From an optimization exercise on the open Yosys and OpenROAD flow, aimed at small area and a short achievable clock period; shortcuts taken in it are not production practice.
At most, simulation tests tie the RTL to the original design; equivalence was not proved.
The series may have gaps, and a smaller design here may also do less where the tests do not look.
Only the layout flow was run in runs 1 and 12; the RTL was not checked for function there.

run_1/ff_map.png
Other sequential cells in the stronger gray, the rest of the logic in the fainter gray.
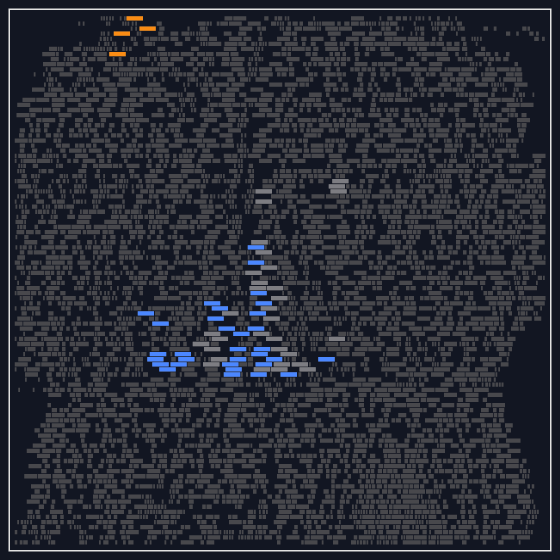
run_1/cts.png
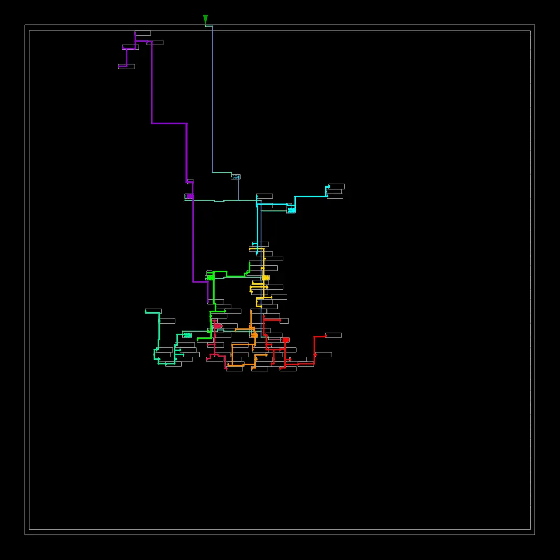
run_1/pinout.png
Pins as bars across the die edge, other pins in gray.
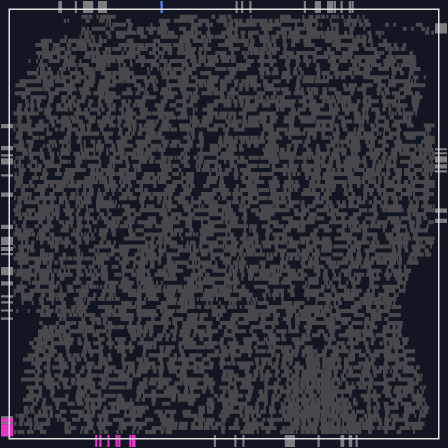
run_1/layers.png
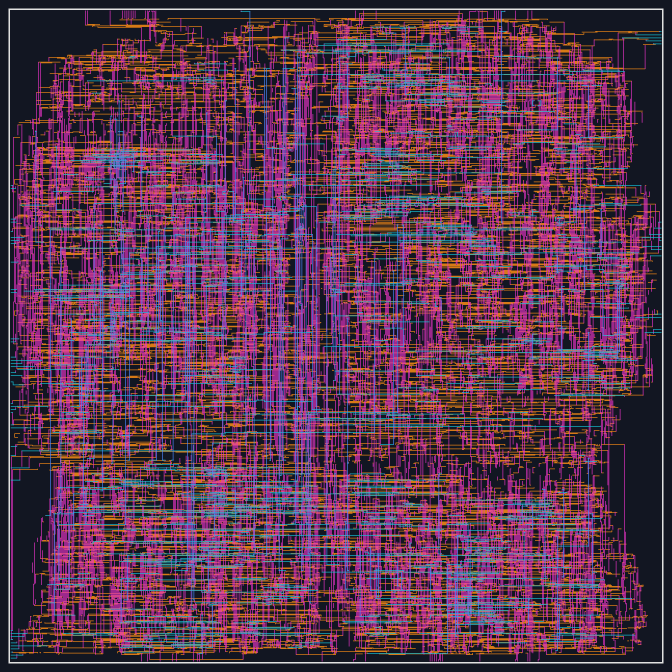
## flow/design.v in outline (module list and top-level ports)
// module notch_filter_q15: 17214 lines
// module nf_x2: 3 lines
// module nf_ha: 4 lines
// module nf_fa: 4 lines
module notch_filter_q15 (
    input logic clk,
    input logic reset,
    input logic signed [15:0] x_in,
    output logic signed [15:0] y_out,
    input logic signed [15:0] b0,
    input logic signed [15:0] b1,
    input logic signed [15:0] b2,
    input logic signed [15:0] a1,
    input logic signed [15:0] a2
);
  // ...
==> flow/flow/run.sh <==
#!/bin/bash
# The standard layout (standard.sh), with two changes to how it is made:
#  - every input and output port still gets its own buffer, but a plain
#    buf_1 (the resizer upsizes it where timing needs it) instead of the
#    clkdlybuf4s50_1 that buffer_ports picks by default;
#  - timing repair aims at a setup margin of 6 ns.
# Clock period, constraints and the synthesis are the standard flow's own.
export BUFFER_PORTS_ARGS="-buffer_cell sky130_fd_sc_hd__buf_1"
export SETUP_SLACK_MARGIN=6
bash standard.sh > standard.log 2>&1
==> flow/standard.sh <==
#!/bin/bash
# synth_recipe.tcl (not shown) runs the flow's synth.tcl, then flattens the netlist and writes it again
# the make line also repeats each setting of config.mk as NAME=value (left out here)
make -C /OpenROAD-flow-scripts/flow DESIGN_CONFIG=/design/flow/config.mk WORK_HOME=/design/flow/orfs CLKGATE_MAP_FILE= SYNTH_SCRIPT=/design/flow/synth_recipe.tcl "${@:-finish}"
==> flow/config.mk <==
export PLATFORM = sky130hd
export DESIGN_NAME = notch_filter_q15
export DESIGN_NICKNAME = notch_filter_q15
export VERILOG_FILES = /design/flow/design.v
export SDC_FILE = /design/flow/constraint.sdc
export NUM_CORES = 4
export LEC_CHECK = 0
export ABC_AREA = 1
export CAP_MARGIN = 20
export CORE_MARGIN = 2
export CORE_UTILIZATION = 55
export CTS_BUF_LIST = sky130_fd_sc_hd__clkbuf_4 sky130_fd_sc_hd__clkbuf_8
export SLEW_MARGIN = 20
export SYNTH_HIERARCHICAL = 1
export SYNTH_MINIMUM_KEEP_SIZE = 0
==> flow/constraint.sdc <==
create_clock -name core_clock -period 20.5 [get_ports {clk}]
set_input_delay 4.1000 -clock core_clock [delete_from_list [all_inputs] [get_ports {clk}]]
set_output_delay 4.1000 -clock core_clock [all_outputs]
set_load 0.01 [all_outputs]
==> metrics.cfg, run 1 <==
[routing]
met1_length_um=59890
routed-wl-met3_um=14020
antenna_nets_post_route=0
detail_route.first_pass.iterations=8
viasPerCell=6.453
route.top_layer_used=met4

[setup_path]
timing.reg2reg.setup_slack_ns=9.47
timing.critical_path.max_delay_family=adder cells
arrival_ns=14.40
worst_path_max_delay_cell=sky130_fd_sc_hd__fa_1
crit_path_end_kind=register
timing.critical_path.slowest_cell_delay_ns=0.57
worst_setup_path_start_kind=input port
critical_path_depth=45
critical_path_class=in2reg
critPathRequiredTime_ns=20.81
critical_path.most_common_cell=sky130_fd_sc_hd__fa_1

[die]
floorplan.initialDensity_pct=55.46
die_area_um2=83380

[timing]
setup_repair_after_global_routing_missed_its_margin=false
timing.final.crit_share_pct=68.73
setup_total_negative_slack_ns=0
relSlewSlack_pct=20.95
finalHoldWorstSlack_ns=0.3732
tightest_pin_transition_ns=1.182
min_period_ns=14.09

[cells_and_area]
finish.net_count=6033
final_cell_area_um2=47600
post_route_cells_drive_above_1_share_pct=9.472
stdcell_count=5886
mostFrequentLayoutCell=sky130_fd_sc_hd__xor2_1
area_growth_synth_to_finish_pct=6.742

[logic_synthesis]
ys_dominant_reg_cell=sky130_fd_sc_hd__dfrtp_1
yosys_warnings=7
yosys_register_bits=68
synth-async-reset-ratio_pct=100.0
yosysUniqueCellTypes=61
number_of_flops_mapped_to_enable_cells_by_yosys=0
ys_seq_area_share_pct=3.816

[cts]
clkTransAtPathRegs_ns=0.11
tritoncts=yes
clk-insertion-delay-late_ns=0.40

[status]
run_status=no timing/DRC/antenna violations

[placed_design]
dp_cells=5793
dpl_wire_length_um=104700
dpl-instance-area_um2=45620

[worst_hold_path]
min_path_cells=0
hold_path_class=reg2reg

[global_route]
grt_start_max_net_pins=69
grt_first_pass_wirelength_um=230000
grt.total_usage_pct=35.79
antenna_found_initial=1

-- ff_map.png (at the start) --
blue -> `w1`  # sequential cells 32
orange -> `yq`  # sequential cells 4, where top left
sequential standard cell area: 1702 um^2
Seq area share: 3.575%
final cell utilization of the core: 59.20%

-- cts.png (at the start) --
total clock buffers created by CTS: 9
number of flip-flops and latches: 68
cell at the root of the clock tree: sky130_fd_sc_hd__clkbuf_8
level count of the clock H-tree: 3

-- pinout.png (at the start) --
blue -> `clk`  # pins 1, direction input, edge top
magenta -> `b1`  # pins 16, direction input, edge 8 bottom, 8 left
all pins by edge = 40 left, 33 top, 24 bottom, 17 right
Chip Height: 288.8 um
Port-buffer cells: 113
die width: 288.8 um

-- layers.png (at the start) --
blue -> M4  # wire length 7520 um
orange -> M1  # wire length 59.9 mm
cyan -> M3  # wire length 14000 um
magenta -> M2  # wire length 67.8 mm
routed len/inst: 25.35 um
Final Routed Wirelength: 149200 um
vias after detailed routing: 37980

==> run 1: layer usage <==
| metal | vias up | global-route usage [%] |
|---|---|---|
| met5 | - | 0 |
| met4 | 0 | 16.06 |
| met3 | 341 | 6.295 |
| met2 | 2015 | 56.25 |
| met1 | 19000 | 48.52 |
| li1 | 16630 | - |
==> run 1: cell type report <==
| cell class | instances | area [um^2] |
|---|---|---|
| multi-input combinational | 4149 | 40590 |
| fill | 7117 | 32810 |
| timing repair inverter | 1 | 5.005 |
| clock buffer | 10 | 137.6 |
| clock inverter | 6 | 95.09 |
| tap | 1060 | 1326 |
| sequential | 68 | 1702 |
| inverter | 267 | 1023 |
| timing repair buffer | 324 | 2721 |
| antenna | 1 | 2.502 |
==> run 1: metrics by stage <==
step	setup slack (ns)
after global placement	4.159
after floorplan	6.086
after global routing	5.955
after detailed placement	3.948
final	6.410
after CTS	6.001
==> run 1: timing repair <==
item / in CTS / in global routing
setup buffers: 12 / 40
hold endpoints to repair: 0 / 0
hold buffers: 0 / 0
endpoints found under the setup margin: 4 / 4
cloned: 3 / 21
gates resized for setup: 92 / 128
pin swaps: 6 / 31
==> run 1: cells by family (layout without fill, tap and decap cells) <==
| family | after synthesis | in the layout | share of synthesized area, % |
|---|---|---|---|
| compound gates | 1202 | 1202 | 16.81 |
| xor+xnor | 1046 | 1046 | 20.62 |
| fa+ha+maj | 1115 | 1115 | 44.68 |
| buf+inv | 739 | 608 | 6.509 |
| flops | 68 | 68 | 3.816 |
| other cells | 0 | 1 | 0 |
| simple gates | 784 | 786 | 7.567 |
==> run 1: Yosys cell counts (4+ instances only) <==
master | n | area, um^2
sky130_fd_sc_hd__a21oi_1 | 113 | 565.5
sky130_fd_sc_hd__o21ai_0 | 55 | 275.3
sky130_fd_sc_hd__nor3_1 | 24 | 120.1
sky130_fd_sc_hd__o21ai_2 | 7 | 61.31
sky130_fd_sc_hd__ha_1 | 319 | 3991
sky130_fd_sc_hd__buf_1 | 56 | 210.2
sky130_fd_sc_hd__a221oi_1 | 7 | 61.31
sky130_fd_sc_hd__fa_1 | 796 | 15940
sky130_fd_sc_hd__nor2_2 | 5 | 31.28
sky130_fd_sc_hd__o22ai_1 | 951 | 5949
sky130_fd_sc_hd__nand3b_1 | 7 | 52.55
sky130_fd_sc_hd__xnor2_1 | 30 | 262.8
sky130_fd_sc_hd__clkinv_1 | 15 | 56.30
sky130_fd_sc_hd__a22o_1 | 7 | 61.31
sky130_fd_sc_hd__o221ai_1 | 4 | 35.03
sky130_fd_sc_hd__xor2_1 | 1013 | 8872
sky130_fd_sc_hd__a211oi_1 | 4 | 30.03
sky130_fd_sc_hd__nor2_1 | 240 | 900.9
sky130_fd_sc_hd__o211ai_1 | 13 | 97.59
sky130_fd_sc_hd__dfrtp_1 | 68 | 1702
sky130_fd_sc_hd__nand2_4 | 10 | 112.6
sky130_fd_sc_hd__o21ai_1 | 6 | 30.03
sky130_fd_sc_hd__nand3_1 | 78 | 390.4
sky130_fd_sc_hd__inv_1 | 242 | 908.4
sky130_fd_sc_hd__buf_2 | 35 | 175.2
sky130_fd_sc_hd__inv_2 | 9 | 33.78
sky130_fd_sc_hd__clkbuf_1 | 363 | 1363
sky130_fd_sc_hd__nand2_1 | 358 | 1344
sky130_fd_sc_hd__buf_4 | 16 | 120.1
sky130_fd_sc_hd__nand2_2 | 20 | 125.1
sky130_fd_sc_hd__nand4_1 | 9 | 56.30
sky130_fd_sc_hd__o22ai_2 | 9 | 112.6
sky130_fd_sc_hd__or2_2 | 19 | 118.9
==> run 2: too many edits to list; what changed since run 1 <==
flow/design.v: 17225 -> 17173 lines; modules unchanged: 3
  notch_filter_q15: edited, 17214 -> 17162 lines
--- a/flow/flow/run.sh
+++ b/flow/flow/run.sh
@@ -4,7 +4,8 @@
 #    buf_1 (the resizer upsizes it where timing needs it) instead of the
 #    clkdlybuf4s50_1 that buffer_ports picks by default;
-#  - timing repair aims at a setup margin of 6 ns.
+#  - timing repair aims at a setup margin of 5 ns.
 # Clock period, constraints and the synthesis are the standard flow's own.
 export BUFFER_PORTS_ARGS="-buffer_cell sky130_fd_sc_hd__buf_1"
-export SETUP_SLACK_MARGIN=6
+export SETUP_SLACK_MARGIN=5
+export REMOVE_ABC_BUFFERS=1
 bash standard.sh > standard.log 2>&1
==> metrics.cfg, run 2 <==
[timing]
min_period_ns=14.97  ; was 14.09 ns
timing.final.crit_share_pct=73.01  ; was 68.73%
finalHoldWorstSlack_ns=0.3797  ; was 0.3732 ns

[die]
die_area_um2=82510  ; was 83380 um^2
floorplan.initialDensity_pct=55.67  ; was 55.46%
die_height_um=287.2  ; was 288.8 um

[logic_synthesis]
ys_seq_area_share_pct=3.856  ; was 3.816%
yosysUniqueCellTypes=59  ; was 61
yosys_warnings=7  ; unchanged
yosys_register_bits=68  ; unchanged
ys_top_cells_by_area=sky130_fd_sc_hd__fa_1 37%, sky130_fd_sc_hd__xor2_1 20%, sky130_fd_sc_hd__o22ai_1 14%  ; was sky130_fd_sc_hd__fa_1 36%, sky130_fd_sc_hd__xor2_1 20%, sky130_fd_sc_hd__o22ai_1 13%
synth_common_cells=1011 x sky130_fd_sc_hd__xor2_1, 971 x sky130_fd_sc_hd__o22ai_1, 810 x sky130_fd_sc_hd__fa_1  ; was 1013 x sky130_fd_sc_hd__xor2_1, 951 x sky130_fd_sc_hd__o22ai_1, 796 x sky130_fd_sc_hd__fa_1

[cts]
cts_made_buffers=9  ; unchanged
clock_tree.root_cell=sky130_fd_sc_hd__clkbuf_8  ; unchanged
tritoncts=yes  ; unchanged

[status]
run_status=no timing/DRC/antenna violations  ; unchanged

[setup_path]
arrival_ns=15.23  ; was 14.40 ns
critical_path.most_common_cell=sky130_fd_sc_hd__nand2_1  ; was sky130_fd_sc_hd__fa_1
critical_path_class=in2reg  ; unchanged
timing.critical_path.max_delay_family=adder cells  ; unchanged
worst_path_max_delay_cell=sky130_fd_sc_hd__fa_2  ; was sky130_fd_sc_hd__fa_1

[cells_and_area]
final_cell_area_um2=46630  ; was 47600 um^2
post_route_cells_drive_above_1_share_pct=7.547  ; was 9.472%
finish.net_count=5912  ; was 6033

[routing]
viasPerCell=6.518  ; was 6.453
detail_route.first_pass.iterations=8  ; unchanged

[worst_hold_path]
min_path_cells=0  ; unchanged

[global_route]
global_route.peak_usage_layer=met2  ; unchanged
grt_first_pass_wirelength_um=227300  ; was 230000 um
grt_start_max_net_pins=69  ; unchanged
global_route.usage.met1_pct=48.09  ; was 48.52%
antenna_found_initial=4  ; was 1
global_route.usage.met3_pct=5.833  ; was 6.295%

[placed_design]
dpl_wire_length_um=103300  ; was 104700 um
placement.setup.worst_slack_ns=3.478  ; was 3.948 ns
io_buffers=113  ; unchanged

run 2: stage by stage:
stage | utilization (%)
floorplan | -
global route | 58.83
global placement | 57.13
finish | 58.83
detailed placement | 57.13
CTS | 57.53
run 2: logic make-up (layout without fill, tap and decap cells):
kind of cell / Yosys count / count (layout) / share of synthesized area (%)
DFF: 68 / 68 / 3.856
buffers and inverters: 726 / 581 / 6.318
adders and majority gates: 1117 / 1117 / 45.44
xor gates and xnor gates: 1047 / 1047 / 20.90
AOI/OAI and AO/OA: 1221 / 1221 / 17.23
other: 0 / 1 / 0
and+or+nand+nor: 668 / 670 / 6.255
run 2: final cells by class:
cell class,count,area (um^2),area share [%]
tap,1050,1314,2.818
inverter,261,985.9,2.115
clock buffer,10,137.6,0.2952
sequential,68,1702,3.650
antenna,1,2.502,0.005367
multi-input combinational,4055,40080,85.97
clock inverter,6,95.09,0.2039
timing repair buffer,304,2307,4.948
run 2: what timing repair did:
| action | 4_1_cts | 5_1_grt |
|---|---|---|
| endpoints found under the setup margin | 4 | 4 |
| pin swaps | 1 | 17 |
| setup buffers | 1 | 36 |
| resized for setup | 22 | 132 |
| cloned | 0 | 13 |
run 2: layer usage:
layer,wire length [um],vias to the layer above
met4,6971,4
met5,30,-
met2,67410,2153
met3,13780,386
met1,59080,18670
li1,-,16300
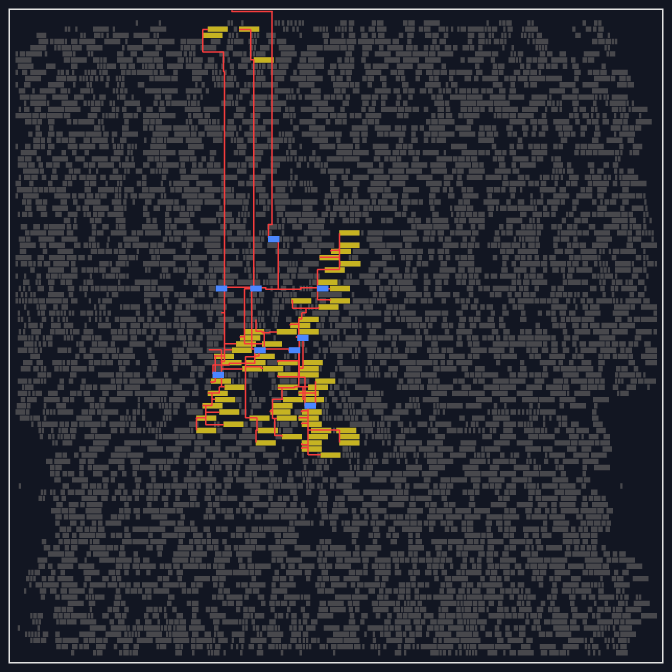
run_2/clock_wires.png
yellow -> flip-flops  # count 68
blue -> clock-net drivers  # count 9
red -> clock wires  # length 1120 um
flops lie = middle
routed clock nets = 10
clock network latency to the later pin of the worst-skew pair: 0.37 ns

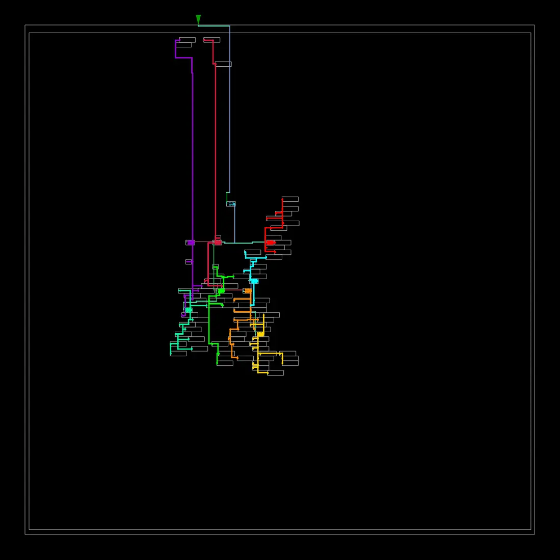
run_2/cts.png
sink count of the clock tree: 68

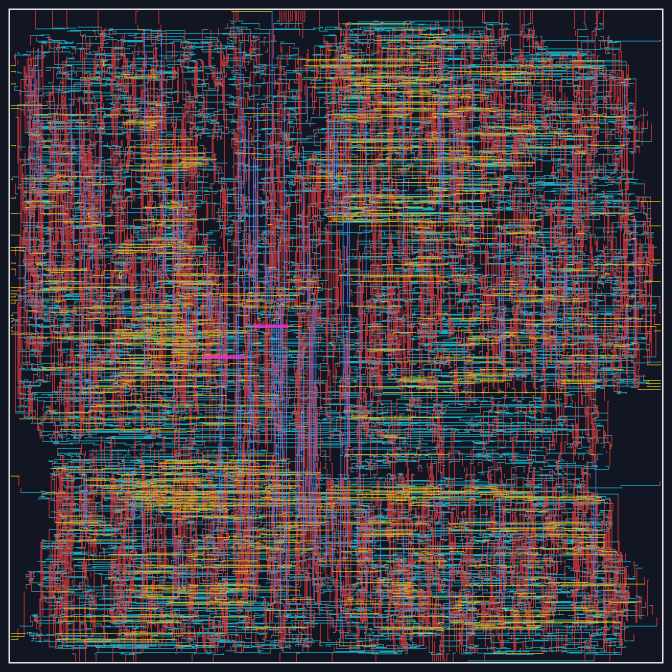
run_2/layers.png
magenta -> M5  # wire length 30.4 um
yellow -> M3  # wire length 13800 um
cyan -> M1  # wire length 59.1 mm
blue -> M4  # wire length 6970 um
red -> M2  # wire length 67.4 mm
Final Routed Wirelength: 147300 um
overall fraction of global-route tracks in use: 35.48%
routed len/inst: 25.59 um
vias after detailed routing: 37510

==> run 3, diff against run 2 <==
--- a/flow/flow/run.sh
+++ b/flow/flow/run.sh
@@ -8,4 +8,3 @@
 export BUFFER_PORTS_ARGS="-buffer_cell sky130_fd_sc_hd__buf_1"
 export SETUP_SLACK_MARGIN=5
-export REMOVE_ABC_BUFFERS=1
 bash standard.sh > standard.log 2>&1
==> metrics.cfg, run 3 <==
[status]
run_status=no timing/DRC/antenna violations  ; unchanged

[placed_design]
dp_cells=5686  ; was 5688
placement.setup.worst_slack_ns=3.687  ; was 3.478 ns
io_buffers=113  ; unchanged

[setup_path]
arrival_ns=15.20  ; was 15.23 ns
timing.reg2reg.setup_slack_ns=8.79  ; was 8.89 ns
timing.critical_path.slowest_cell_delay_ns=0.54  ; was 0.59 ns
worst_setup_path_start_kind=input port  ; unchanged

[timing]
min_period_ns=14.90  ; was 14.97 ns
setup_repair_after_global_routing_missed_its_margin=false  ; unchanged
relSlewSlack_pct=22.57  ; was 26.00%
finalWorstSetupSlack_ns=5.605  ; was 5.533 ns
setup_total_negative_slack_ns=0  ; unchanged

[cells_and_area]
mostFrequentLayoutCell=sky130_fd_sc_hd__xor2_1  ; unchanged
stdcell_count=5728  ; was 5755
area_growth_synth_to_finish_pct=4.605  ; was 5.668%
finish.net_count=5885  ; was 5912

[global_route]
grt_start_max_net_pins=63  ; was 69

[cts]
sink_count_of_the_clock_tree=68  ; unchanged
tritoncts=yes  ; unchanged
clock_tree.root_cell=sky130_fd_sc_hd__clkbuf_8  ; unchanged
cts_made_buffers=9  ; unchanged
clk-insertion-delay-late_ns=0.40  ; was 0.37 ns
clkTransAtPathRegs_ns=0.10  ; was 0.09 ns

[logic_synthesis]
number_of_flops_mapped_to_enable_cells_by_yosys=0  ; unchanged
yosys_register_bits=68  ; unchanged
ys_seq_area_share_pct=3.856  ; unchanged
synth_top_area_share_pct=36.75  ; unchanged
ys_top_cells_by_area=sky130_fd_sc_hd__fa_1 37%, sky130_fd_sc_hd__xor2_1 20%, sky130_fd_sc_hd__o22ai_1 14%  ; unchanged
ys_dominant_reg_cell=sky130_fd_sc_hd__dfrtp_1  ; unchanged
synth_largest_area_cell=sky130_fd_sc_hd__fa_1  ; unchanged

[worst_hold_path]
min_path_cells=0  ; unchanged

[die]
die_area_um2=82510  ; unchanged
floorplan.initialDensity_pct=55.67  ; unchanged
die_x_um=287.2  ; unchanged

[routing]
detail_route.first_pass.iterations=6  ; was 8
viasPerCell=6.536  ; was 6.518

[run 3: cell counts after synthesis]
No cell type changed its count.
[run 3: per-layer routing]
| layer | global-route usage (%) | up-vias | part of all wire [%] |
|---|---|---|---|
| met5 | 0 | - | 0.017 |
| met1 | 49.84 | 18900 | 41 |
| met4 | 12.62 | 4 | 3.8 |
| met2 | 57.01 | 1931 | 46 |
| li1 | - | 16260 | - |
| met3 | 7.214 | 340 | 9.5 |
[run 3: logic make-up (layout without fill, tap and decap cells)]
family	count (synthesis)	count (layout)	synth area share (%)
AOI/OAI and AO/OA	1221	1221	17.23
xor gates and xnor gates	1047	1047	20.90
other	0	1	0
buffers and inverters	726	555	6.318
and+or+nand+nor	668	669	6.255
DFF	68	68	3.856
adders and majority gates	1117	1117	45.44
[run 3: what timing repair did]
item                       in CTS  in global routing
setup buffers                   0                 17
cloned                          0                  8
resized for setup              24                103
setup endpoints to repair       4                  3
pin swaps                       0                  4
hold buffers                    0                  0
[run 3: metrics by stage]
stage	utilization (%)	cell area (um^2)	hold slack, ns
2_1_floorplan	-	44120	0.3537
3_3_place_gp	57.09	45250	0.3599
3_5_place_dp	57.11	45260	0.3645
4_1_cts	57.42	45510	0.3827
5_1_grt	58.23	46150	0.3923
6_report	58.24	46160	0.3823
[run 3: critical path: cells and delay by family]
| kind | cells | cell delay (ns) |
|---|---|---|
| buffers and inverters | 7 | 0.93 |
| xor gates and xnor gates | 3 | 0.56 |
| and+or+nand+nor | 18 | 1.95 |
| AOI/OAI and AO/OA | 10 | 1.67 |
| adders and majority gates | 16 | 5.94 |
[run 3: final cells by class]
type | count | area, um^2
diodes | 1 | 2.502
clock buffers | 9 | 123.9
clock inverters | 7 | 51.30
fillers | 7182 | 33100
inverters | 261 | 992.2
multi-input cells | 4054 | 39890
flip-flops and latches | 68 | 1702
well taps | 1050 | 1314
repair buffers | 278 | 2077
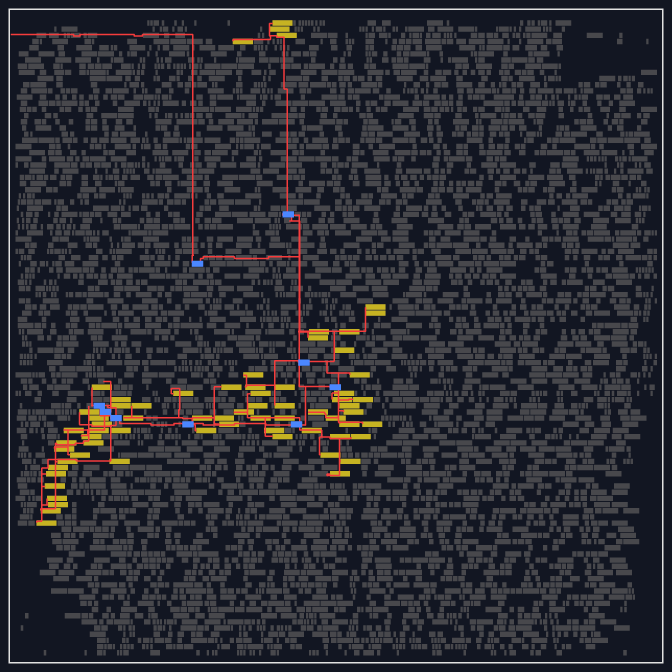
run_3/clock_wires.png
blue -> clock-net drivers  # count 9
red -> clock wires  # length 1320 um
yellow -> flip-flops  # count 68
routed clock nets = 10
worst clock skew: 0.02692 ns

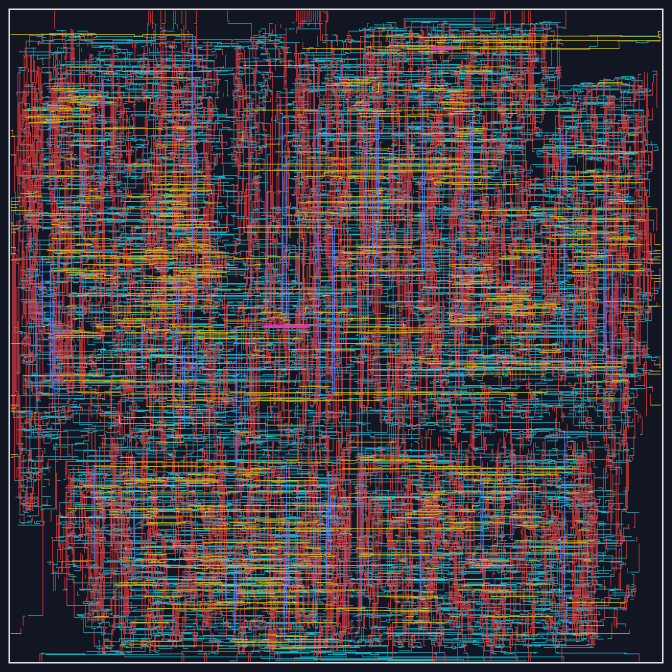
run_3/layers.png
cyan -> M1  # wire length 60.4 mm
red -> M2  # wire length 68.6 mm
blue -> M4  # wire length 5690 um
magenta -> M5  # wire length 26.7 um
yellow -> M3  # wire length 14100 um
routed len/inst: 25.97 um
vias after detailed routing: 37440
Final Routed Wirelength: 148800 um
overall fraction of global-route tracks in use: 36.20%

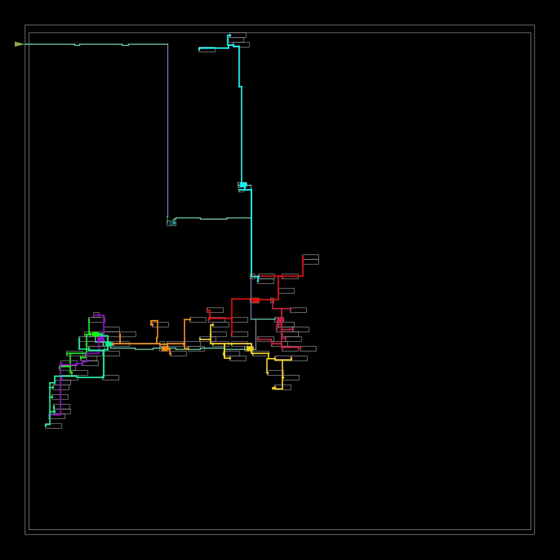
run_3/cts.png

## Run 4: large edit since run 3, in outline
flow/design.v: 17173 -> 17433 lines; modules unchanged: 3
  notch_filter_q15: edited, 17162 -> 17422 lines
--- a/flow/flow/run.sh
+++ b/flow/flow/run.sh
@@ -4,7 +4,7 @@
 #    buf_1 (the resizer upsizes it where timing needs it) instead of the
 #    clkdlybuf4s50_1 that buffer_ports picks by default;
-#  - timing repair aims at a setup margin of 5 ns.
+#  - timing repair aims at a setup margin of 6.5 ns.
 # Clock period, constraints and the synthesis are the standard flow's own.
 export BUFFER_PORTS_ARGS="-buffer_cell sky130_fd_sc_hd__buf_1"
-export SETUP_SLACK_MARGIN=5
+export SETUP_SLACK_MARGIN=6.5
 bash standard.sh > standard.log 2>&1
==> metrics.cfg, run 4 <==
[setup_path]
critical_path_class=in2reg  ; unchanged
worst_path_max_delay_cell=sky130_fd_sc_hd__fa_1  ; unchanged
critical_path.most_common_cell=sky130_fd_sc_hd__fa_1  ; unchanged
critPathRequiredTime_ns=20.76  ; was 20.80 ns
crit_path_end_kind=register  ; unchanged
timing.reg2reg.setup_slack_ns=9.86  ; was 8.79 ns
timing.critical_path.slowest_cell_delay_ns=0.54  ; about the same

[cts]
clk-insertion-delay-late_ns=0.37  ; was 0.40 ns
clock_tree.root_cell=sky130_fd_sc_hd__clkbuf_8  ; unchanged
sink_count_of_the_clock_tree=68  ; unchanged
tritoncts=yes  ; unchanged
clkTransAtPathRegs_ns=0.08  ; was 0.10 ns
cts_hold_buf=0  ; unchanged
cts_made_buffers=9  ; unchanged

[worst_hold_path]
hold_path_class=reg2reg  ; unchanged
min_path_cells=0  ; unchanged

[placed_design]
dpl_wire_length_um=110600  ; was 106300 um
dpl-instance-area_um2=45720  ; was 45260 um^2
io_buffers=113  ; unchanged
placement.setup.worst_slack_ns=4.592  ; was 3.687 ns

[logic_synthesis]
synth_common_cells=1012 x sky130_fd_sc_hd__xor2_1, 966 x sky130_fd_sc_hd__o22ai_1, 796 x sky130_fd_sc_hd__fa_1  ; was 1011 x sky130_fd_sc_hd__xor2_1, 971 x sky130_fd_sc_hd__o22ai_1, 810 x sky130_fd_sc_hd__fa_1
synth.avg_cell_area_um2=8.937  ; was 9.104 um^2
yosysMostFrequentCell=sky130_fd_sc_hd__xor2_1  ; unchanged
synth_largest_area_cell=sky130_fd_sc_hd__fa_1  ; unchanged
synth_top_area_share_pct=35.70  ; was 36.75%
ys_top_cells_by_area=sky130_fd_sc_hd__fa_1 36%, sky130_fd_sc_hd__xor2_1 20%, sky130_fd_sc_hd__o22ai_1 14%  ; was sky130_fd_sc_hd__fa_1 37%, sky130_fd_sc_hd__xor2_1 20%, sky130_fd_sc_hd__o22ai_1 14%
yosysUniqueCellTypes=61  ; was 59
number_of_flops_mapped_to_enable_cells_by_yosys=0  ; unchanged
ys_dominant_reg_cell=sky130_fd_sc_hd__dfrtp_1  ; unchanged
yosys_register_bits=68  ; unchanged

[die]
die_height_um=288.9  ; was 287.2 um
die_area_um2=83450  ; was 82510 um^2
floorplan.initialDensity_pct=55.50  ; was 55.67%

[global_route]
grt_start_max_net_pins=69  ; was 63
antenna_found_initial=6  ; was 3

[timing]
tightest_pin_transition_ns=1.155  ; was 1.161 ns
min_period_ns=13.80  ; was 14.90 ns
setup_total_negative_slack_ns=0  ; unchanged
setup_repair_after_global_routing_missed_its_margin=false  ; unchanged
relSlewSlack_pct=22.92  ; was 22.57%

[cells_and_area]
area_growth_synth_to_finish_pct=7.970  ; was 4.605%
post_route_cells_drive_above_1_share_pct=10.18  ; was 6.628%
antenna_cells_inserted=0  ; was 1
final_cell_area_um2=48190  ; was 46160 um^2
finish.net_count=6095  ; was 5885

[routing]
detail_route.wirelength_um=160000  ; was 148800 um
detail_route.first_pass.iterations=9  ; was 6

[status]
run_status=no timing/DRC/antenna violations  ; unchanged

==> run 4: cells by family (layout without fill, tap and decap cells) <==
logic type	count (synthesis)	in the layout	share of synthesized area [%]
flip-flops	68	68	3.813
XOR/XNOR	1042	1042	20.45
buffers and inverters	726	622	6.274
AND/OR/NAND/NOR	804	805	7.656
adder cells (fa/ha/maj)	1112	1112	44.56
AO/OA/AOI/OAI	1242	1242	17.25
==> run 4: per-stage QoR <==
step,hold WS [ns],instances,utilization (%)
2_1_floorplan,0.3537,4994,-
3_3_place_gp,0.3607,5836,56.86
3_5_place_dp,0.3631,5836,56.86
4_1_cts,0.3794,5860,57.54
5_1_grt,0.3892,5951,59.93
6_report,0.3810,5951,59.93
==> run 4: metal layers <==
layer / GRT usage (%) / share of wire [%]
met3: 7.488 / 10
met5: 0 / 0.013
met4: 17.10 / 5.2
met1: 49.34 / 39
met2: 59.26 / 45
==> run 4: layout make-up <==
| class | count | area, um^2 |
|---|---|---|
| multi-input combinational | 4201 | 40970 |
| fill | 7161 | 32230 |
| timing repair buffer | 350 | 3017 |
| sequential | 68 | 1702 |
| tap | 1060 | 1326 |
| inverter | 254 | 968.4 |
| clock buffer | 10 | 131.4 |
| clock inverter | 6 | 63.81 |
| timing repair inverter | 2 | 15.01 |
==> run 4: worst max-delay path: cells and delay by family <==
kind / cells / cell delay [ns]
buf+inv: 8 / 1.08
xor+xnor: 4 / 0.76
compound gates: 10 / 1.34
simple gates: 12 / 1.46
fa+ha+maj: 12 / 5.29
==> run 4: timing repair <==
action                     CTS  global route
gates cloned                 2            22
hold endpoints to repair     0             0
pin swaps                    2            50
buffers inserted             6            69
gates resized for setup     68           208
setup endpoints to repair    4             4
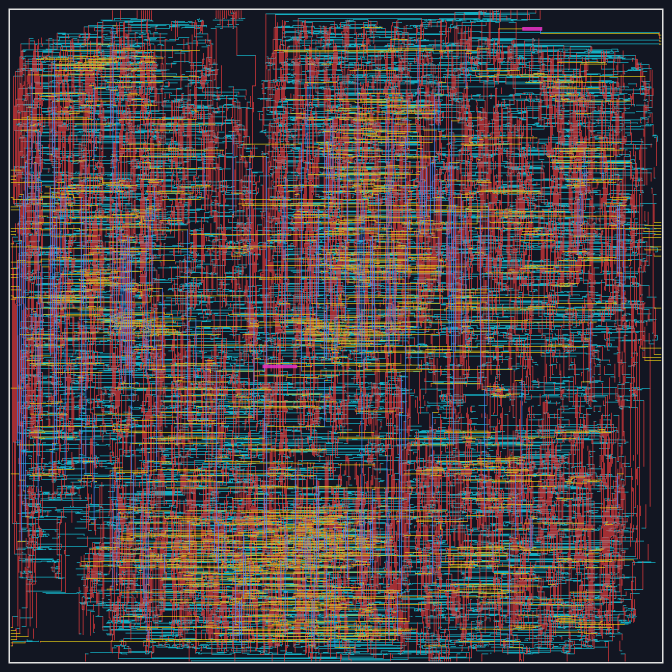
run_4/layers.png
blue -> M4  # wire length 8380 um
red -> M2  # wire length 72.7 mm
magenta -> M5  # wire length 21.2 um
yellow -> M3  # wire length 16600 um
cyan -> M1  # wire length 62.2 mm
routed len/inst: 26.88 um
vias after detailed routing: 39400

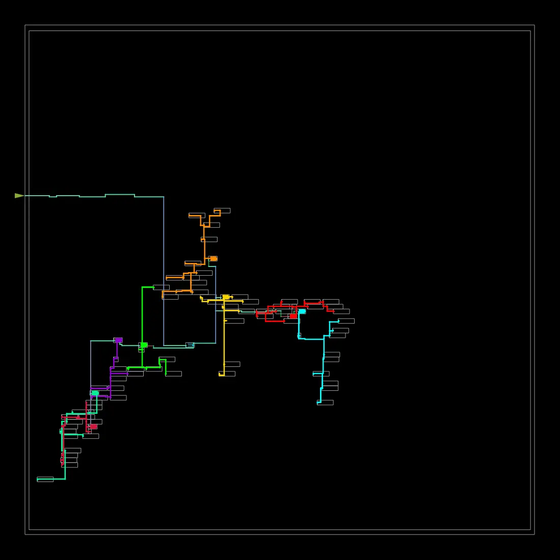
run_4/cts.png

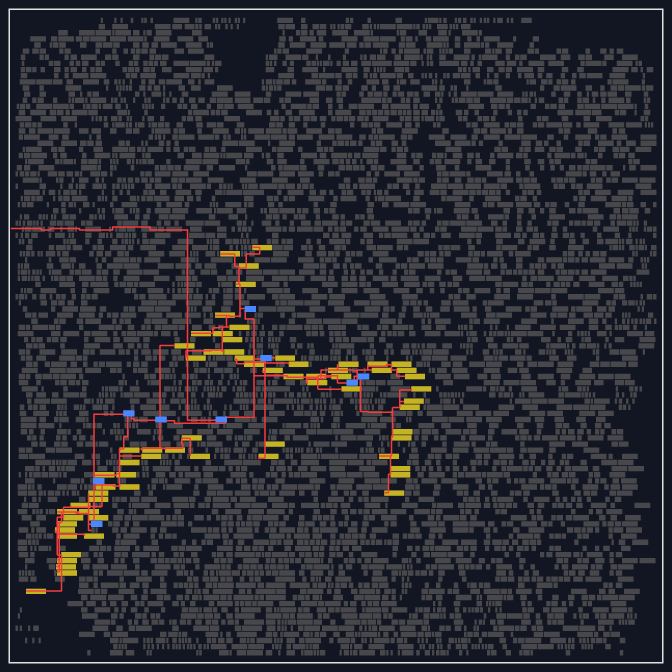
run_4/clock_wires.png
blue -> clock-net drivers  # count 9
yellow -> flip-flops  # count 68
red -> clock wires  # length 1170 um
routed clock nets = 10
worst clock skew: 0.01172 ns

==> run 5, diff against run 4 <==
--- a/flow/flow/run.sh
+++ b/flow/flow/run.sh
@@ -4,7 +4,7 @@
 #    buf_1 (the resizer upsizes it where timing needs it) instead of the
 #    clkdlybuf4s50_1 that buffer_ports picks by default;
-#  - timing repair aims at a setup margin of 6.5 ns.
+#  - timing repair aims at a setup margin of 5 ns.
 # Clock period, constraints and the synthesis are the standard flow's own.
 export BUFFER_PORTS_ARGS="-buffer_cell sky130_fd_sc_hd__buf_1"
-export SETUP_SLACK_MARGIN=6.5
+export SETUP_SLACK_MARGIN=5
 bash standard.sh > standard.log 2>&1
==> metrics.cfg, run 5 <==
[timing]
setup_repair_after_global_routing_missed_its_margin=false  ; unchanged
skew_ns=0.01151  ; was 0.01172 ns
tightest_pin_transition_ns=1.124  ; was 1.155 ns
setup_total_negative_slack_ns=0  ; unchanged

[cells_and_area]
sequential_cell_area_um2=1702  ; unchanged
area_growth_synth_to_finish_pct=2.988  ; was 7.970%
nFillCells=7405  ; was 7161
multi_input_comb_area_um2=40250  ; was 40970 um^2
final_cell_area_um2=45970  ; was 48190 um^2
antenna_cells_inserted=0  ; unchanged
finish.net_count=5997  ; was 6095

[setup_path]
crit_path_end_kind=register  ; unchanged
critical_path.most_common_cell=sky130_fd_sc_hd__fa_1  ; unchanged
arrival_ns=15.31  ; was 14.06 ns
critPathRequiredTime_ns=20.80  ; was 20.76 ns
critical_path_class=in2reg  ; unchanged

[cts]
post-cts-setup-buffers=0  ; was 6
h-tree-depth=3  ; unchanged
clk-insertion-delay-late_ns=0.37  ; about the same

[placed_design]
io_buffers=113  ; unchanged
dp_cells=5836  ; unchanged
dpl_wire_length_um=110600  ; unchanged

[global_route]
grt.total_usage_pct=37.24  ; was 37.31%
antenna_found_initial=5  ; was 6

[logic_synthesis]
synth_top_area_share_pct=35.70  ; unchanged
yosys_warnings=7  ; unchanged
synth_common_cells=1012 x sky130_fd_sc_hd__xor2_1, 966 x sky130_fd_sc_hd__o22ai_1, 796 x sky130_fd_sc_hd__fa_1  ; unchanged
yosysUniqueCellTypes=61  ; unchanged
ys_dominant_reg_cell=sky130_fd_sc_hd__dfrtp_1  ; unchanged
yosys_register_bits=68  ; unchanged

[status]
run_status=no timing/DRC/antenna violations  ; unchanged

[die]
die_area_um2=83450  ; unchanged
floorplan.initialDensity_pct=55.50  ; unchanged

[worst_hold_path]
min_path_cells=0  ; unchanged

[run 5: kinds of logic (layout without fill, tap and decap cells)]
kind of cell | after synthesis | count (layout) | share of synthesized area (%)
flops | 68 | 68 | 3.813
simple gates | 804 | 804 | 7.656
xor+xnor | 1042 | 1042 | 20.45
fa+ha+maj | 1112 | 1112 | 44.56
compound gates | 1242 | 1242 | 17.25
buf+inv | 726 | 525 | 6.274
[run 5: timing repair]
item                       4_1_cts  5_1_grt
cloned                           0        1
hold buffers                     0        0
gates resized for setup          1       12
setup endpoints to repair        2        4
[run 5: layout make-up]
| cell class | count | area share [%] |
|---|---|---|
| clock inverter | 6 | 0.1388 |
| timing repair buffer | 254 | 3.318 |
| multi-input combinational | 4200 | 87.57 |
| sequential | 68 | 3.702 |
| clock buffer | 10 | 0.2858 |
| inverter | 254 | 2.090 |
| timing repair inverter | 1 | 0.01089 |
| tap | 1060 | 2.885 |
[run 5: routing by layer]
layer / wire, um / GRT usage (%) / vias up
met5: 7 / 0 / -
met4: 7931 / 17.22 / 2
met3: 14580 / 7.346 / 413
met2: 70590 / 59.01 / 2037
met1: 61040 / 49.39 / 19210
li1: - / - / 16690
[run 5: critical path, delay by kind of cell]
family / cells / cell delay, ns
AND/OR/NAND/NOR: 15 / 2.64
XOR/XNOR: 3 / 0.58
buffers and inverters: 6 / 1.41
adder cells (fa/ha/maj): 13 / 5.88
AO/OA/AOI/OAI: 3 / 0.65
[run 5: through the flow]
| stage | setup WS, ns | util, % |
|---|---|---|
| 4_1_cts | 5.057 | 57.10 |
| 5_1_grt | 4.985 | 57.16 |
| 2_1_floorplan | 6.743 | - |
| 3_5_place_dp | 4.592 | 56.86 |
| 3_3_place_gp | 4.811 | 56.86 |
| 6_report | 5.490 | 57.16 |
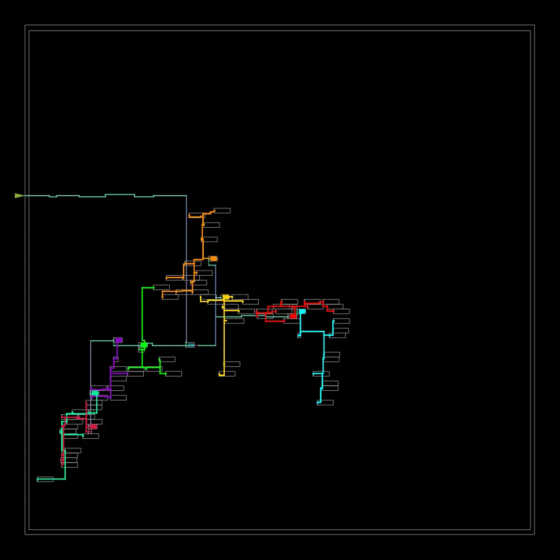
run_5/cts.png

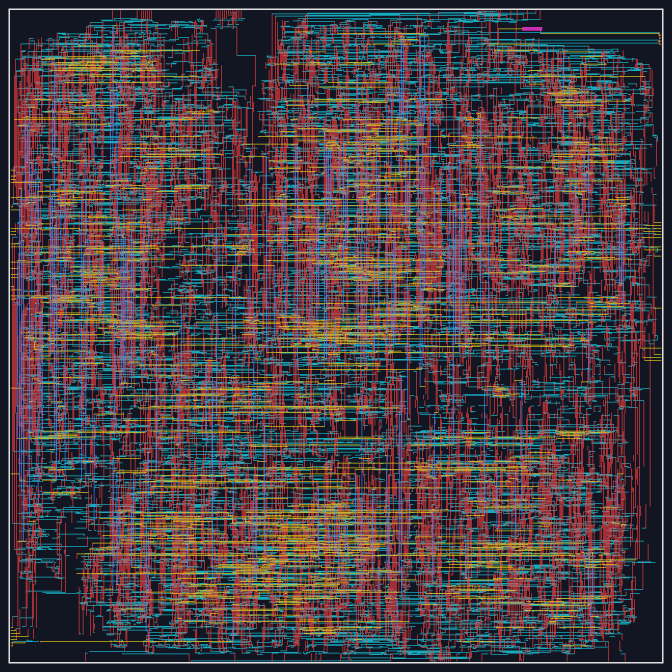
run_5/layers.png
red -> M2  # wire length 70.6 mm
yellow -> M3  # wire length 14600 um
cyan -> M1  # wire length 61.0 mm
blue -> M4  # wire length 7930 um
magenta -> M5  # wire length 7.40 um
routed len/inst: 26.34 um
vias after detailed routing: 38350

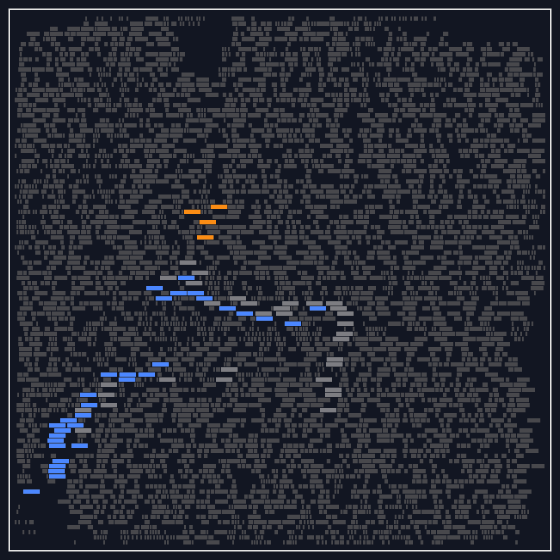
run_5/ff_map.png
Other sequential cells in the stronger gray, the rest of the logic in the fainter gray.
blue -> `w1`  # sequential cells 32
orange -> `yq`  # sequential cells 4
not colored = 32
final cell utilization of the core: 57.16%
Seq area share: 3.702%

==> run 6, diff against run 5 <==
--- a/flow/flow/run.sh
+++ b/flow/flow/run.sh
@@ -4,7 +4,7 @@
 #    buf_1 (the resizer upsizes it where timing needs it) instead of the
 #    clkdlybuf4s50_1 that buffer_ports picks by default;
-#  - timing repair aims at a setup margin of 5 ns.
+#  - timing repair aims at a setup margin of 7.5 ns.
 # Clock period, constraints and the synthesis are the standard flow's own.
 export BUFFER_PORTS_ARGS="-buffer_cell sky130_fd_sc_hd__buf_1"
-export SETUP_SLACK_MARGIN=5
+export SETUP_SLACK_MARGIN=7.5
 bash standard.sh > standard.log 2>&1
==> metrics.cfg, run 6 <==
[status]
run_status=no timing/DRC/antenna violations  ; unchanged

[logic_synthesis]
yosys_warnings=7  ; unchanged
ys_seq_area_share_pct=3.813  ; unchanged
ys_dominant_reg_cell=sky130_fd_sc_hd__dfrtp_1  ; unchanged
synth_largest_area_cell=sky130_fd_sc_hd__fa_1  ; unchanged
synth.avg_cell_area_um2=8.937  ; unchanged
number_of_flops_mapped_to_enable_cells_by_yosys=0  ; unchanged
synth_common_cells=1012 x sky130_fd_sc_hd__xor2_1, 966 x sky130_fd_sc_hd__o22ai_1, 796 x sky130_fd_sc_hd__fa_1  ; unchanged

[cts]
clkTransAtPathRegs_ns=0.11  ; was 0.08 ns
clock_tree.root_cell=sky130_fd_sc_hd__clkbuf_8  ; unchanged
cts_made_buffers=9  ; unchanged

[worst_hold_path]
hold_path_class=reg2reg  ; unchanged

[timing]
relSlewSlack_pct=15.88  ; was 24.98%
setup_repair_after_global_routing_missed_its_margin=true  ; was false
setup_total_negative_slack_ns=0  ; unchanged
min_period_ns=13.50  ; was 15.01 ns

[placed_design]
dp_cells=5815  ; was 5836
io_buffers=113  ; unchanged

[routing]
detail_route.first_pass.iterations=6  ; unchanged
detail_route.wirelength_um=160500  ; was 154200 um
avgRoutedWirePerCell_um=26.79  ; was 26.34 um
antenna_nets_post_route=0  ; unchanged

[global_route]
grt_first_pass_wirelength_um=242800  ; was 237200 um

[cells_and_area]
mostFrequentLayoutCell=sky130_fd_sc_hd__xor2_1  ; unchanged

[setup_path]
worst_path_max_delay_cell=sky130_fd_sc_hd__fa_2  ; was sky130_fd_sc_hd__nor4b_1
critical_path.most_common_cell=sky130_fd_sc_hd__fa_1  ; unchanged
timing.reg2reg.setup_slack_ns=9.79  ; was 9.35 ns
worst_setup_path_start_kind=input port  ; unchanged

[die]
floorplan.initialDensity_pct=55.50  ; unchanged
die_area_um2=83450  ; unchanged

run 6: cell counts after synthesis:
No cell type changed its count.
run 6: layer usage:
metal / part of all wire (%) / wire length (um) / up-vias / global-route usage (%)
met5: 0 / 0 / - / 0
met4: 5.3 / 8450 / 0 / 17.40
met3: 9.8 / 15770 / 528 / 7.402
met2: 46 / 73430 / 2276 / 59.98
met1: 39 / 62860 / 19780 / 50.37
li1: - / - / 17000 / -
run 6: area by class of cell:
| type | instances | area, um^2 | share of cell area (%) |
|---|---|---|---|
| multi-input combinational | 4207 | 41920 | 84.30 |
| timing repair buffer | 384 | 3573 | 7.187 |
| sequential | 68 | 1702 | 3.422 |
| tap | 1060 | 1326 | 2.667 |
| inverter | 254 | 983.4 | 1.978 |
| clock buffer | 9 | 123.9 | 0.2491 |
| clock inverter | 7 | 82.58 | 0.1661 |
| timing repair inverter | 2 | 12.51 | 0.02516 |
run 6: per-stage QoR:
step	hold WS (ns)	setup WS [ns]
final	0.3801	7.000
after global routing	0.3877	6.704
after CTS	0.3728	7.090
after detailed placement	0.3652	4.814
after global placement	0.3671	4.949
after floorplan	0.3537	7.390
run 6: critical path: cells and delay by family:
kind            cells  cell delay (ns)
simple gates       13             1.83
fa+ha+maj          12             5.30
compound gates      8             1.06
xor+xnor            4             0.67
buf+inv             6             0.84
run 6: cell families (layout without fill, tap and decap cells):
logic type               Yosys count  in the layout  share of synthesized area (%)
AO/OA/AOI/OAI                   1242           1245                          17.25
XOR/XNOR                        1042           1042                          20.45
adder cells (fa/ha/maj)         1112           1112                          44.56
buffers and inverters            726            656                          6.274
flip-flops                        68             68                          3.813
AND/OR/NAND/NOR                  804            808                          7.656
run 6: repair_timing:
item | in CTS | in global routing
gates cloned | 21 | 10
gates resized for setup | 226 | 177
endpoints found under the hold margin | 0 | 0
endpoints found under the setup margin | 7 | 4
pin swaps | 81 | 95
buffers inserted | 90 | 39
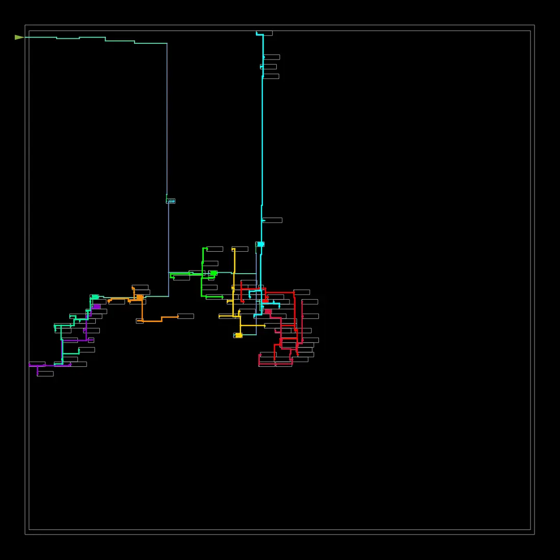
run_6/cts.png

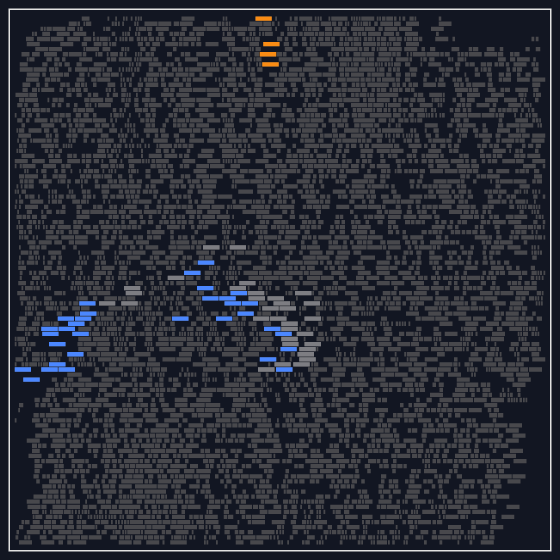
run_6/ff_map.png
Other sequential cells in the stronger gray, the rest of the logic in the fainter gray.
orange -> `yq`  # sequential cells 4, where top middle
blue -> `w1`  # sequential cells 32
not colored = 32
Seq area share: 3.422%

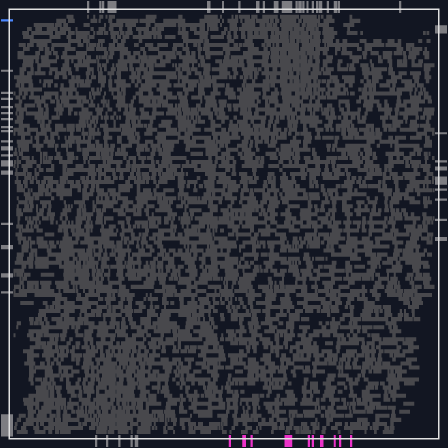
run_6/pinout.png
Pins as bars across the die edge, other pins in gray.
blue -> `clk`  # pins 1, direction input, edge left
magenta -> `b1`  # pins 16, direction input, edge bottom
Chip Height: 288.9 um
die width: 288.9 um

==> run 7, diff against run 6 <==
--- a/flow/flow/run.sh
+++ b/flow/flow/run.sh
@@ -4,7 +4,7 @@
 #    buf_1 (the resizer upsizes it where timing needs it) instead of the
 #    clkdlybuf4s50_1 that buffer_ports picks by default;
-#  - timing repair aims at a setup margin of 7.5 ns.
+#  - timing repair aims at a setup margin of 7 ns.
 # Clock period, constraints and the synthesis are the standard flow's own.
 export BUFFER_PORTS_ARGS="-buffer_cell sky130_fd_sc_hd__buf_1"
-export SETUP_SLACK_MARGIN=7.5
+export SETUP_SLACK_MARGIN=7
 bash standard.sh > standard.log 2>&1
==> metrics.cfg, run 7 <==
[logic_synthesis]
ys_seq_area_share_pct=3.813  ; unchanged
yosys_warnings=7  ; unchanged
synth-async-reset-ratio_pct=100.0  ; unchanged
synth_common_cells=1012 x sky130_fd_sc_hd__xor2_1, 966 x sky130_fd_sc_hd__o22ai_1, 796 x sky130_fd_sc_hd__fa_1  ; unchanged

[cts]
clock_tree.root_cell=sky130_fd_sc_hd__clkbuf_8  ; unchanged
clkTransAtPathRegs_ns=0.09  ; was 0.11 ns
tritoncts=yes  ; unchanged

[cells_and_area]
antenna_cells_inserted=0  ; unchanged
stdcell_count=6033  ; was 5991
post_route_cells_drive_above_1_share_pct=14.76  ; was 14.05%
area_growth_synth_to_finish_pct=11.99  ; was 11.40%
finalCoreUtilization_pct=62.15  ; was 61.83%
nFillCells=6873  ; was 6987

[die]
floorplan.initialDensity_pct=55.50  ; unchanged
die_height_um=288.9  ; unchanged

[timing]
finalHoldWorstSlack_ns=0.3654  ; was 0.3801 ns
tightest_pin_transition_ns=1.205  ; was 1.253 ns

[setup_path]
timing.reg2reg.setup_slack_ns=9.84  ; was 9.79 ns
worst_path_max_delay_cell=sky130_fd_sc_hd__fa_2  ; unchanged
critical_path.most_common_cell=sky130_fd_sc_hd__fa_1  ; unchanged
timing.critical_path.max_delay_family=adder cells  ; unchanged
critical_path_depth=43  ; unchanged
arrival_ns=13.90  ; was 13.83 ns
critPathBufInv=8  ; was 6

[routing]
met1_length_um=62470  ; was 62860 um
routed-wl-met3_um=18310  ; was 15770 um
viasPerCell=6.673  ; was 6.606
detail_route.first_pass.iterations=8  ; was 6

[global_route]
grt_start_max_net_pins=69  ; unchanged
grt_first_pass_wirelength_um=246000  ; was 242800 um

[placed_design]
dpl_wire_length_um=110400  ; was 107400 um

[status]
run_status=no timing/DRC/antenna violations  ; unchanged

[run 7: area by class of cell]
cell class                      count  area, um^2  share of cell area [%]
Tap cell                         1060        1326                   2.653
Timing Repair inverter              1       7.507                 0.01502
Inverter                          254       973.4                   1.948
Sequential cell                    68        1702                   3.404
Timing Repair Buffer              429        4018                   8.038
Multi-Input combinational cell   4205       41760                   83.55
Clock inverter                      6       63.81                  0.1277
Clock buffer                       10       131.4                  0.2628
[run 7: logic make-up after synthesis]
| family | after synthesis | synth area share (%) |
|---|---|---|
| adders and majority gates | 1112 | 44.56 |
| xor gates and xnor gates | 1042 | 20.45 |
| buffers and inverters | 726 | 6.274 |
| and+or+nand+nor | 804 | 7.656 |
| AOI/OAI and AO/OA | 1242 | 17.25 |
| DFF | 68 | 3.813 |
[run 7: timing repair]
action | CTS | global route
setup buffers | 56 | 94
hold buffers | 0 | 0
setup endpoints to repair | 4 | 4
resized for setup | 254 | 223
cloned | 25 | 10
pin swaps | 43 | 133
[run 7: per-layer routing]
metal | track usage [%] | up-vias
li1 | - | 17060
met1 | 51.04 | 20040
met2 | 61.11 | 2535
met3 | 9.008 | 612
met4 | 17.33 | 4
met5 | 0 | -
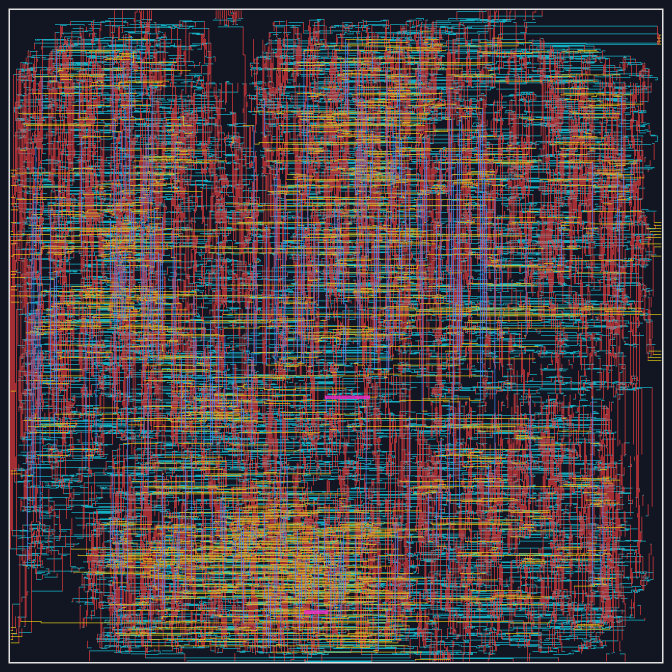
run_7/layers.png
magenta -> M5  # wire length 27.6 um
cyan -> M1  # wire length 62.5 mm
yellow -> M3  # wire length 18300 um
red -> M2  # wire length 74.8 mm
blue -> M4  # wire length 9270 um
Final Routed Wirelength: 164900 um
overall fraction of global-route tracks in use: 38.77%
routed len/inst: 27.34 um
vias after detailed routing: 40260

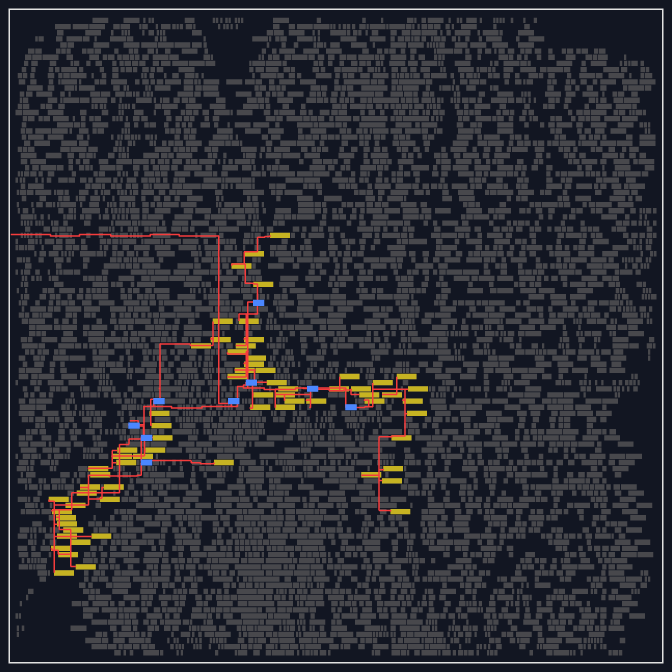
run_7/clock_wires.png
red -> clock wires  # length 1160 um
yellow -> flip-flops  # count 68
blue -> clock-net drivers  # count 9
routed clock nets = 10
worst clock skew: 0.02001 ns

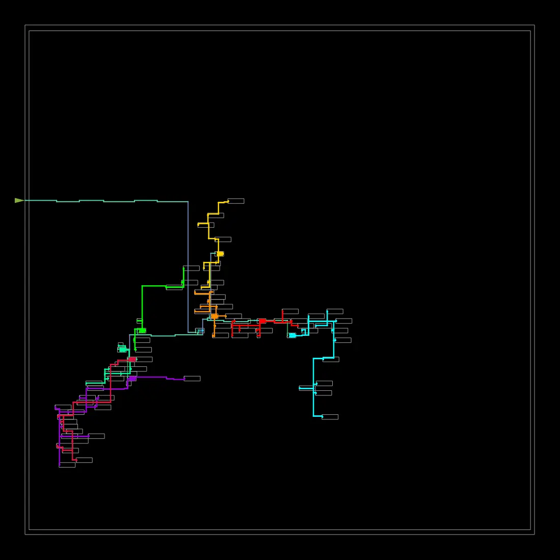
run_7/cts.png

==> run 8, diff against run 7 <==
--- a/flow/flow/run.sh
+++ b/flow/flow/run.sh
@@ -4,7 +4,7 @@
 #    buf_1 (the resizer upsizes it where timing needs it) instead of the
 #    clkdlybuf4s50_1 that buffer_ports picks by default;
-#  - timing repair aims at a setup margin of 7 ns.
+#  - timing repair aims at a setup margin of 5.5 ns.
 # Clock period, constraints and the synthesis are the standard flow's own.
 export BUFFER_PORTS_ARGS="-buffer_cell sky130_fd_sc_hd__buf_1"
-export SETUP_SLACK_MARGIN=7
+export SETUP_SLACK_MARGIN=5.5
 bash standard.sh > standard.log 2>&1
==> metrics.cfg, run 8 <==
[status]
run_status=no timing/DRC/antenna violations  ; unchanged

[setup_path]
timing.reg2reg.setup_slack_ns=9.55  ; was 9.84 ns
crit_path_end_kind=register  ; unchanged
worst_setup_path_start_kind=input port  ; unchanged
critical_path.most_common_cell=sky130_fd_sc_hd__fa_1  ; unchanged

[placed_design]
io_buffers=113  ; unchanged
dpl_wire_length_um=110600  ; was 110400 um
dpl-instance-area_um2=45720  ; was 45700 um^2

[cts]
h-tree-depth=3  ; unchanged
clkTransAtPathRegs_ns=0.08  ; was 0.09 ns
sink_count_of_the_clock_tree=68  ; unchanged

[cells_and_area]
finish.net_count=6003  ; was 6177
stdcell_count=5861  ; was 6033
finalCoreUtilization_pct=57.35  ; was 62.15%
post_route_cells_drive_above_1_share_pct=6.210  ; was 14.76%
mostFrequentLayoutCell=sky130_fd_sc_hd__xor2_1  ; unchanged
final_cell_area_um2=46120  ; was 49980 um^2

[die]
die_area_um2=83450  ; unchanged

[logic_synthesis]
yosys_warnings=7  ; unchanged
synth_top_area_share_pct=35.70  ; unchanged
ys_top_cells_by_area=sky130_fd_sc_hd__fa_1 36%, sky130_fd_sc_hd__xor2_1 20%, sky130_fd_sc_hd__o22ai_1 14%  ; unchanged
number_of_flops_mapped_to_enable_cells_by_yosys=0  ; unchanged
ys_dominant_reg_cell=sky130_fd_sc_hd__dfrtp_1  ; unchanged

[timing]
setup_repair_after_global_routing_missed_its_margin=false  ; was true
finalWorstSetupSlack_ns=6.099  ; was 6.848 ns
relSlewSlack_pct=24.19  ; was 19.59%

[worst_hold_path]
hold_path_class=reg2reg  ; unchanged

[routing]
antenna_nets_post_route=0  ; unchanged

[global_route]
antenna_found_initial=6  ; unchanged

## run 8: changes by cell type in the layout (fill, tap and decap cells not counted), sizes merged
cell      previous run  this run
clkinv              17        15
clkbuf              39        37
clkinvlp             5         7
diode                0         2
nand2              407       402
buf                382       232
inv                238       239
bufbuf              18         0
## run 8: cell families (layout without fill, tap and decap cells)
group | after synthesis | count (layout) | synth area share, %
other cells | 0 | 2 | 0
fa+ha+maj | 1112 | 1112 | 44.56
compound gates | 1242 | 1242 | 17.25
xor+xnor | 1042 | 1042 | 20.45
flops | 68 | 68 | 3.813
simple gates | 804 | 804 | 7.656
buf+inv | 726 | 531 | 6.274
## run 8: final cells by class
cell class / count / area [um^2] / share of cell area [%]
clock inverters: 6 / 63.81 / 0.1384
clock buffers: 10 / 131.4 / 0.2849
repair inverters: 2 / 10.01 / 0.02170
repair buffers: 259 / 1615 / 3.502
diodes: 2 / 5.005 / 0.01085
flip-flops and latches: 68 / 1702 / 3.690
well taps: 1060 / 1326 / 2.876
multi-input cells: 4200 / 40300 / 87.39
inverters: 254 / 964.7 / 2.092
## run 8: timing repair
| action | in CTS | in global routing |
|---|---|---|
| setup endpoints to repair | 4 | 4 |
| gates resized for setup | 6 | 38 |
| cloned | 0 | 2 |
| buffers inserted | 0 | 5 |
| hold buffers | 0 | 0 |
## run 8: critical path: cells and delay by family
family / cells / cell delay [ns]
adders and majority gates: 13 / 5.85
AOI/OAI and AO/OA: 8 / 1.56
xor gates and xnor gates: 2 / 0.40
buffers and inverters: 6 / 1.49
and+or+nand+nor: 11 / 1.21
## run 8: metal layers
layer | routed length [um] | track usage (%) | share of wire [%]
met5 | 7 | 0 | 0.0045
met4 | 7665 | 17.20 | 5.0
met3 | 15180 | 7.315 | 9.8
met2 | 71030 | 59.04 | 46
met1 | 60750 | 49.41 | 39
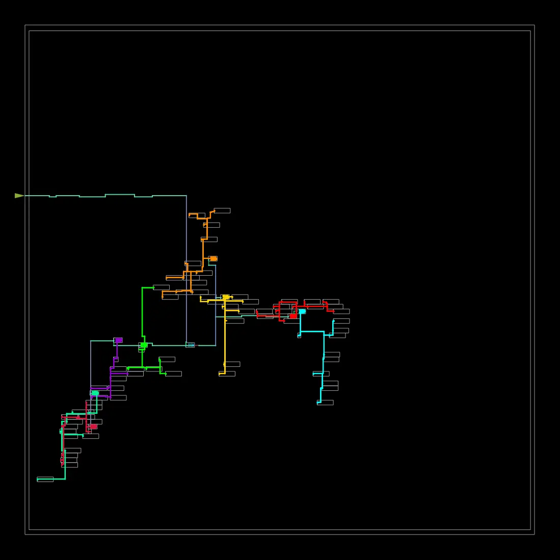
run_8/cts.png

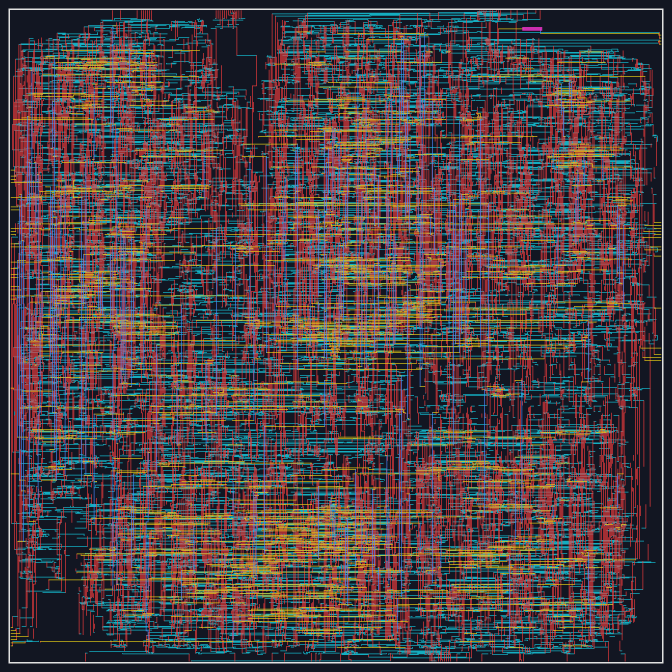
run_8/layers.png
cyan -> M1  # wire length 60.8 mm
blue -> M4  # wire length 7670 um
red -> M2  # wire length 71.0 mm
magenta -> M5  # wire length 7.40 um
yellow -> M3  # wire length 15200 um
routed len/inst: 26.38 um
Final Routed Wirelength: 154600 um
overall fraction of global-route tracks in use: 37.25%
vias after detailed routing: 38620

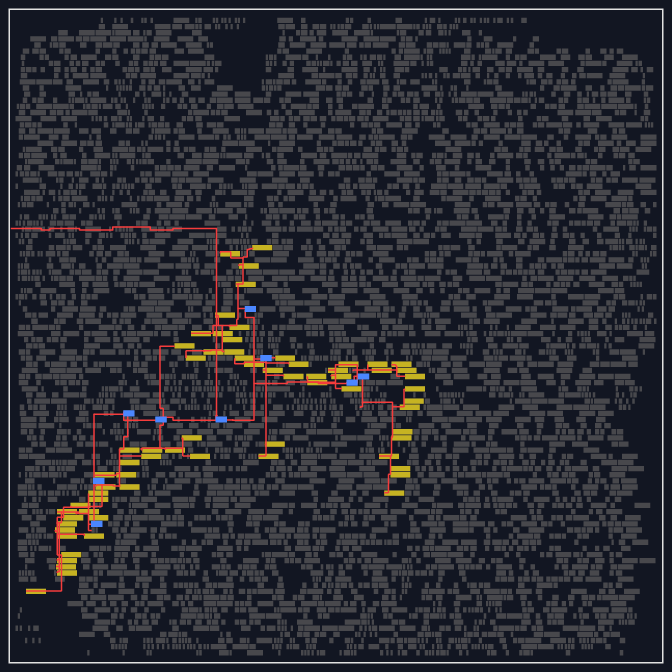
run_8/clock_wires.png
yellow -> flip-flops  # count 68
red -> clock wires  # length 1140 um
blue -> clock-net drivers  # count 9
routed clock nets = 10
worst clock skew: 0.01251 ns

==> run 9, diff against run 8 <==
--- a/flow/flow/run.sh
+++ b/flow/flow/run.sh
@@ -4,7 +4,7 @@
 #    buf_1 (the resizer upsizes it where timing needs it) instead of the
 #    clkdlybuf4s50_1 that buffer_ports picks by default;
-#  - timing repair aims at a setup margin of 5.5 ns.
+#  - timing repair aims at a setup margin of 6 ns.
 # Clock period, constraints and the synthesis are the standard flow's own.
 export BUFFER_PORTS_ARGS="-buffer_cell sky130_fd_sc_hd__buf_1"
-export SETUP_SLACK_MARGIN=5.5
+export SETUP_SLACK_MARGIN=6
 bash standard.sh > standard.log 2>&1
--- a/flow/config.mk
+++ b/flow/config.mk
@@ -9,5 +9,5 @@
 export CAP_MARGIN = 20
 export CORE_MARGIN = 2
-export CORE_UTILIZATION = 55
+export CORE_UTILIZATION = 45
 export CTS_BUF_LIST = sky130_fd_sc_hd__clkbuf_4 sky130_fd_sc_hd__clkbuf_8
 export SLEW_MARGIN = 20
==> metrics.cfg, run 9 <==
[status]
run_status=no timing/DRC/antenna violations  ; unchanged

[cts]
h-tree-depth=3  ; unchanged
cts_made_buffers=9  ; unchanged
clock_tree.root_cell=sky130_fd_sc_hd__clkbuf_8  ; unchanged
tritoncts=yes  ; unchanged

[timing]
min_period_ns=14.02  ; was 14.40 ns
tightest_pin_transition_ns=1.114  ; was 1.130 ns
finalWorstSetupSlack_ns=6.478  ; was 6.099 ns
finalHoldWorstSlack_ns=0.3775  ; was 0.3791 ns

[logic_synthesis]
synth_common_cells=1012 x sky130_fd_sc_hd__xor2_1, 966 x sky130_fd_sc_hd__o22ai_1, 796 x sky130_fd_sc_hd__fa_1  ; unchanged
yosys_register_bits=68  ; unchanged
yosysMostFrequentCell=sky130_fd_sc_hd__xor2_1  ; unchanged
synth-async-reset-ratio_pct=100.0  ; unchanged
synth_compound_area_share_pct=17.25  ; unchanged
ys_dominant_reg_cell=sky130_fd_sc_hd__dfrtp_1  ; unchanged
synth.area.mux_share_pct=0  ; unchanged
ys_top_cells_by_area=sky130_fd_sc_hd__fa_1 36%, sky130_fd_sc_hd__xor2_1 20%, sky130_fd_sc_hd__o22ai_1 14%  ; unchanged
synth_largest_area_cell=sky130_fd_sc_hd__fa_1  ; unchanged

[worst_hold_path]
min_path_cells=0  ; unchanged

[setup_path]
crit_path_end_kind=register  ; unchanged
timing.reg2reg.setup_slack_ns=9.84  ; was 9.55 ns
critical_path_class=in2reg  ; unchanged
timing.critical_path.slowest_cell_delay_ns=0.55  ; was 0.58 ns

[routing]
antenna_nets_post_route=0  ; unchanged

[cells_and_area]
stdcell_count=6089  ; was 5861
finish.net_count=6005  ; was 6003

[global_route]
antenna_found_initial=6  ; unchanged
grt.total_usage_pct=30.15  ; was 37.25%
grt_first_pass_wirelength_um=239500  ; was 237200 um

[placed_design]
placement.setup.worst_slack_ns=4.615  ; was 4.592 ns

[run 9: changes by cell type in the layout (fill, tap and decap cells not counted), moves of 6 or more]
cell / before / now
sky130_fd_sc_hd__buf_12: 0 / 13
sky130_fd_sc_hd__buf_4: 136 / 116
sky130_fd_sc_hd__fa_1: 796 / 788
sky130_fd_sc_hd__fa_2: 0 / 8
sky130_fd_sc_hd__nand2_1: 364 / 358
[run 9: critical path, delay by kind of cell]
family,cells,cell delay [ns]
simple gates,10,1.76
fa+ha+maj,13,5.71
compound gates,6,1.32
buf+inv,5,0.72
xor+xnor,3,0.64
[run 9: cell families after synthesis]
family	Yosys count
simple gates	804
flops	68
compound gates	1242
xor+xnor	1042
fa+ha+maj	1112
buf+inv	726
[run 9: timing repair]
action                                  CTS  global route
cloned                                    2             5
buffers inserted                          1            11
endpoints found under the setup margin    4             4
pin swaps                                 0             2
resized for setup                        28           100
[run 9: routing by layer]
metal	track usage (%)	vias up	share of wire, %
met4	12.77	6	4.8
met1	39.64	19330	40
met2	48.74	1995	47
met5	0	-	0.050
li1	-	16710	-
met3	5.601	419	8.9
[run 9: cell type report]
cell class                 instances  area (um^2)
clock inverter                     7        80.08
sequential                        68         1702
fill                            9354        51450
timing repair inverter             3        22.52
timing repair buffer             260         1886
clock buffer                       9        123.9
multi-input combinational       4200        40430
tap                             1287         1610
antenna                            1        2.502
inverter                         254        968.4
[run 9: through the flow]
step / instance area, um^2 / util, %
3_3_place_gp: 45930 / 46.73
2_1_floorplan: 44630 / -
3_5_place_dp: 45930 / 46.73
6_report: 46830 / 47.65
5_1_grt: 46820 / 47.65
4_1_cts: 46250 / 47.06
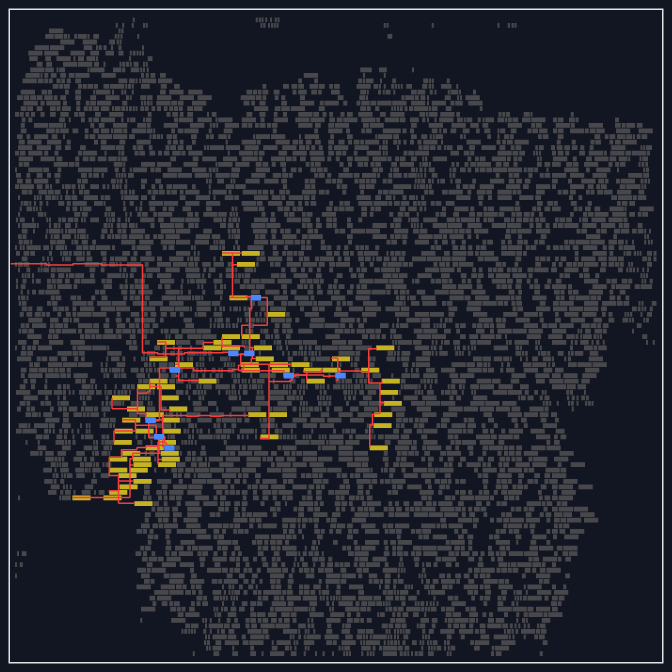
run_9/clock_wires.png
yellow -> flip-flops  # count 68
red -> clock wires  # length 1100 um
blue -> clock-net drivers  # count 9
routed clock nets = 10
worst clock skew: 0.02357 ns

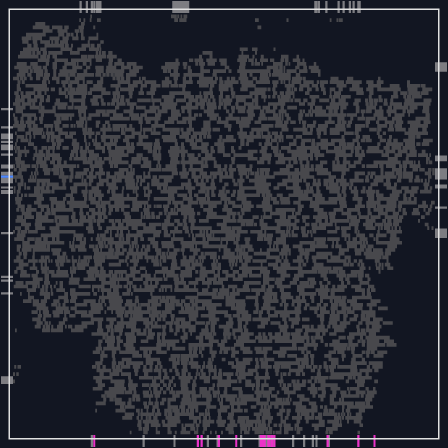
run_9/pinout.png
Pins as bars across the die edge, other pins in gray.
blue -> `clk`  # pins 1, direction input, edge left
magenta -> `b1`  # pins 16, direction input, edge bottom
all pins by edge = 32 bottom, 31 top, 29 left, 22 right
die width: 318.9 um
Chip Height: 318.9 um

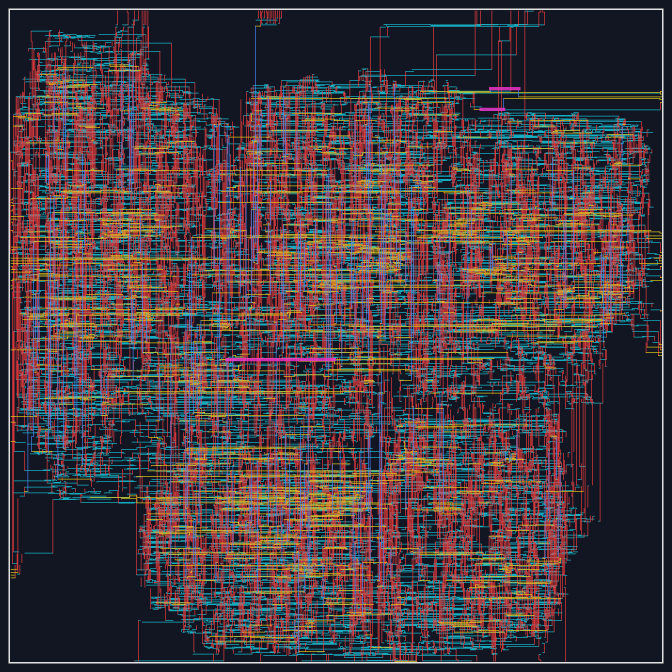
run_9/layers.png
magenta -> M5  # wire length 77.3 um
yellow -> M3  # wire length 13800 um
cyan -> M1  # wire length 61.3 mm
red -> M2  # wire length 72.1 mm
blue -> M4  # wire length 7480 um
Final Routed Wirelength: 154700 um
vias after detailed routing: 38460

==> run 10, diff against run 9 <==
--- a/flow/config.mk
+++ b/flow/config.mk
@@ -9,5 +9,5 @@
 export CAP_MARGIN = 20
 export CORE_MARGIN = 2
-export CORE_UTILIZATION = 45
+export CORE_UTILIZATION = 65
 export CTS_BUF_LIST = sky130_fd_sc_hd__clkbuf_4 sky130_fd_sc_hd__clkbuf_8
 export SLEW_MARGIN = 20
==> metrics.cfg, run 10 <==
[cells_and_area]
final_cell_area_um2=46150  ; was 46830 um^2
multi_input_comb_area_um2=40360  ; was 40430 um^2
finish.net_count=6003  ; was 6005
stdcell_count=5682  ; was 6089
area_growth_synth_to_finish_pct=3.406  ; was 4.917%
post_route_cells_drive_above_1_share_pct=6.481  ; was 6.686%
nFillCells=5766  ; was 9354

[logic_synthesis]
yosys_register_bits=68  ; unchanged
yosysMostFrequentCell=sky130_fd_sc_hd__xor2_1  ; unchanged
number_of_flops_mapped_to_enable_cells_by_yosys=0  ; unchanged
ys_seq_area_share_pct=3.813  ; unchanged

[cts]
sink_count_of_the_clock_tree=68  ; unchanged
clock_tree.root_cell=sky130_fd_sc_hd__clkbuf_8  ; unchanged
tritoncts=yes  ; unchanged
clk-insertion-delay-late_ns=0.37  ; about the same

[global_route]
grt_first_pass_wirelength_um=233100  ; was 239500 um
antenna_found_initial=3  ; was 6
grt_start_max_net_pins=69  ; unchanged
global_route.usage.met1_pct=55.69  ; was 39.64%
met2_capacity_usage_during_global_routing_pct=67.07  ; was 48.74%

[die]
die_area_um2=70780  ; was 101700 um^2
die_x_um=266.0  ; was 318.9 um

[timing]
finalHoldWorstSlack_ns=0.3889  ; was 0.3775 ns
finalWorstSetupSlack_ns=6.329  ; was 6.478 ns
timing.final.crit_share_pct=69.13  ; was 68.40%
setup_total_negative_slack_ns=0  ; unchanged

[setup_path]
timing.critical_path.max_delay_family=adder cells  ; unchanged
worst_path_max_delay_cell=sky130_fd_sc_hd__fa_1  ; unchanged
critical_path.most_common_cell=sky130_fd_sc_hd__fa_1  ; unchanged
critical_path_depth=38  ; was 37
critPathRequiredTime_ns=20.80  ; was 20.78 ns
crit_path_end_kind=register  ; unchanged
worst_setup_path_start_kind=input port  ; unchanged

[placed_design]
placement.setup.worst_slack_ns=4.635  ; was 4.615 ns
dpl_wire_length_um=106900  ; was 109700 um
dpl-instance-area_um2=45420  ; was 45930 um^2

[routing]
detail_route.first_pass.iterations=6  ; unchanged

[status]
run_status=no timing/DRC/antenna violations  ; unchanged

-- run 10: cell counts after synthesis --
Identical to the previous run, type by type.
-- run 10: area by class of cell --
cell class,instances,area share (%)
clock buffer,9,0.2684
tap,882,2.391
sequential,68,3.687
clock inverter,7,0.1247
timing repair buffer,259,3.934
antenna,1,0.005422
timing repair inverter,2,0.03253
inverter,254,2.101
multi-input combinational,4200,87.46
-- run 10: metal layers --
layer  wire length [um]  part of all wire, %
met5                 10               0.0066
met4               9130                  6.0
met3              16780                   11
met2              68270                   45
met1              57200                   38
-- run 10: cell families (layout without fill, tap and decap cells) --
kind of cell | Yosys count | count (layout) | synth area share, %
AO/OA/AOI/OAI | 1242 | 1242 | 17.25
adder cells (fa/ha/maj) | 1112 | 1112 | 44.56
XOR/XNOR | 1042 | 1042 | 20.45
AND/OR/NAND/NOR | 804 | 804 | 7.656
buffers and inverters | 726 | 531 | 6.274
flip-flops | 68 | 68 | 3.813
other | 0 | 1 | 0
-- run 10: what timing repair did --
item,4_1_cts,5_1_grt
endpoints found under the setup margin,4,4
resized for setup,33,74
pin swaps,0,4
buffers inserted,2,10
cloned,2,3
-- run 10: stage by stage --
step	utilization (%)
final	67.53
after detailed placement	66.45
after floorplan	-
after global routing	67.53
after CTS	66.93
after global placement	66.45
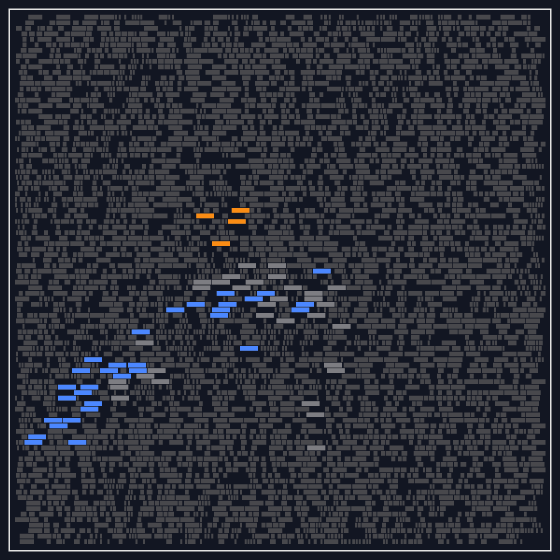
run_10/ff_map.png
Other sequential cells in the stronger gray, the rest of the logic in the fainter gray.
orange -> `yq`  # sequential cells 4, where middle
blue -> `w1`  # sequential cells 32
not colored = 32
final cell utilization of the core: 67.53%
Seq area share: 3.687%

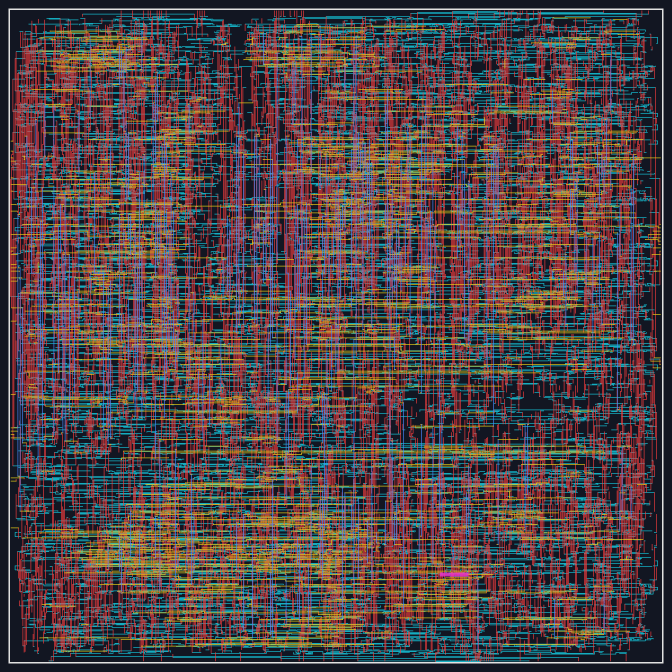
run_10/layers.png
magenta -> M5  # wire length 10.1 um
cyan -> M1  # wire length 57.2 mm
blue -> M4  # wire length 9130 um
red -> M2  # wire length 68.3 mm
yellow -> M3  # wire length 16800 um
vias after detailed routing: 39120
Final Routed Wirelength: 151400 um
routed len/inst: 26.64 um
overall fraction of global-route tracks in use: 42.73%

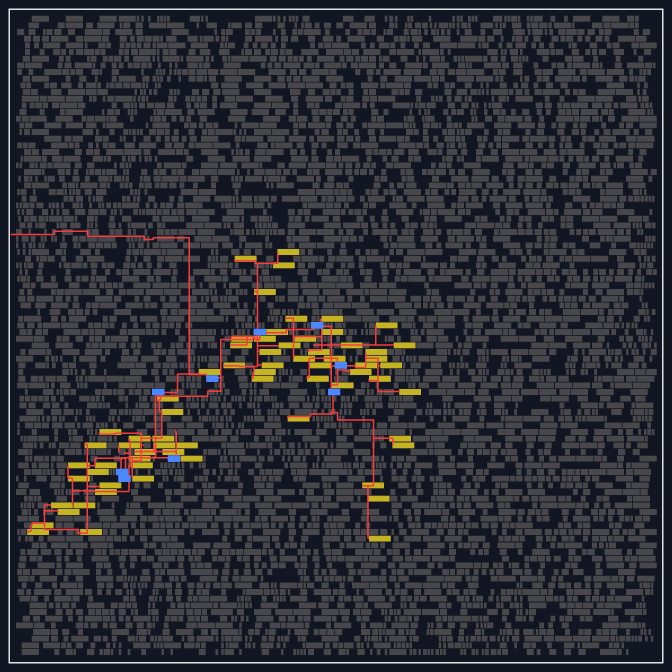
run_10/clock_wires.png
blue -> clock-net drivers  # count 9
red -> clock wires  # length 1080 um
yellow -> flip-flops  # count 68
routed clock nets = 10
worst clock skew: 0.01930 ns

==> run 11, diff against run 10 <==
--- a/flow/config.mk
+++ b/flow/config.mk
@@ -9,5 +9,5 @@
 export CAP_MARGIN = 20
 export CORE_MARGIN = 2
-export CORE_UTILIZATION = 65
+export CORE_UTILIZATION = 55
 export CTS_BUF_LIST = sky130_fd_sc_hd__clkbuf_4 sky130_fd_sc_hd__clkbuf_8
 export SLEW_MARGIN = 20
==> metrics.cfg, run 11 <==
[cells_and_area]
post_route_cells_drive_above_1_share_pct=6.669  ; was 6.481%
stdcell_count=5873  ; was 5682
finalCoreUtilization_pct=57.85  ; was 67.53%
finish.net_count=6017  ; was 6003
mostFrequentLayoutCell=sky130_fd_sc_hd__xor2_1  ; unchanged

[setup_path]
worst_setup_path_start_kind=input port  ; unchanged
critical_path_depth=42  ; was 38
critical_path_class=in2reg  ; unchanged
worst_path_max_delay_cell=sky130_fd_sc_hd__fa_1  ; unchanged
timing.reg2reg.setup_slack_ns=9.83  ; was 9.55 ns
critical_path.most_common_cell=sky130_fd_sc_hd__fa_1  ; unchanged
timing.critical_path.slowest_cell_delay_ns=0.58  ; about the same

[status]
run_status=no timing/DRC/antenna violations  ; unchanged

[worst_hold_path]
min_path_cells=0  ; unchanged
hold_path_class=reg2reg  ; unchanged

[logic_synthesis]
number_of_flops_mapped_to_enable_cells_by_yosys=0  ; unchanged
yosysMostFrequentCell=sky130_fd_sc_hd__xor2_1  ; unchanged
synth_largest_area_cell=sky130_fd_sc_hd__fa_1  ; unchanged
synth_common_cells=1012 x sky130_fd_sc_hd__xor2_1, 966 x sky130_fd_sc_hd__o22ai_1, 796 x sky130_fd_sc_hd__fa_1  ; unchanged
yosysUniqueCellTypes=61  ; unchanged
yosys_warnings=7  ; unchanged
yosys_register_bits=68  ; unchanged

[timing]
timing.final.crit_share_pct=68.04  ; was 69.13%
min_period_ns=13.95  ; was 14.17 ns
setup_repair_after_global_routing_missed_its_margin=false  ; unchanged
relSlewSlack_pct=24.90  ; was 23.73%

[cts]
h-tree-depth=3  ; unchanged
sink_count_of_the_clock_tree=68  ; unchanged
clkTransAtPathRegs_ns=0.08  ; was 0.09 ns
cts_made_buffers=9  ; unchanged
tritoncts=yes  ; unchanged

[die]
die_area_um2=83450  ; was 70780 um^2
die_height_um=288.9  ; was 266.0 um

[placed_design]
io_buffers=113  ; unchanged

[routing]
detail_route.first_pass.iterations=6  ; unchanged

run 11: cell types whose count changed in the layout (fill, tap and decap cells not counted), moves of 3 or more:
cell and delta:
sky130_fd_sc_hd__buf_4 +8, sky130_fd_sc_hd__a21oi_2 -3, sky130_fd_sc_hd__a21oi_4 +3, sky130_fd_sc_hd__clkbuf_2 +3, sky130_fd_sc_hd__buf_12 +5, sky130_fd_sc_hd__nand2_1 +3
run 11: final cells by class:
cell class	count	area [um^2]	area share (%)
Multi-Input combinational cell	4200	40370	86.78
Tap cell	1060	1326	2.851
Clock buffer	10	131.4	0.2824
Timing Repair inverter	2	12.51	0.02690
Timing Repair Buffer	273	1947	4.185
Sequential cell	68	1702	3.658
Clock inverter	6	63.81	0.1372
Inverter	254	968.4	2.082
run 11: metal layers:
layer | up-vias | part of all wire (%) | wire, um | GRT usage (%)
met2 | 2047 | 46 | 71030 | 59.16
met4 | 6 | 5.2 | 8081 | 17.35
met1 | 19270 | 39 | 60670 | 49.05
met3 | 430 | 9.6 | 14850 | 7.843
met5 | - | 0.021 | 33 | 0
li1 | 16750 | - | - | -
run 11: kinds of logic (layout without fill, tap and decap cells):
logic type      count (synthesis)  after routing  share of synthesized area, %
simple gates                  804            804                         7.656
fa+ha+maj                    1112           1112                         44.56
flops                          68             68                         3.813
xor+xnor                     1042           1042                         20.45
compound gates               1242           1242                         17.25
buf+inv                       726            545                         6.274
run 11: stage by stage:
stage	hold WS, ns	setup WS (ns)	area [um^2]
finish	0.3783	6.552	46520
global route	0.3892	5.988	46520
CTS	0.3794	6.058	46030
detailed placement	0.3631	4.592	45720
global placement	0.3607	4.811	45720
floorplan	0.3537	6.743	44630
run 11: timing repair:
| item | 4_1_cts | 5_1_grt |
|---|---|---|
| resized for setup | 24 | 88 |
| setup buffers | 1 | 16 |
| hold buffers | 0 | 0 |
| endpoints found under the hold margin | 0 | 0 |
| pin swaps | 0 | 1 |
| cloned | 2 | 2 |
| setup endpoints to repair | 4 | 4 |
run 11: worst register-to-register path: cells and delay by family, from the launching register on:
kind,cells,cell delay [ns]
adder cells (fa/ha/maj),13,5.74
AO/OA/AOI/OAI,8,1.46
AND/OR/NAND/NOR,10,1.35
buffers and inverters,4,1.07
flip-flops,1,0.52
XOR/XNOR,2,0.44
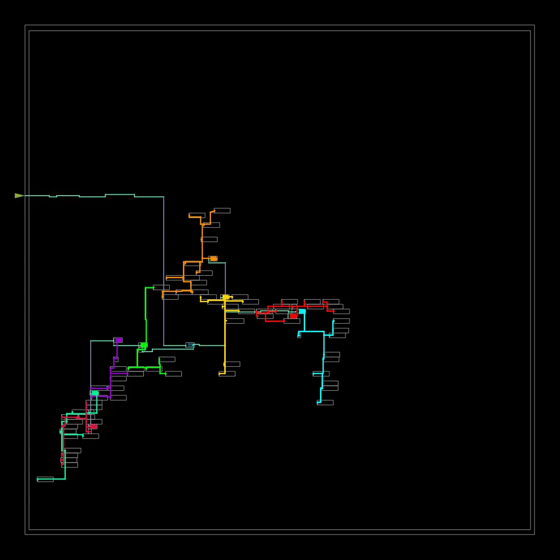
run_11/cts.png

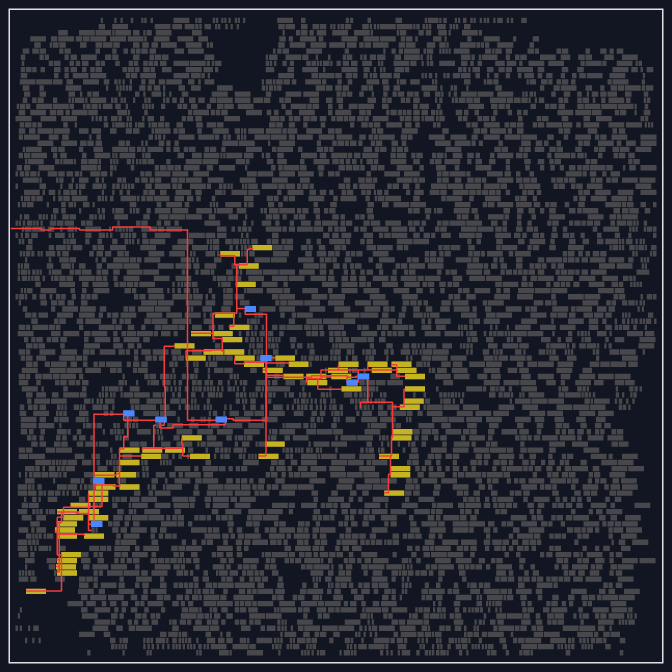
run_11/clock_wires.png
yellow -> flip-flops  # count 68
red -> clock wires  # length 1150 um
blue -> clock-net drivers  # count 9
routed clock nets = 10
clock network latency to the later pin of the worst-skew pair: 0.38 ns
worst clock skew: 0.01263 ns

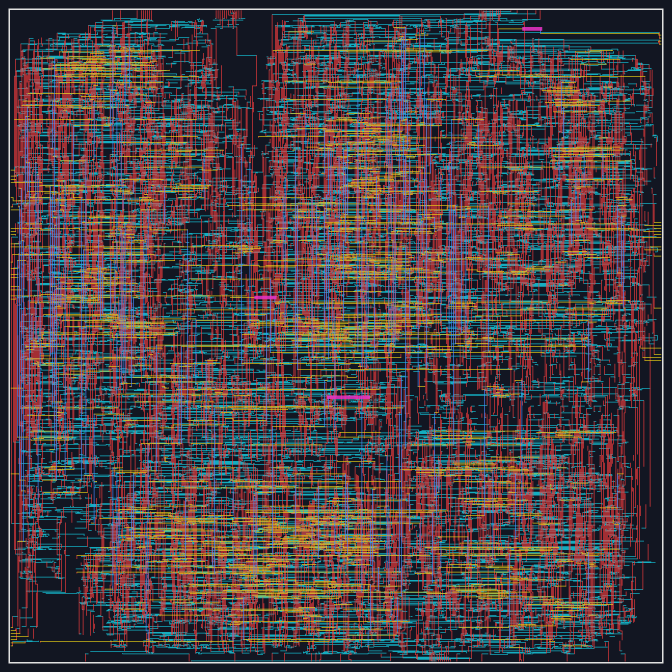
run_11/layers.png
blue -> M4  # wire length 8080 um
cyan -> M1  # wire length 60.7 mm
yellow -> M3  # wire length 14800 um
red -> M2  # wire length 71.0 mm
magenta -> M5  # wire length 33.1 um
vias after detailed routing: 38500
Final Routed Wirelength: 154700 um
overall fraction of global-route tracks in use: 37.29%
routed len/inst: 26.33 um

==> run 12, diff against run 11 <==
--- a/flow/design.v
+++ b/flow/design.v
@@ -8272,68 +8272,4 @@
     wire n7537;
     wire n7538;
-    wire n7539;
-    wire n7540;
-    wire n7541;
-    wire n7542;
-    wire n7543;
-    wire n7544;
-    wire n7545;
-    wire n7546;
-    wire n7547;
-    wire n7548;
-    wire n7549;
-    wire n7550;
-    wire n7551;
-    wire n7552;
-    wire n7554;
-    wire n7555;
-    wire n7556;
-    wire n7557;
-    wire n7558;
-    wire n7559;
-    wire n7560;
-    wire n7561;
-    wire n7562;
-    wire n7563;
-    wire n7564;
-    wire n7565;
-    wire n7566;
-    wire n7567;
-    wire n7569;
-    wire n7570;
-    wire n7571;
-    wire n7572;
-    wire n7573;
-    wire n7574;
-    wire n7575;
-    wire n7576;
-    wire n7577;
-    wire n7578;
-    wire n7579;
-    wire n7580;
-    wire n7581;
-    wire n7582;
-    wire n7583;
-    wire n7584;
-    wire n7585;
-    wire n7586;
-    wire n7587;
-    wire n7588;
-    wire n7590;
-    wire n7591;
-    wire n7592;
-    wire n7593;
-    wire n7594;
-    wire n7595;
-    wire n7596;
-    wire n7597;
-    wire n7598;
-    wire n7599;
-    wire n7600;
-    wire n7602;
-    wire n7603;
-    wire n7604;
-    wire n7605;
-    wire n7606;
     wire n7608;
     wire n7609;
@@ -8413,9 +8349,6 @@
     wire n7683;
     wire n7684;
-    wire n7685;
-    wire n7686;
     wire n7687;
     wire n7688;
-    wire n7689;
     wire hs7690, hc7690;
     wire n7690;
@@ -8625,4 +8558,7 @@
     wire n7860;
     wire n7861;
+    wire n7862;
+    wire n7863;
+    wire n7864;
     wire n7865;
     wire n7866;
@@ -8645,4 +8581,7 @@
     wire n7901;
     wire n7902;
+    wire n7910;
+    wire n7911;
+    wire n7912;
     wire n7913;
     wire n7914;
@@ -8660,4 +8599,6 @@
     wire n7938;
     wire n7939;
+    wire n7958;
+    wire n7959;
     wire n7961;
     wire n7962;
@@ -8679,6 +8620,5 @@
     wire n8071;
     wire n8072;
-    wire n8073;
-    wire n8074;
+    wire n8075;
     wire n8076;
     wire n8077;
@@ -8693,4 +8633,8 @@
     wire n8086;
     wire n8087;
+    wire n8088;
+    wire n8089;
+    wire n8090;
+    wire n8091;
     assign n162 = a1[0] ^ a1[1];
     assign n163 = ~a1[0];
@@ -16951,68 +16895,4 @@
     assign n7537 = n7427 ^ n7516;
     assign n7538 = n7429 ^ n7492;
-    assign n7539 = n3262 & n3264;
-    assign n7540 = n3272 & n4623;
-    assign n7541 = n4624 & n4625;
-    assign n7542 = n4626 & n4627;
-    assign n7543 = n4628 & n4629;
-    assign n7544 = n4630 & n4631;
-    assign n7545 = n4632 & n4633;
-    assign n7546 = n4634 & n4635;
-    assign n7547 = n4636 & n4637;
-    assign n7548 = n4638 & n4639;
-    assign n7549 = n4640 & n4641;
-    assign n7550 = n4642 & n4643;
-    assign n7551 = n4644 & n4645;
-    assign n7552 = n4646 & n4647;
-    assign n7554 = n3272 | n4623;
-    assign n7555 = n4624 | n4625;
-    assign n7556 = n4626 | n4627;
-    assign n7557 = n4628 | n4629;
-    assign n7558 = n4630 | n4631;
-    assign n7559 = n4632 | n4633;
-    assign n7560 = n4634 | n4635;
-    assign n7561 = n4636 | n4637;
-    assign n7562 = n4638 | n4639;
-    assign n7563 = n4640 | n4641;
-    assign n7564 = n4642 | n4643;
-    assign n7565 = n4644 | n4645;
-    assign n7566 = n4646 | n4647;
-    assign n7567 = n3268 & n7539;
-    assign n7569 = n7540 & n7555;
-    assign n7570 = n7541 | n7569;
-    assign n7571 = n7554 & n7555;
-    assign n7572 = n7542 & n7557;
-    assign n7573 = n7543 | n7572;
-    assign n7574 = n7556 & n7557;
-    assign n7575 = n7544 & n7559;
-    assign n7576 = n7545 | n7575;
-    assign n7577 = n7558 & n7559;
-    assign n7578 = n7546 & n7561;
-    assign n7579 = n7547 | n7578;
-    assign n7580 = n7560 & n7561;
-    assign n7581 = n7548 & n7563;
-    assign n7582 = n7549 | n7581;
-    assign n7583 = n7562 & n7563;
-    assign n7584 = n7550 & n7565;
-    assign n7585 = n7551 | n7584;
-    assign n7586 = n7564 & n7565;
-    assign n7587 = n7567 & n7571;
-    assign n7588 = n7570 | n7587;
-    assign n7590 = n7573 & n7577;
-    assign n7591 = n7576 | n7590;
-    assign n7592 = n7574 & n7577;
-    assign n7593 = n7579 & n7583;
-    assign n7594 = n7582 | n7593;
-    assign n7595 = n7580 & n7583;
-    assign n7596 = n7566 & n7585;
-    assign n7597 = n7552 | n7596;
-    assign n7598 = n7566 & n7586;
-    assign n7599 = n7588 & n7592;
-    assign n7600 = n7591 | n7599;
-    assign n7602 = n7594 & n7598;
-    assign n7603 = n7597 | n7602;
-    assign n7604 = n7595 & n7598;
-    assign n7605 = n7600 & n7604;
-    assign n7606 = n7603 | n7605;
     assign n7608 = n4648 & n4649;
     assign n7609 = n4650 & n4651;
@@ -17092,9 +16972,6 @@
     assign n7683 = n7680 | n7682;
     assign n7684 = n7678 & n7681;
-    assign n7685 = n7606 & n7684;
-    assign n7686 = n7683 | n7685;
     assign n7687 = n4680 ^ n4681;
     assign n7688 = ~n7687;
-    assign n7689 = n7686 & n7688;
     nf_ha u7690 (.a(n4648), .b(n7393), .s(hs7690), .co(hc7690));
     assign n7690 = hs7690;
@@ -17304,4 +17181,7 @@
     assign n7860 = n7809 | n7859;
     assign n7861 = n7807 & n7810;
+    assign n7862 = n7754 & n7812;
+    assign n7863 = n7755 | n7862;
+    assign n7864 = n7754 & n7813;
     assign n7865 = n7812 & n7816;
     assign n7866 = n7815 | n7865;
@@ -17324,4 +17204,7 @@
     assign n7901 = n7848 & n7855;
     assign n7902 = n7854 | n7901;
+    assign n7910 = n7860 & n7864;
+    assign n7911 = n7863 | n7910;
+    assign n7912 = n7861 & n7864;
     assign n7913 = n7860 & n7867;
     assign n7914 = n7866 | n7913;
@@ -17339,4 +17222,6 @@
     assign n7938 = n7890 | n7937;
     assign n7939 = n7885 & n7891;
+    assign n7958 = n7902 & n7912;
+    assign n7959 = n7911 | n7958;
     assign n7961 = n7902 & n7915;
     assign n7962 = n7914 | n7961;
@@ -17358,18 +17243,21 @@
     assign n8071 = n7786 ^ n8028;
     assign n8072 = n7788 ^ n8031;
-    assign n8073 = n7689 ^ n7790;
-    assign n8074 = n8034 ^ n8073;
-    assign n8076 = n7791 ^ n7792;
-    assign n8077 = ~n7790;
-    assign n8078 = n7689 & n8077;
-    assign n8079 = n8076 ^ n8078;
-    assign n8080 = n7790 | n7791;
-    assign n8081 = n7792 ^ n8080;
-    assign n8082 = n7689 & n7790;
-    assign n8083 = n8081 ^ n8082;
-    assign n8084 = n8034 & n8083;
-    assign n8085 = ~n8034;
-    assign n8086 = n8079 & n8085;
-    assign n8087 = n8084 | n8086;
+    assign n8075 = n7684 & n7959;
+    assign n8076 = n7683 | n8075;
+    assign n8077 = n7688 & n8076;
+    assign n8078 = n7790 ^ n8077;
+    assign n8079 = n8034 ^ n8078;
+    assign n8080 = n7791 ^ n7792;
+    assign n8081 = ~n7790;
+    assign n8082 = n8077 & n8081;
+    assign n8083 = n8080 ^ n8082;
+    assign n8084 = n7790 | n7791;
+    assign n8085 = n7792 ^ n8084;
+    assign n8086 = n7790 & n8077;
+    assign n8087 = n8085 ^ n8086;
+    assign n8088 = n8034 & n8087;
+    assign n8089 = ~n8034;
+    assign n8090 = n8083 & n8089;
+    assign n8091 = n8088 | n8090;
     assign w0[0] = n3012;
     assign w0[1] = n3200;
@@ -17406,6 +17294,6 @@
     assign y4[0] = n8071;
     assign y4[1] = n8072;
-    assign y4[2] = n8074;
-    assign y4[3] = n8087;
+    assign y4[2] = n8079;
+    assign y4[3] = n8091;
     always_ff @(posedge clk or posedge reset) begin
         if (reset) begin
==> metrics.cfg, run 12 <==
[logic_synthesis]
ys_top_cells_by_area=sky130_fd_sc_hd__fa_1 36%, sky130_fd_sc_hd__xor2_1 20%, sky130_fd_sc_hd__o22ai_1 14%  ; unchanged
ys_dominant_reg_cell=sky130_fd_sc_hd__dfrtp_1  ; unchanged
synth.avg_cell_area_um2=8.947  ; was 8.937 um^2
synth_top_area_share_pct=35.83  ; was 35.70%
yosys_warnings=7  ; unchanged
yosys_register_bits=68  ; unchanged
synth_xor_area_share_pct=20.65  ; was 20.45%

[timing]
relSlewSlack_pct=26.97  ; was 24.90%
finalHoldWorstSlack_ns=0.3671  ; was 0.3783 ns
tightest_pin_transition_ns=1.093  ; was 1.125 ns

[cts]
clock_tree.root_cell=sky130_fd_sc_hd__clkbuf_8  ; unchanged
tritoncts=yes  ; unchanged
sink_count_of_the_clock_tree=68  ; unchanged

[cells_and_area]
mostFrequentLayoutCell=sky130_fd_sc_hd__xor2_1  ; unchanged
finalCoreUtilization_pct=57.81  ; was 57.85%
stdcell_count=5844  ; was 5873
area_growth_synth_to_finish_pct=4.361  ; was 4.227%

[global_route]
antenna_found_initial=1  ; was 7
global_route.peak_usage_layer=met2  ; unchanged
grt_first_pass_wirelength_um=230300  ; was 237600 um

[routing]
avgRoutedWirePerCell_um=25.27  ; was 26.33 um
detail_route.first_pass.iterations=6  ; unchanged
viasPerCell=6.475  ; was 6.555
antenna_nets_post_route=0  ; unchanged

[placed_design]
dpl_wire_length_um=104900  ; was 110600 um
dp_cells=5794  ; was 5836
dpl-instance-area_um2=45430  ; was 45720 um^2
io_buffers=113  ; unchanged

[setup_path]
critPathRequiredTime_ns=20.84  ; was 20.77 ns
arrival_ns=14.27  ; was 14.21 ns
worst_setup_path_start_kind=input port  ; unchanged
critical_path_class=in2reg  ; unchanged
critical_path.most_common_cell=sky130_fd_sc_hd__fa_1  ; unchanged

[status]
run_status=no timing/DRC/antenna violations  ; unchanged

[die]
floorplan.initialDensity_pct=55.40  ; was 55.50%

[worst_hold_path]
hold_path_class=reg2reg  ; unchanged

## run 12: area by class of cell
| cell class | instances | area share [%] |
|---|---|---|
| clock buffers | 9 | 0.2669 |
| clock inverters | 7 | 0.1779 |
| well taps | 1060 | 2.857 |
| repair inverters | 1 | 0.01078 |
| diodes | 1 | 0.005391 |
| repair buffers | 267 | 4.181 |
| multi-input cells | 4166 | 86.66 |
| flip-flops and latches | 68 | 3.666 |
| inverters | 265 | 2.170 |
## run 12: metal layers
metal | up-vias | share of wire (%)
met5 | - | 0.023
met4 | 2 | 5.1
met3 | 307 | 8.9
met2 | 1937 | 45
met1 | 18970 | 41
li1 | 16620 | -
## run 12: worst max-delay path: cells and delay by family
family	cells	cell delay, ns
fa+ha+maj	13	5.76
buf+inv	5	1.18
xor+xnor	3	0.62
simple gates	16	2.18
compound gates	3	0.38
## run 12: cell families (layout without fill, tap and decap cells)
logic type      after synthesis  count (layout)
fa+ha+maj                  1110            1110
compound gates             1227            1228
other cells                   0               1
flops                        68              68
simple gates                781             781
buf+inv                     738             549
xor+xnor                   1047            1047
## run 12: what timing repair did
action,4_1_cts,5_1_grt
gates resized for setup,21,100
cloned,0,6
endpoints found under the setup margin,4,4
hold endpoints to repair,0,0
pin swaps,0,3
buffers inserted,0,26
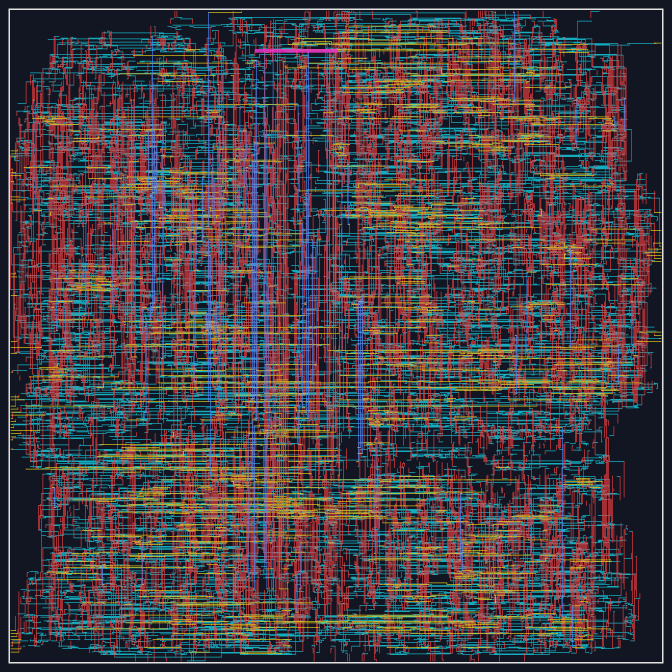
run_12/layers.png
red -> M2  # wire length 66.9 mm
blue -> M4  # wire length 7570 um
magenta -> M5  # wire length 35.0 um
yellow -> M3  # wire length 13200 um
cyan -> M1  # wire length 60.1 mm
Final Routed Wirelength: 147700 um
overall fraction of global-route tracks in use: 35.91%

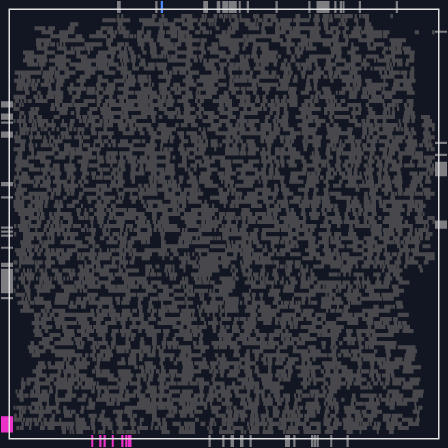
run_12/pinout.png
Pins as bars across the die edge, other pins in gray.
magenta -> `b1`  # pins 16, direction input, edge 8 bottom, 8 left
blue -> `clk`  # pins 1, direction input, edge top
Chip Height: 288.4 um
die width: 288.4 um

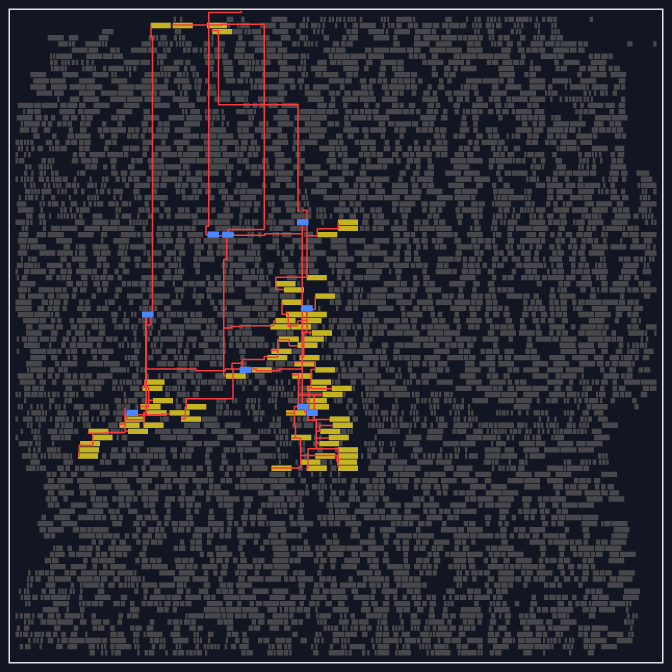
run_12/clock_wires.png
blue -> clock-net drivers  # count 9
red -> clock wires  # length 1480 um
yellow -> flip-flops  # count 68
routed clock nets = 10
flops lie = middle
worst clock skew: 0.03506 ns
clock network latency to the later pin of the worst-skew pair: 0.41 ns

-- port drivers added, routing unchanged --
The flow's constraints put no driver on any port. The routed layouts listed below were extracted and timed again, unchanged, in two steps.
Step 1 sets driving cells, clkbuf_16 on the clock port and buf_2 on the other inputs (assumed; they add their load-dependent delay and slew).
Step 2, shift: input delay + t, output delay - t, t = (earliest + latest rising clock arrival at the registers) / 2. This alone moves slack from input paths to output paths.
Three values: no drivers, after step 1, after step 2; two values: the first two.
| run | t (ns) | slack for setup (ns) | worst register clock-pin slew, ns | cell pins on the clock port's net |
|---|---|---|---|---|
| run 1 | 0.416 | 6.410 / 6.388 / 5.972 | 0.11 / 0.11 | 1 |
| run 2 | 0.395 | 5.533 / 5.535 / 5.140 | 0.10 / 0.10 | 1 |
| run 3 | 0.434 | 5.605 / 5.619 / 5.185 | 0.10 / 0.10 | 1 |
| run 4 | 0.420 | 6.698 / 6.683 / 6.263 | 0.08 / 0.08 | 1 |
| run 5 | 0.418 | 5.490 / 5.494 / 5.076 | 0.08 / 0.08 | 1 |
| run 6 | 0.433 | 7.000 / 7.000 / 6.567 | 0.11 / 0.11 | 1 |
| run 7 | 0.412 | 6.848 / 6.866 / 6.454 | 0.09 / 0.09 | 1 |
| run 8 | 0.416 | 6.099 / 6.053 / 5.637 | 0.08 / 0.08 | 1 |
| run 9 | 0.410 | 6.478 / 6.383 / 5.972 | 0.10 / 0.10 | 1 |
| run 10 | 0.407 | 6.329 / 6.292 / 5.884 | 0.09 / 0.09 | 1 |
| run 11 | 0.422 | 6.552 / 6.560 / 6.137 | 0.08 / 0.08 | 1 |
| run 12 | 0.430 | 6.578 / 6.551 / 6.121 | 0.12 / 0.12 | 1 |
After both steps setup and hold are still met in every run listed. The setup slack of run 9, which loses most, moves by -0.095 ns with the drivers and by -0.506 ns with both steps.
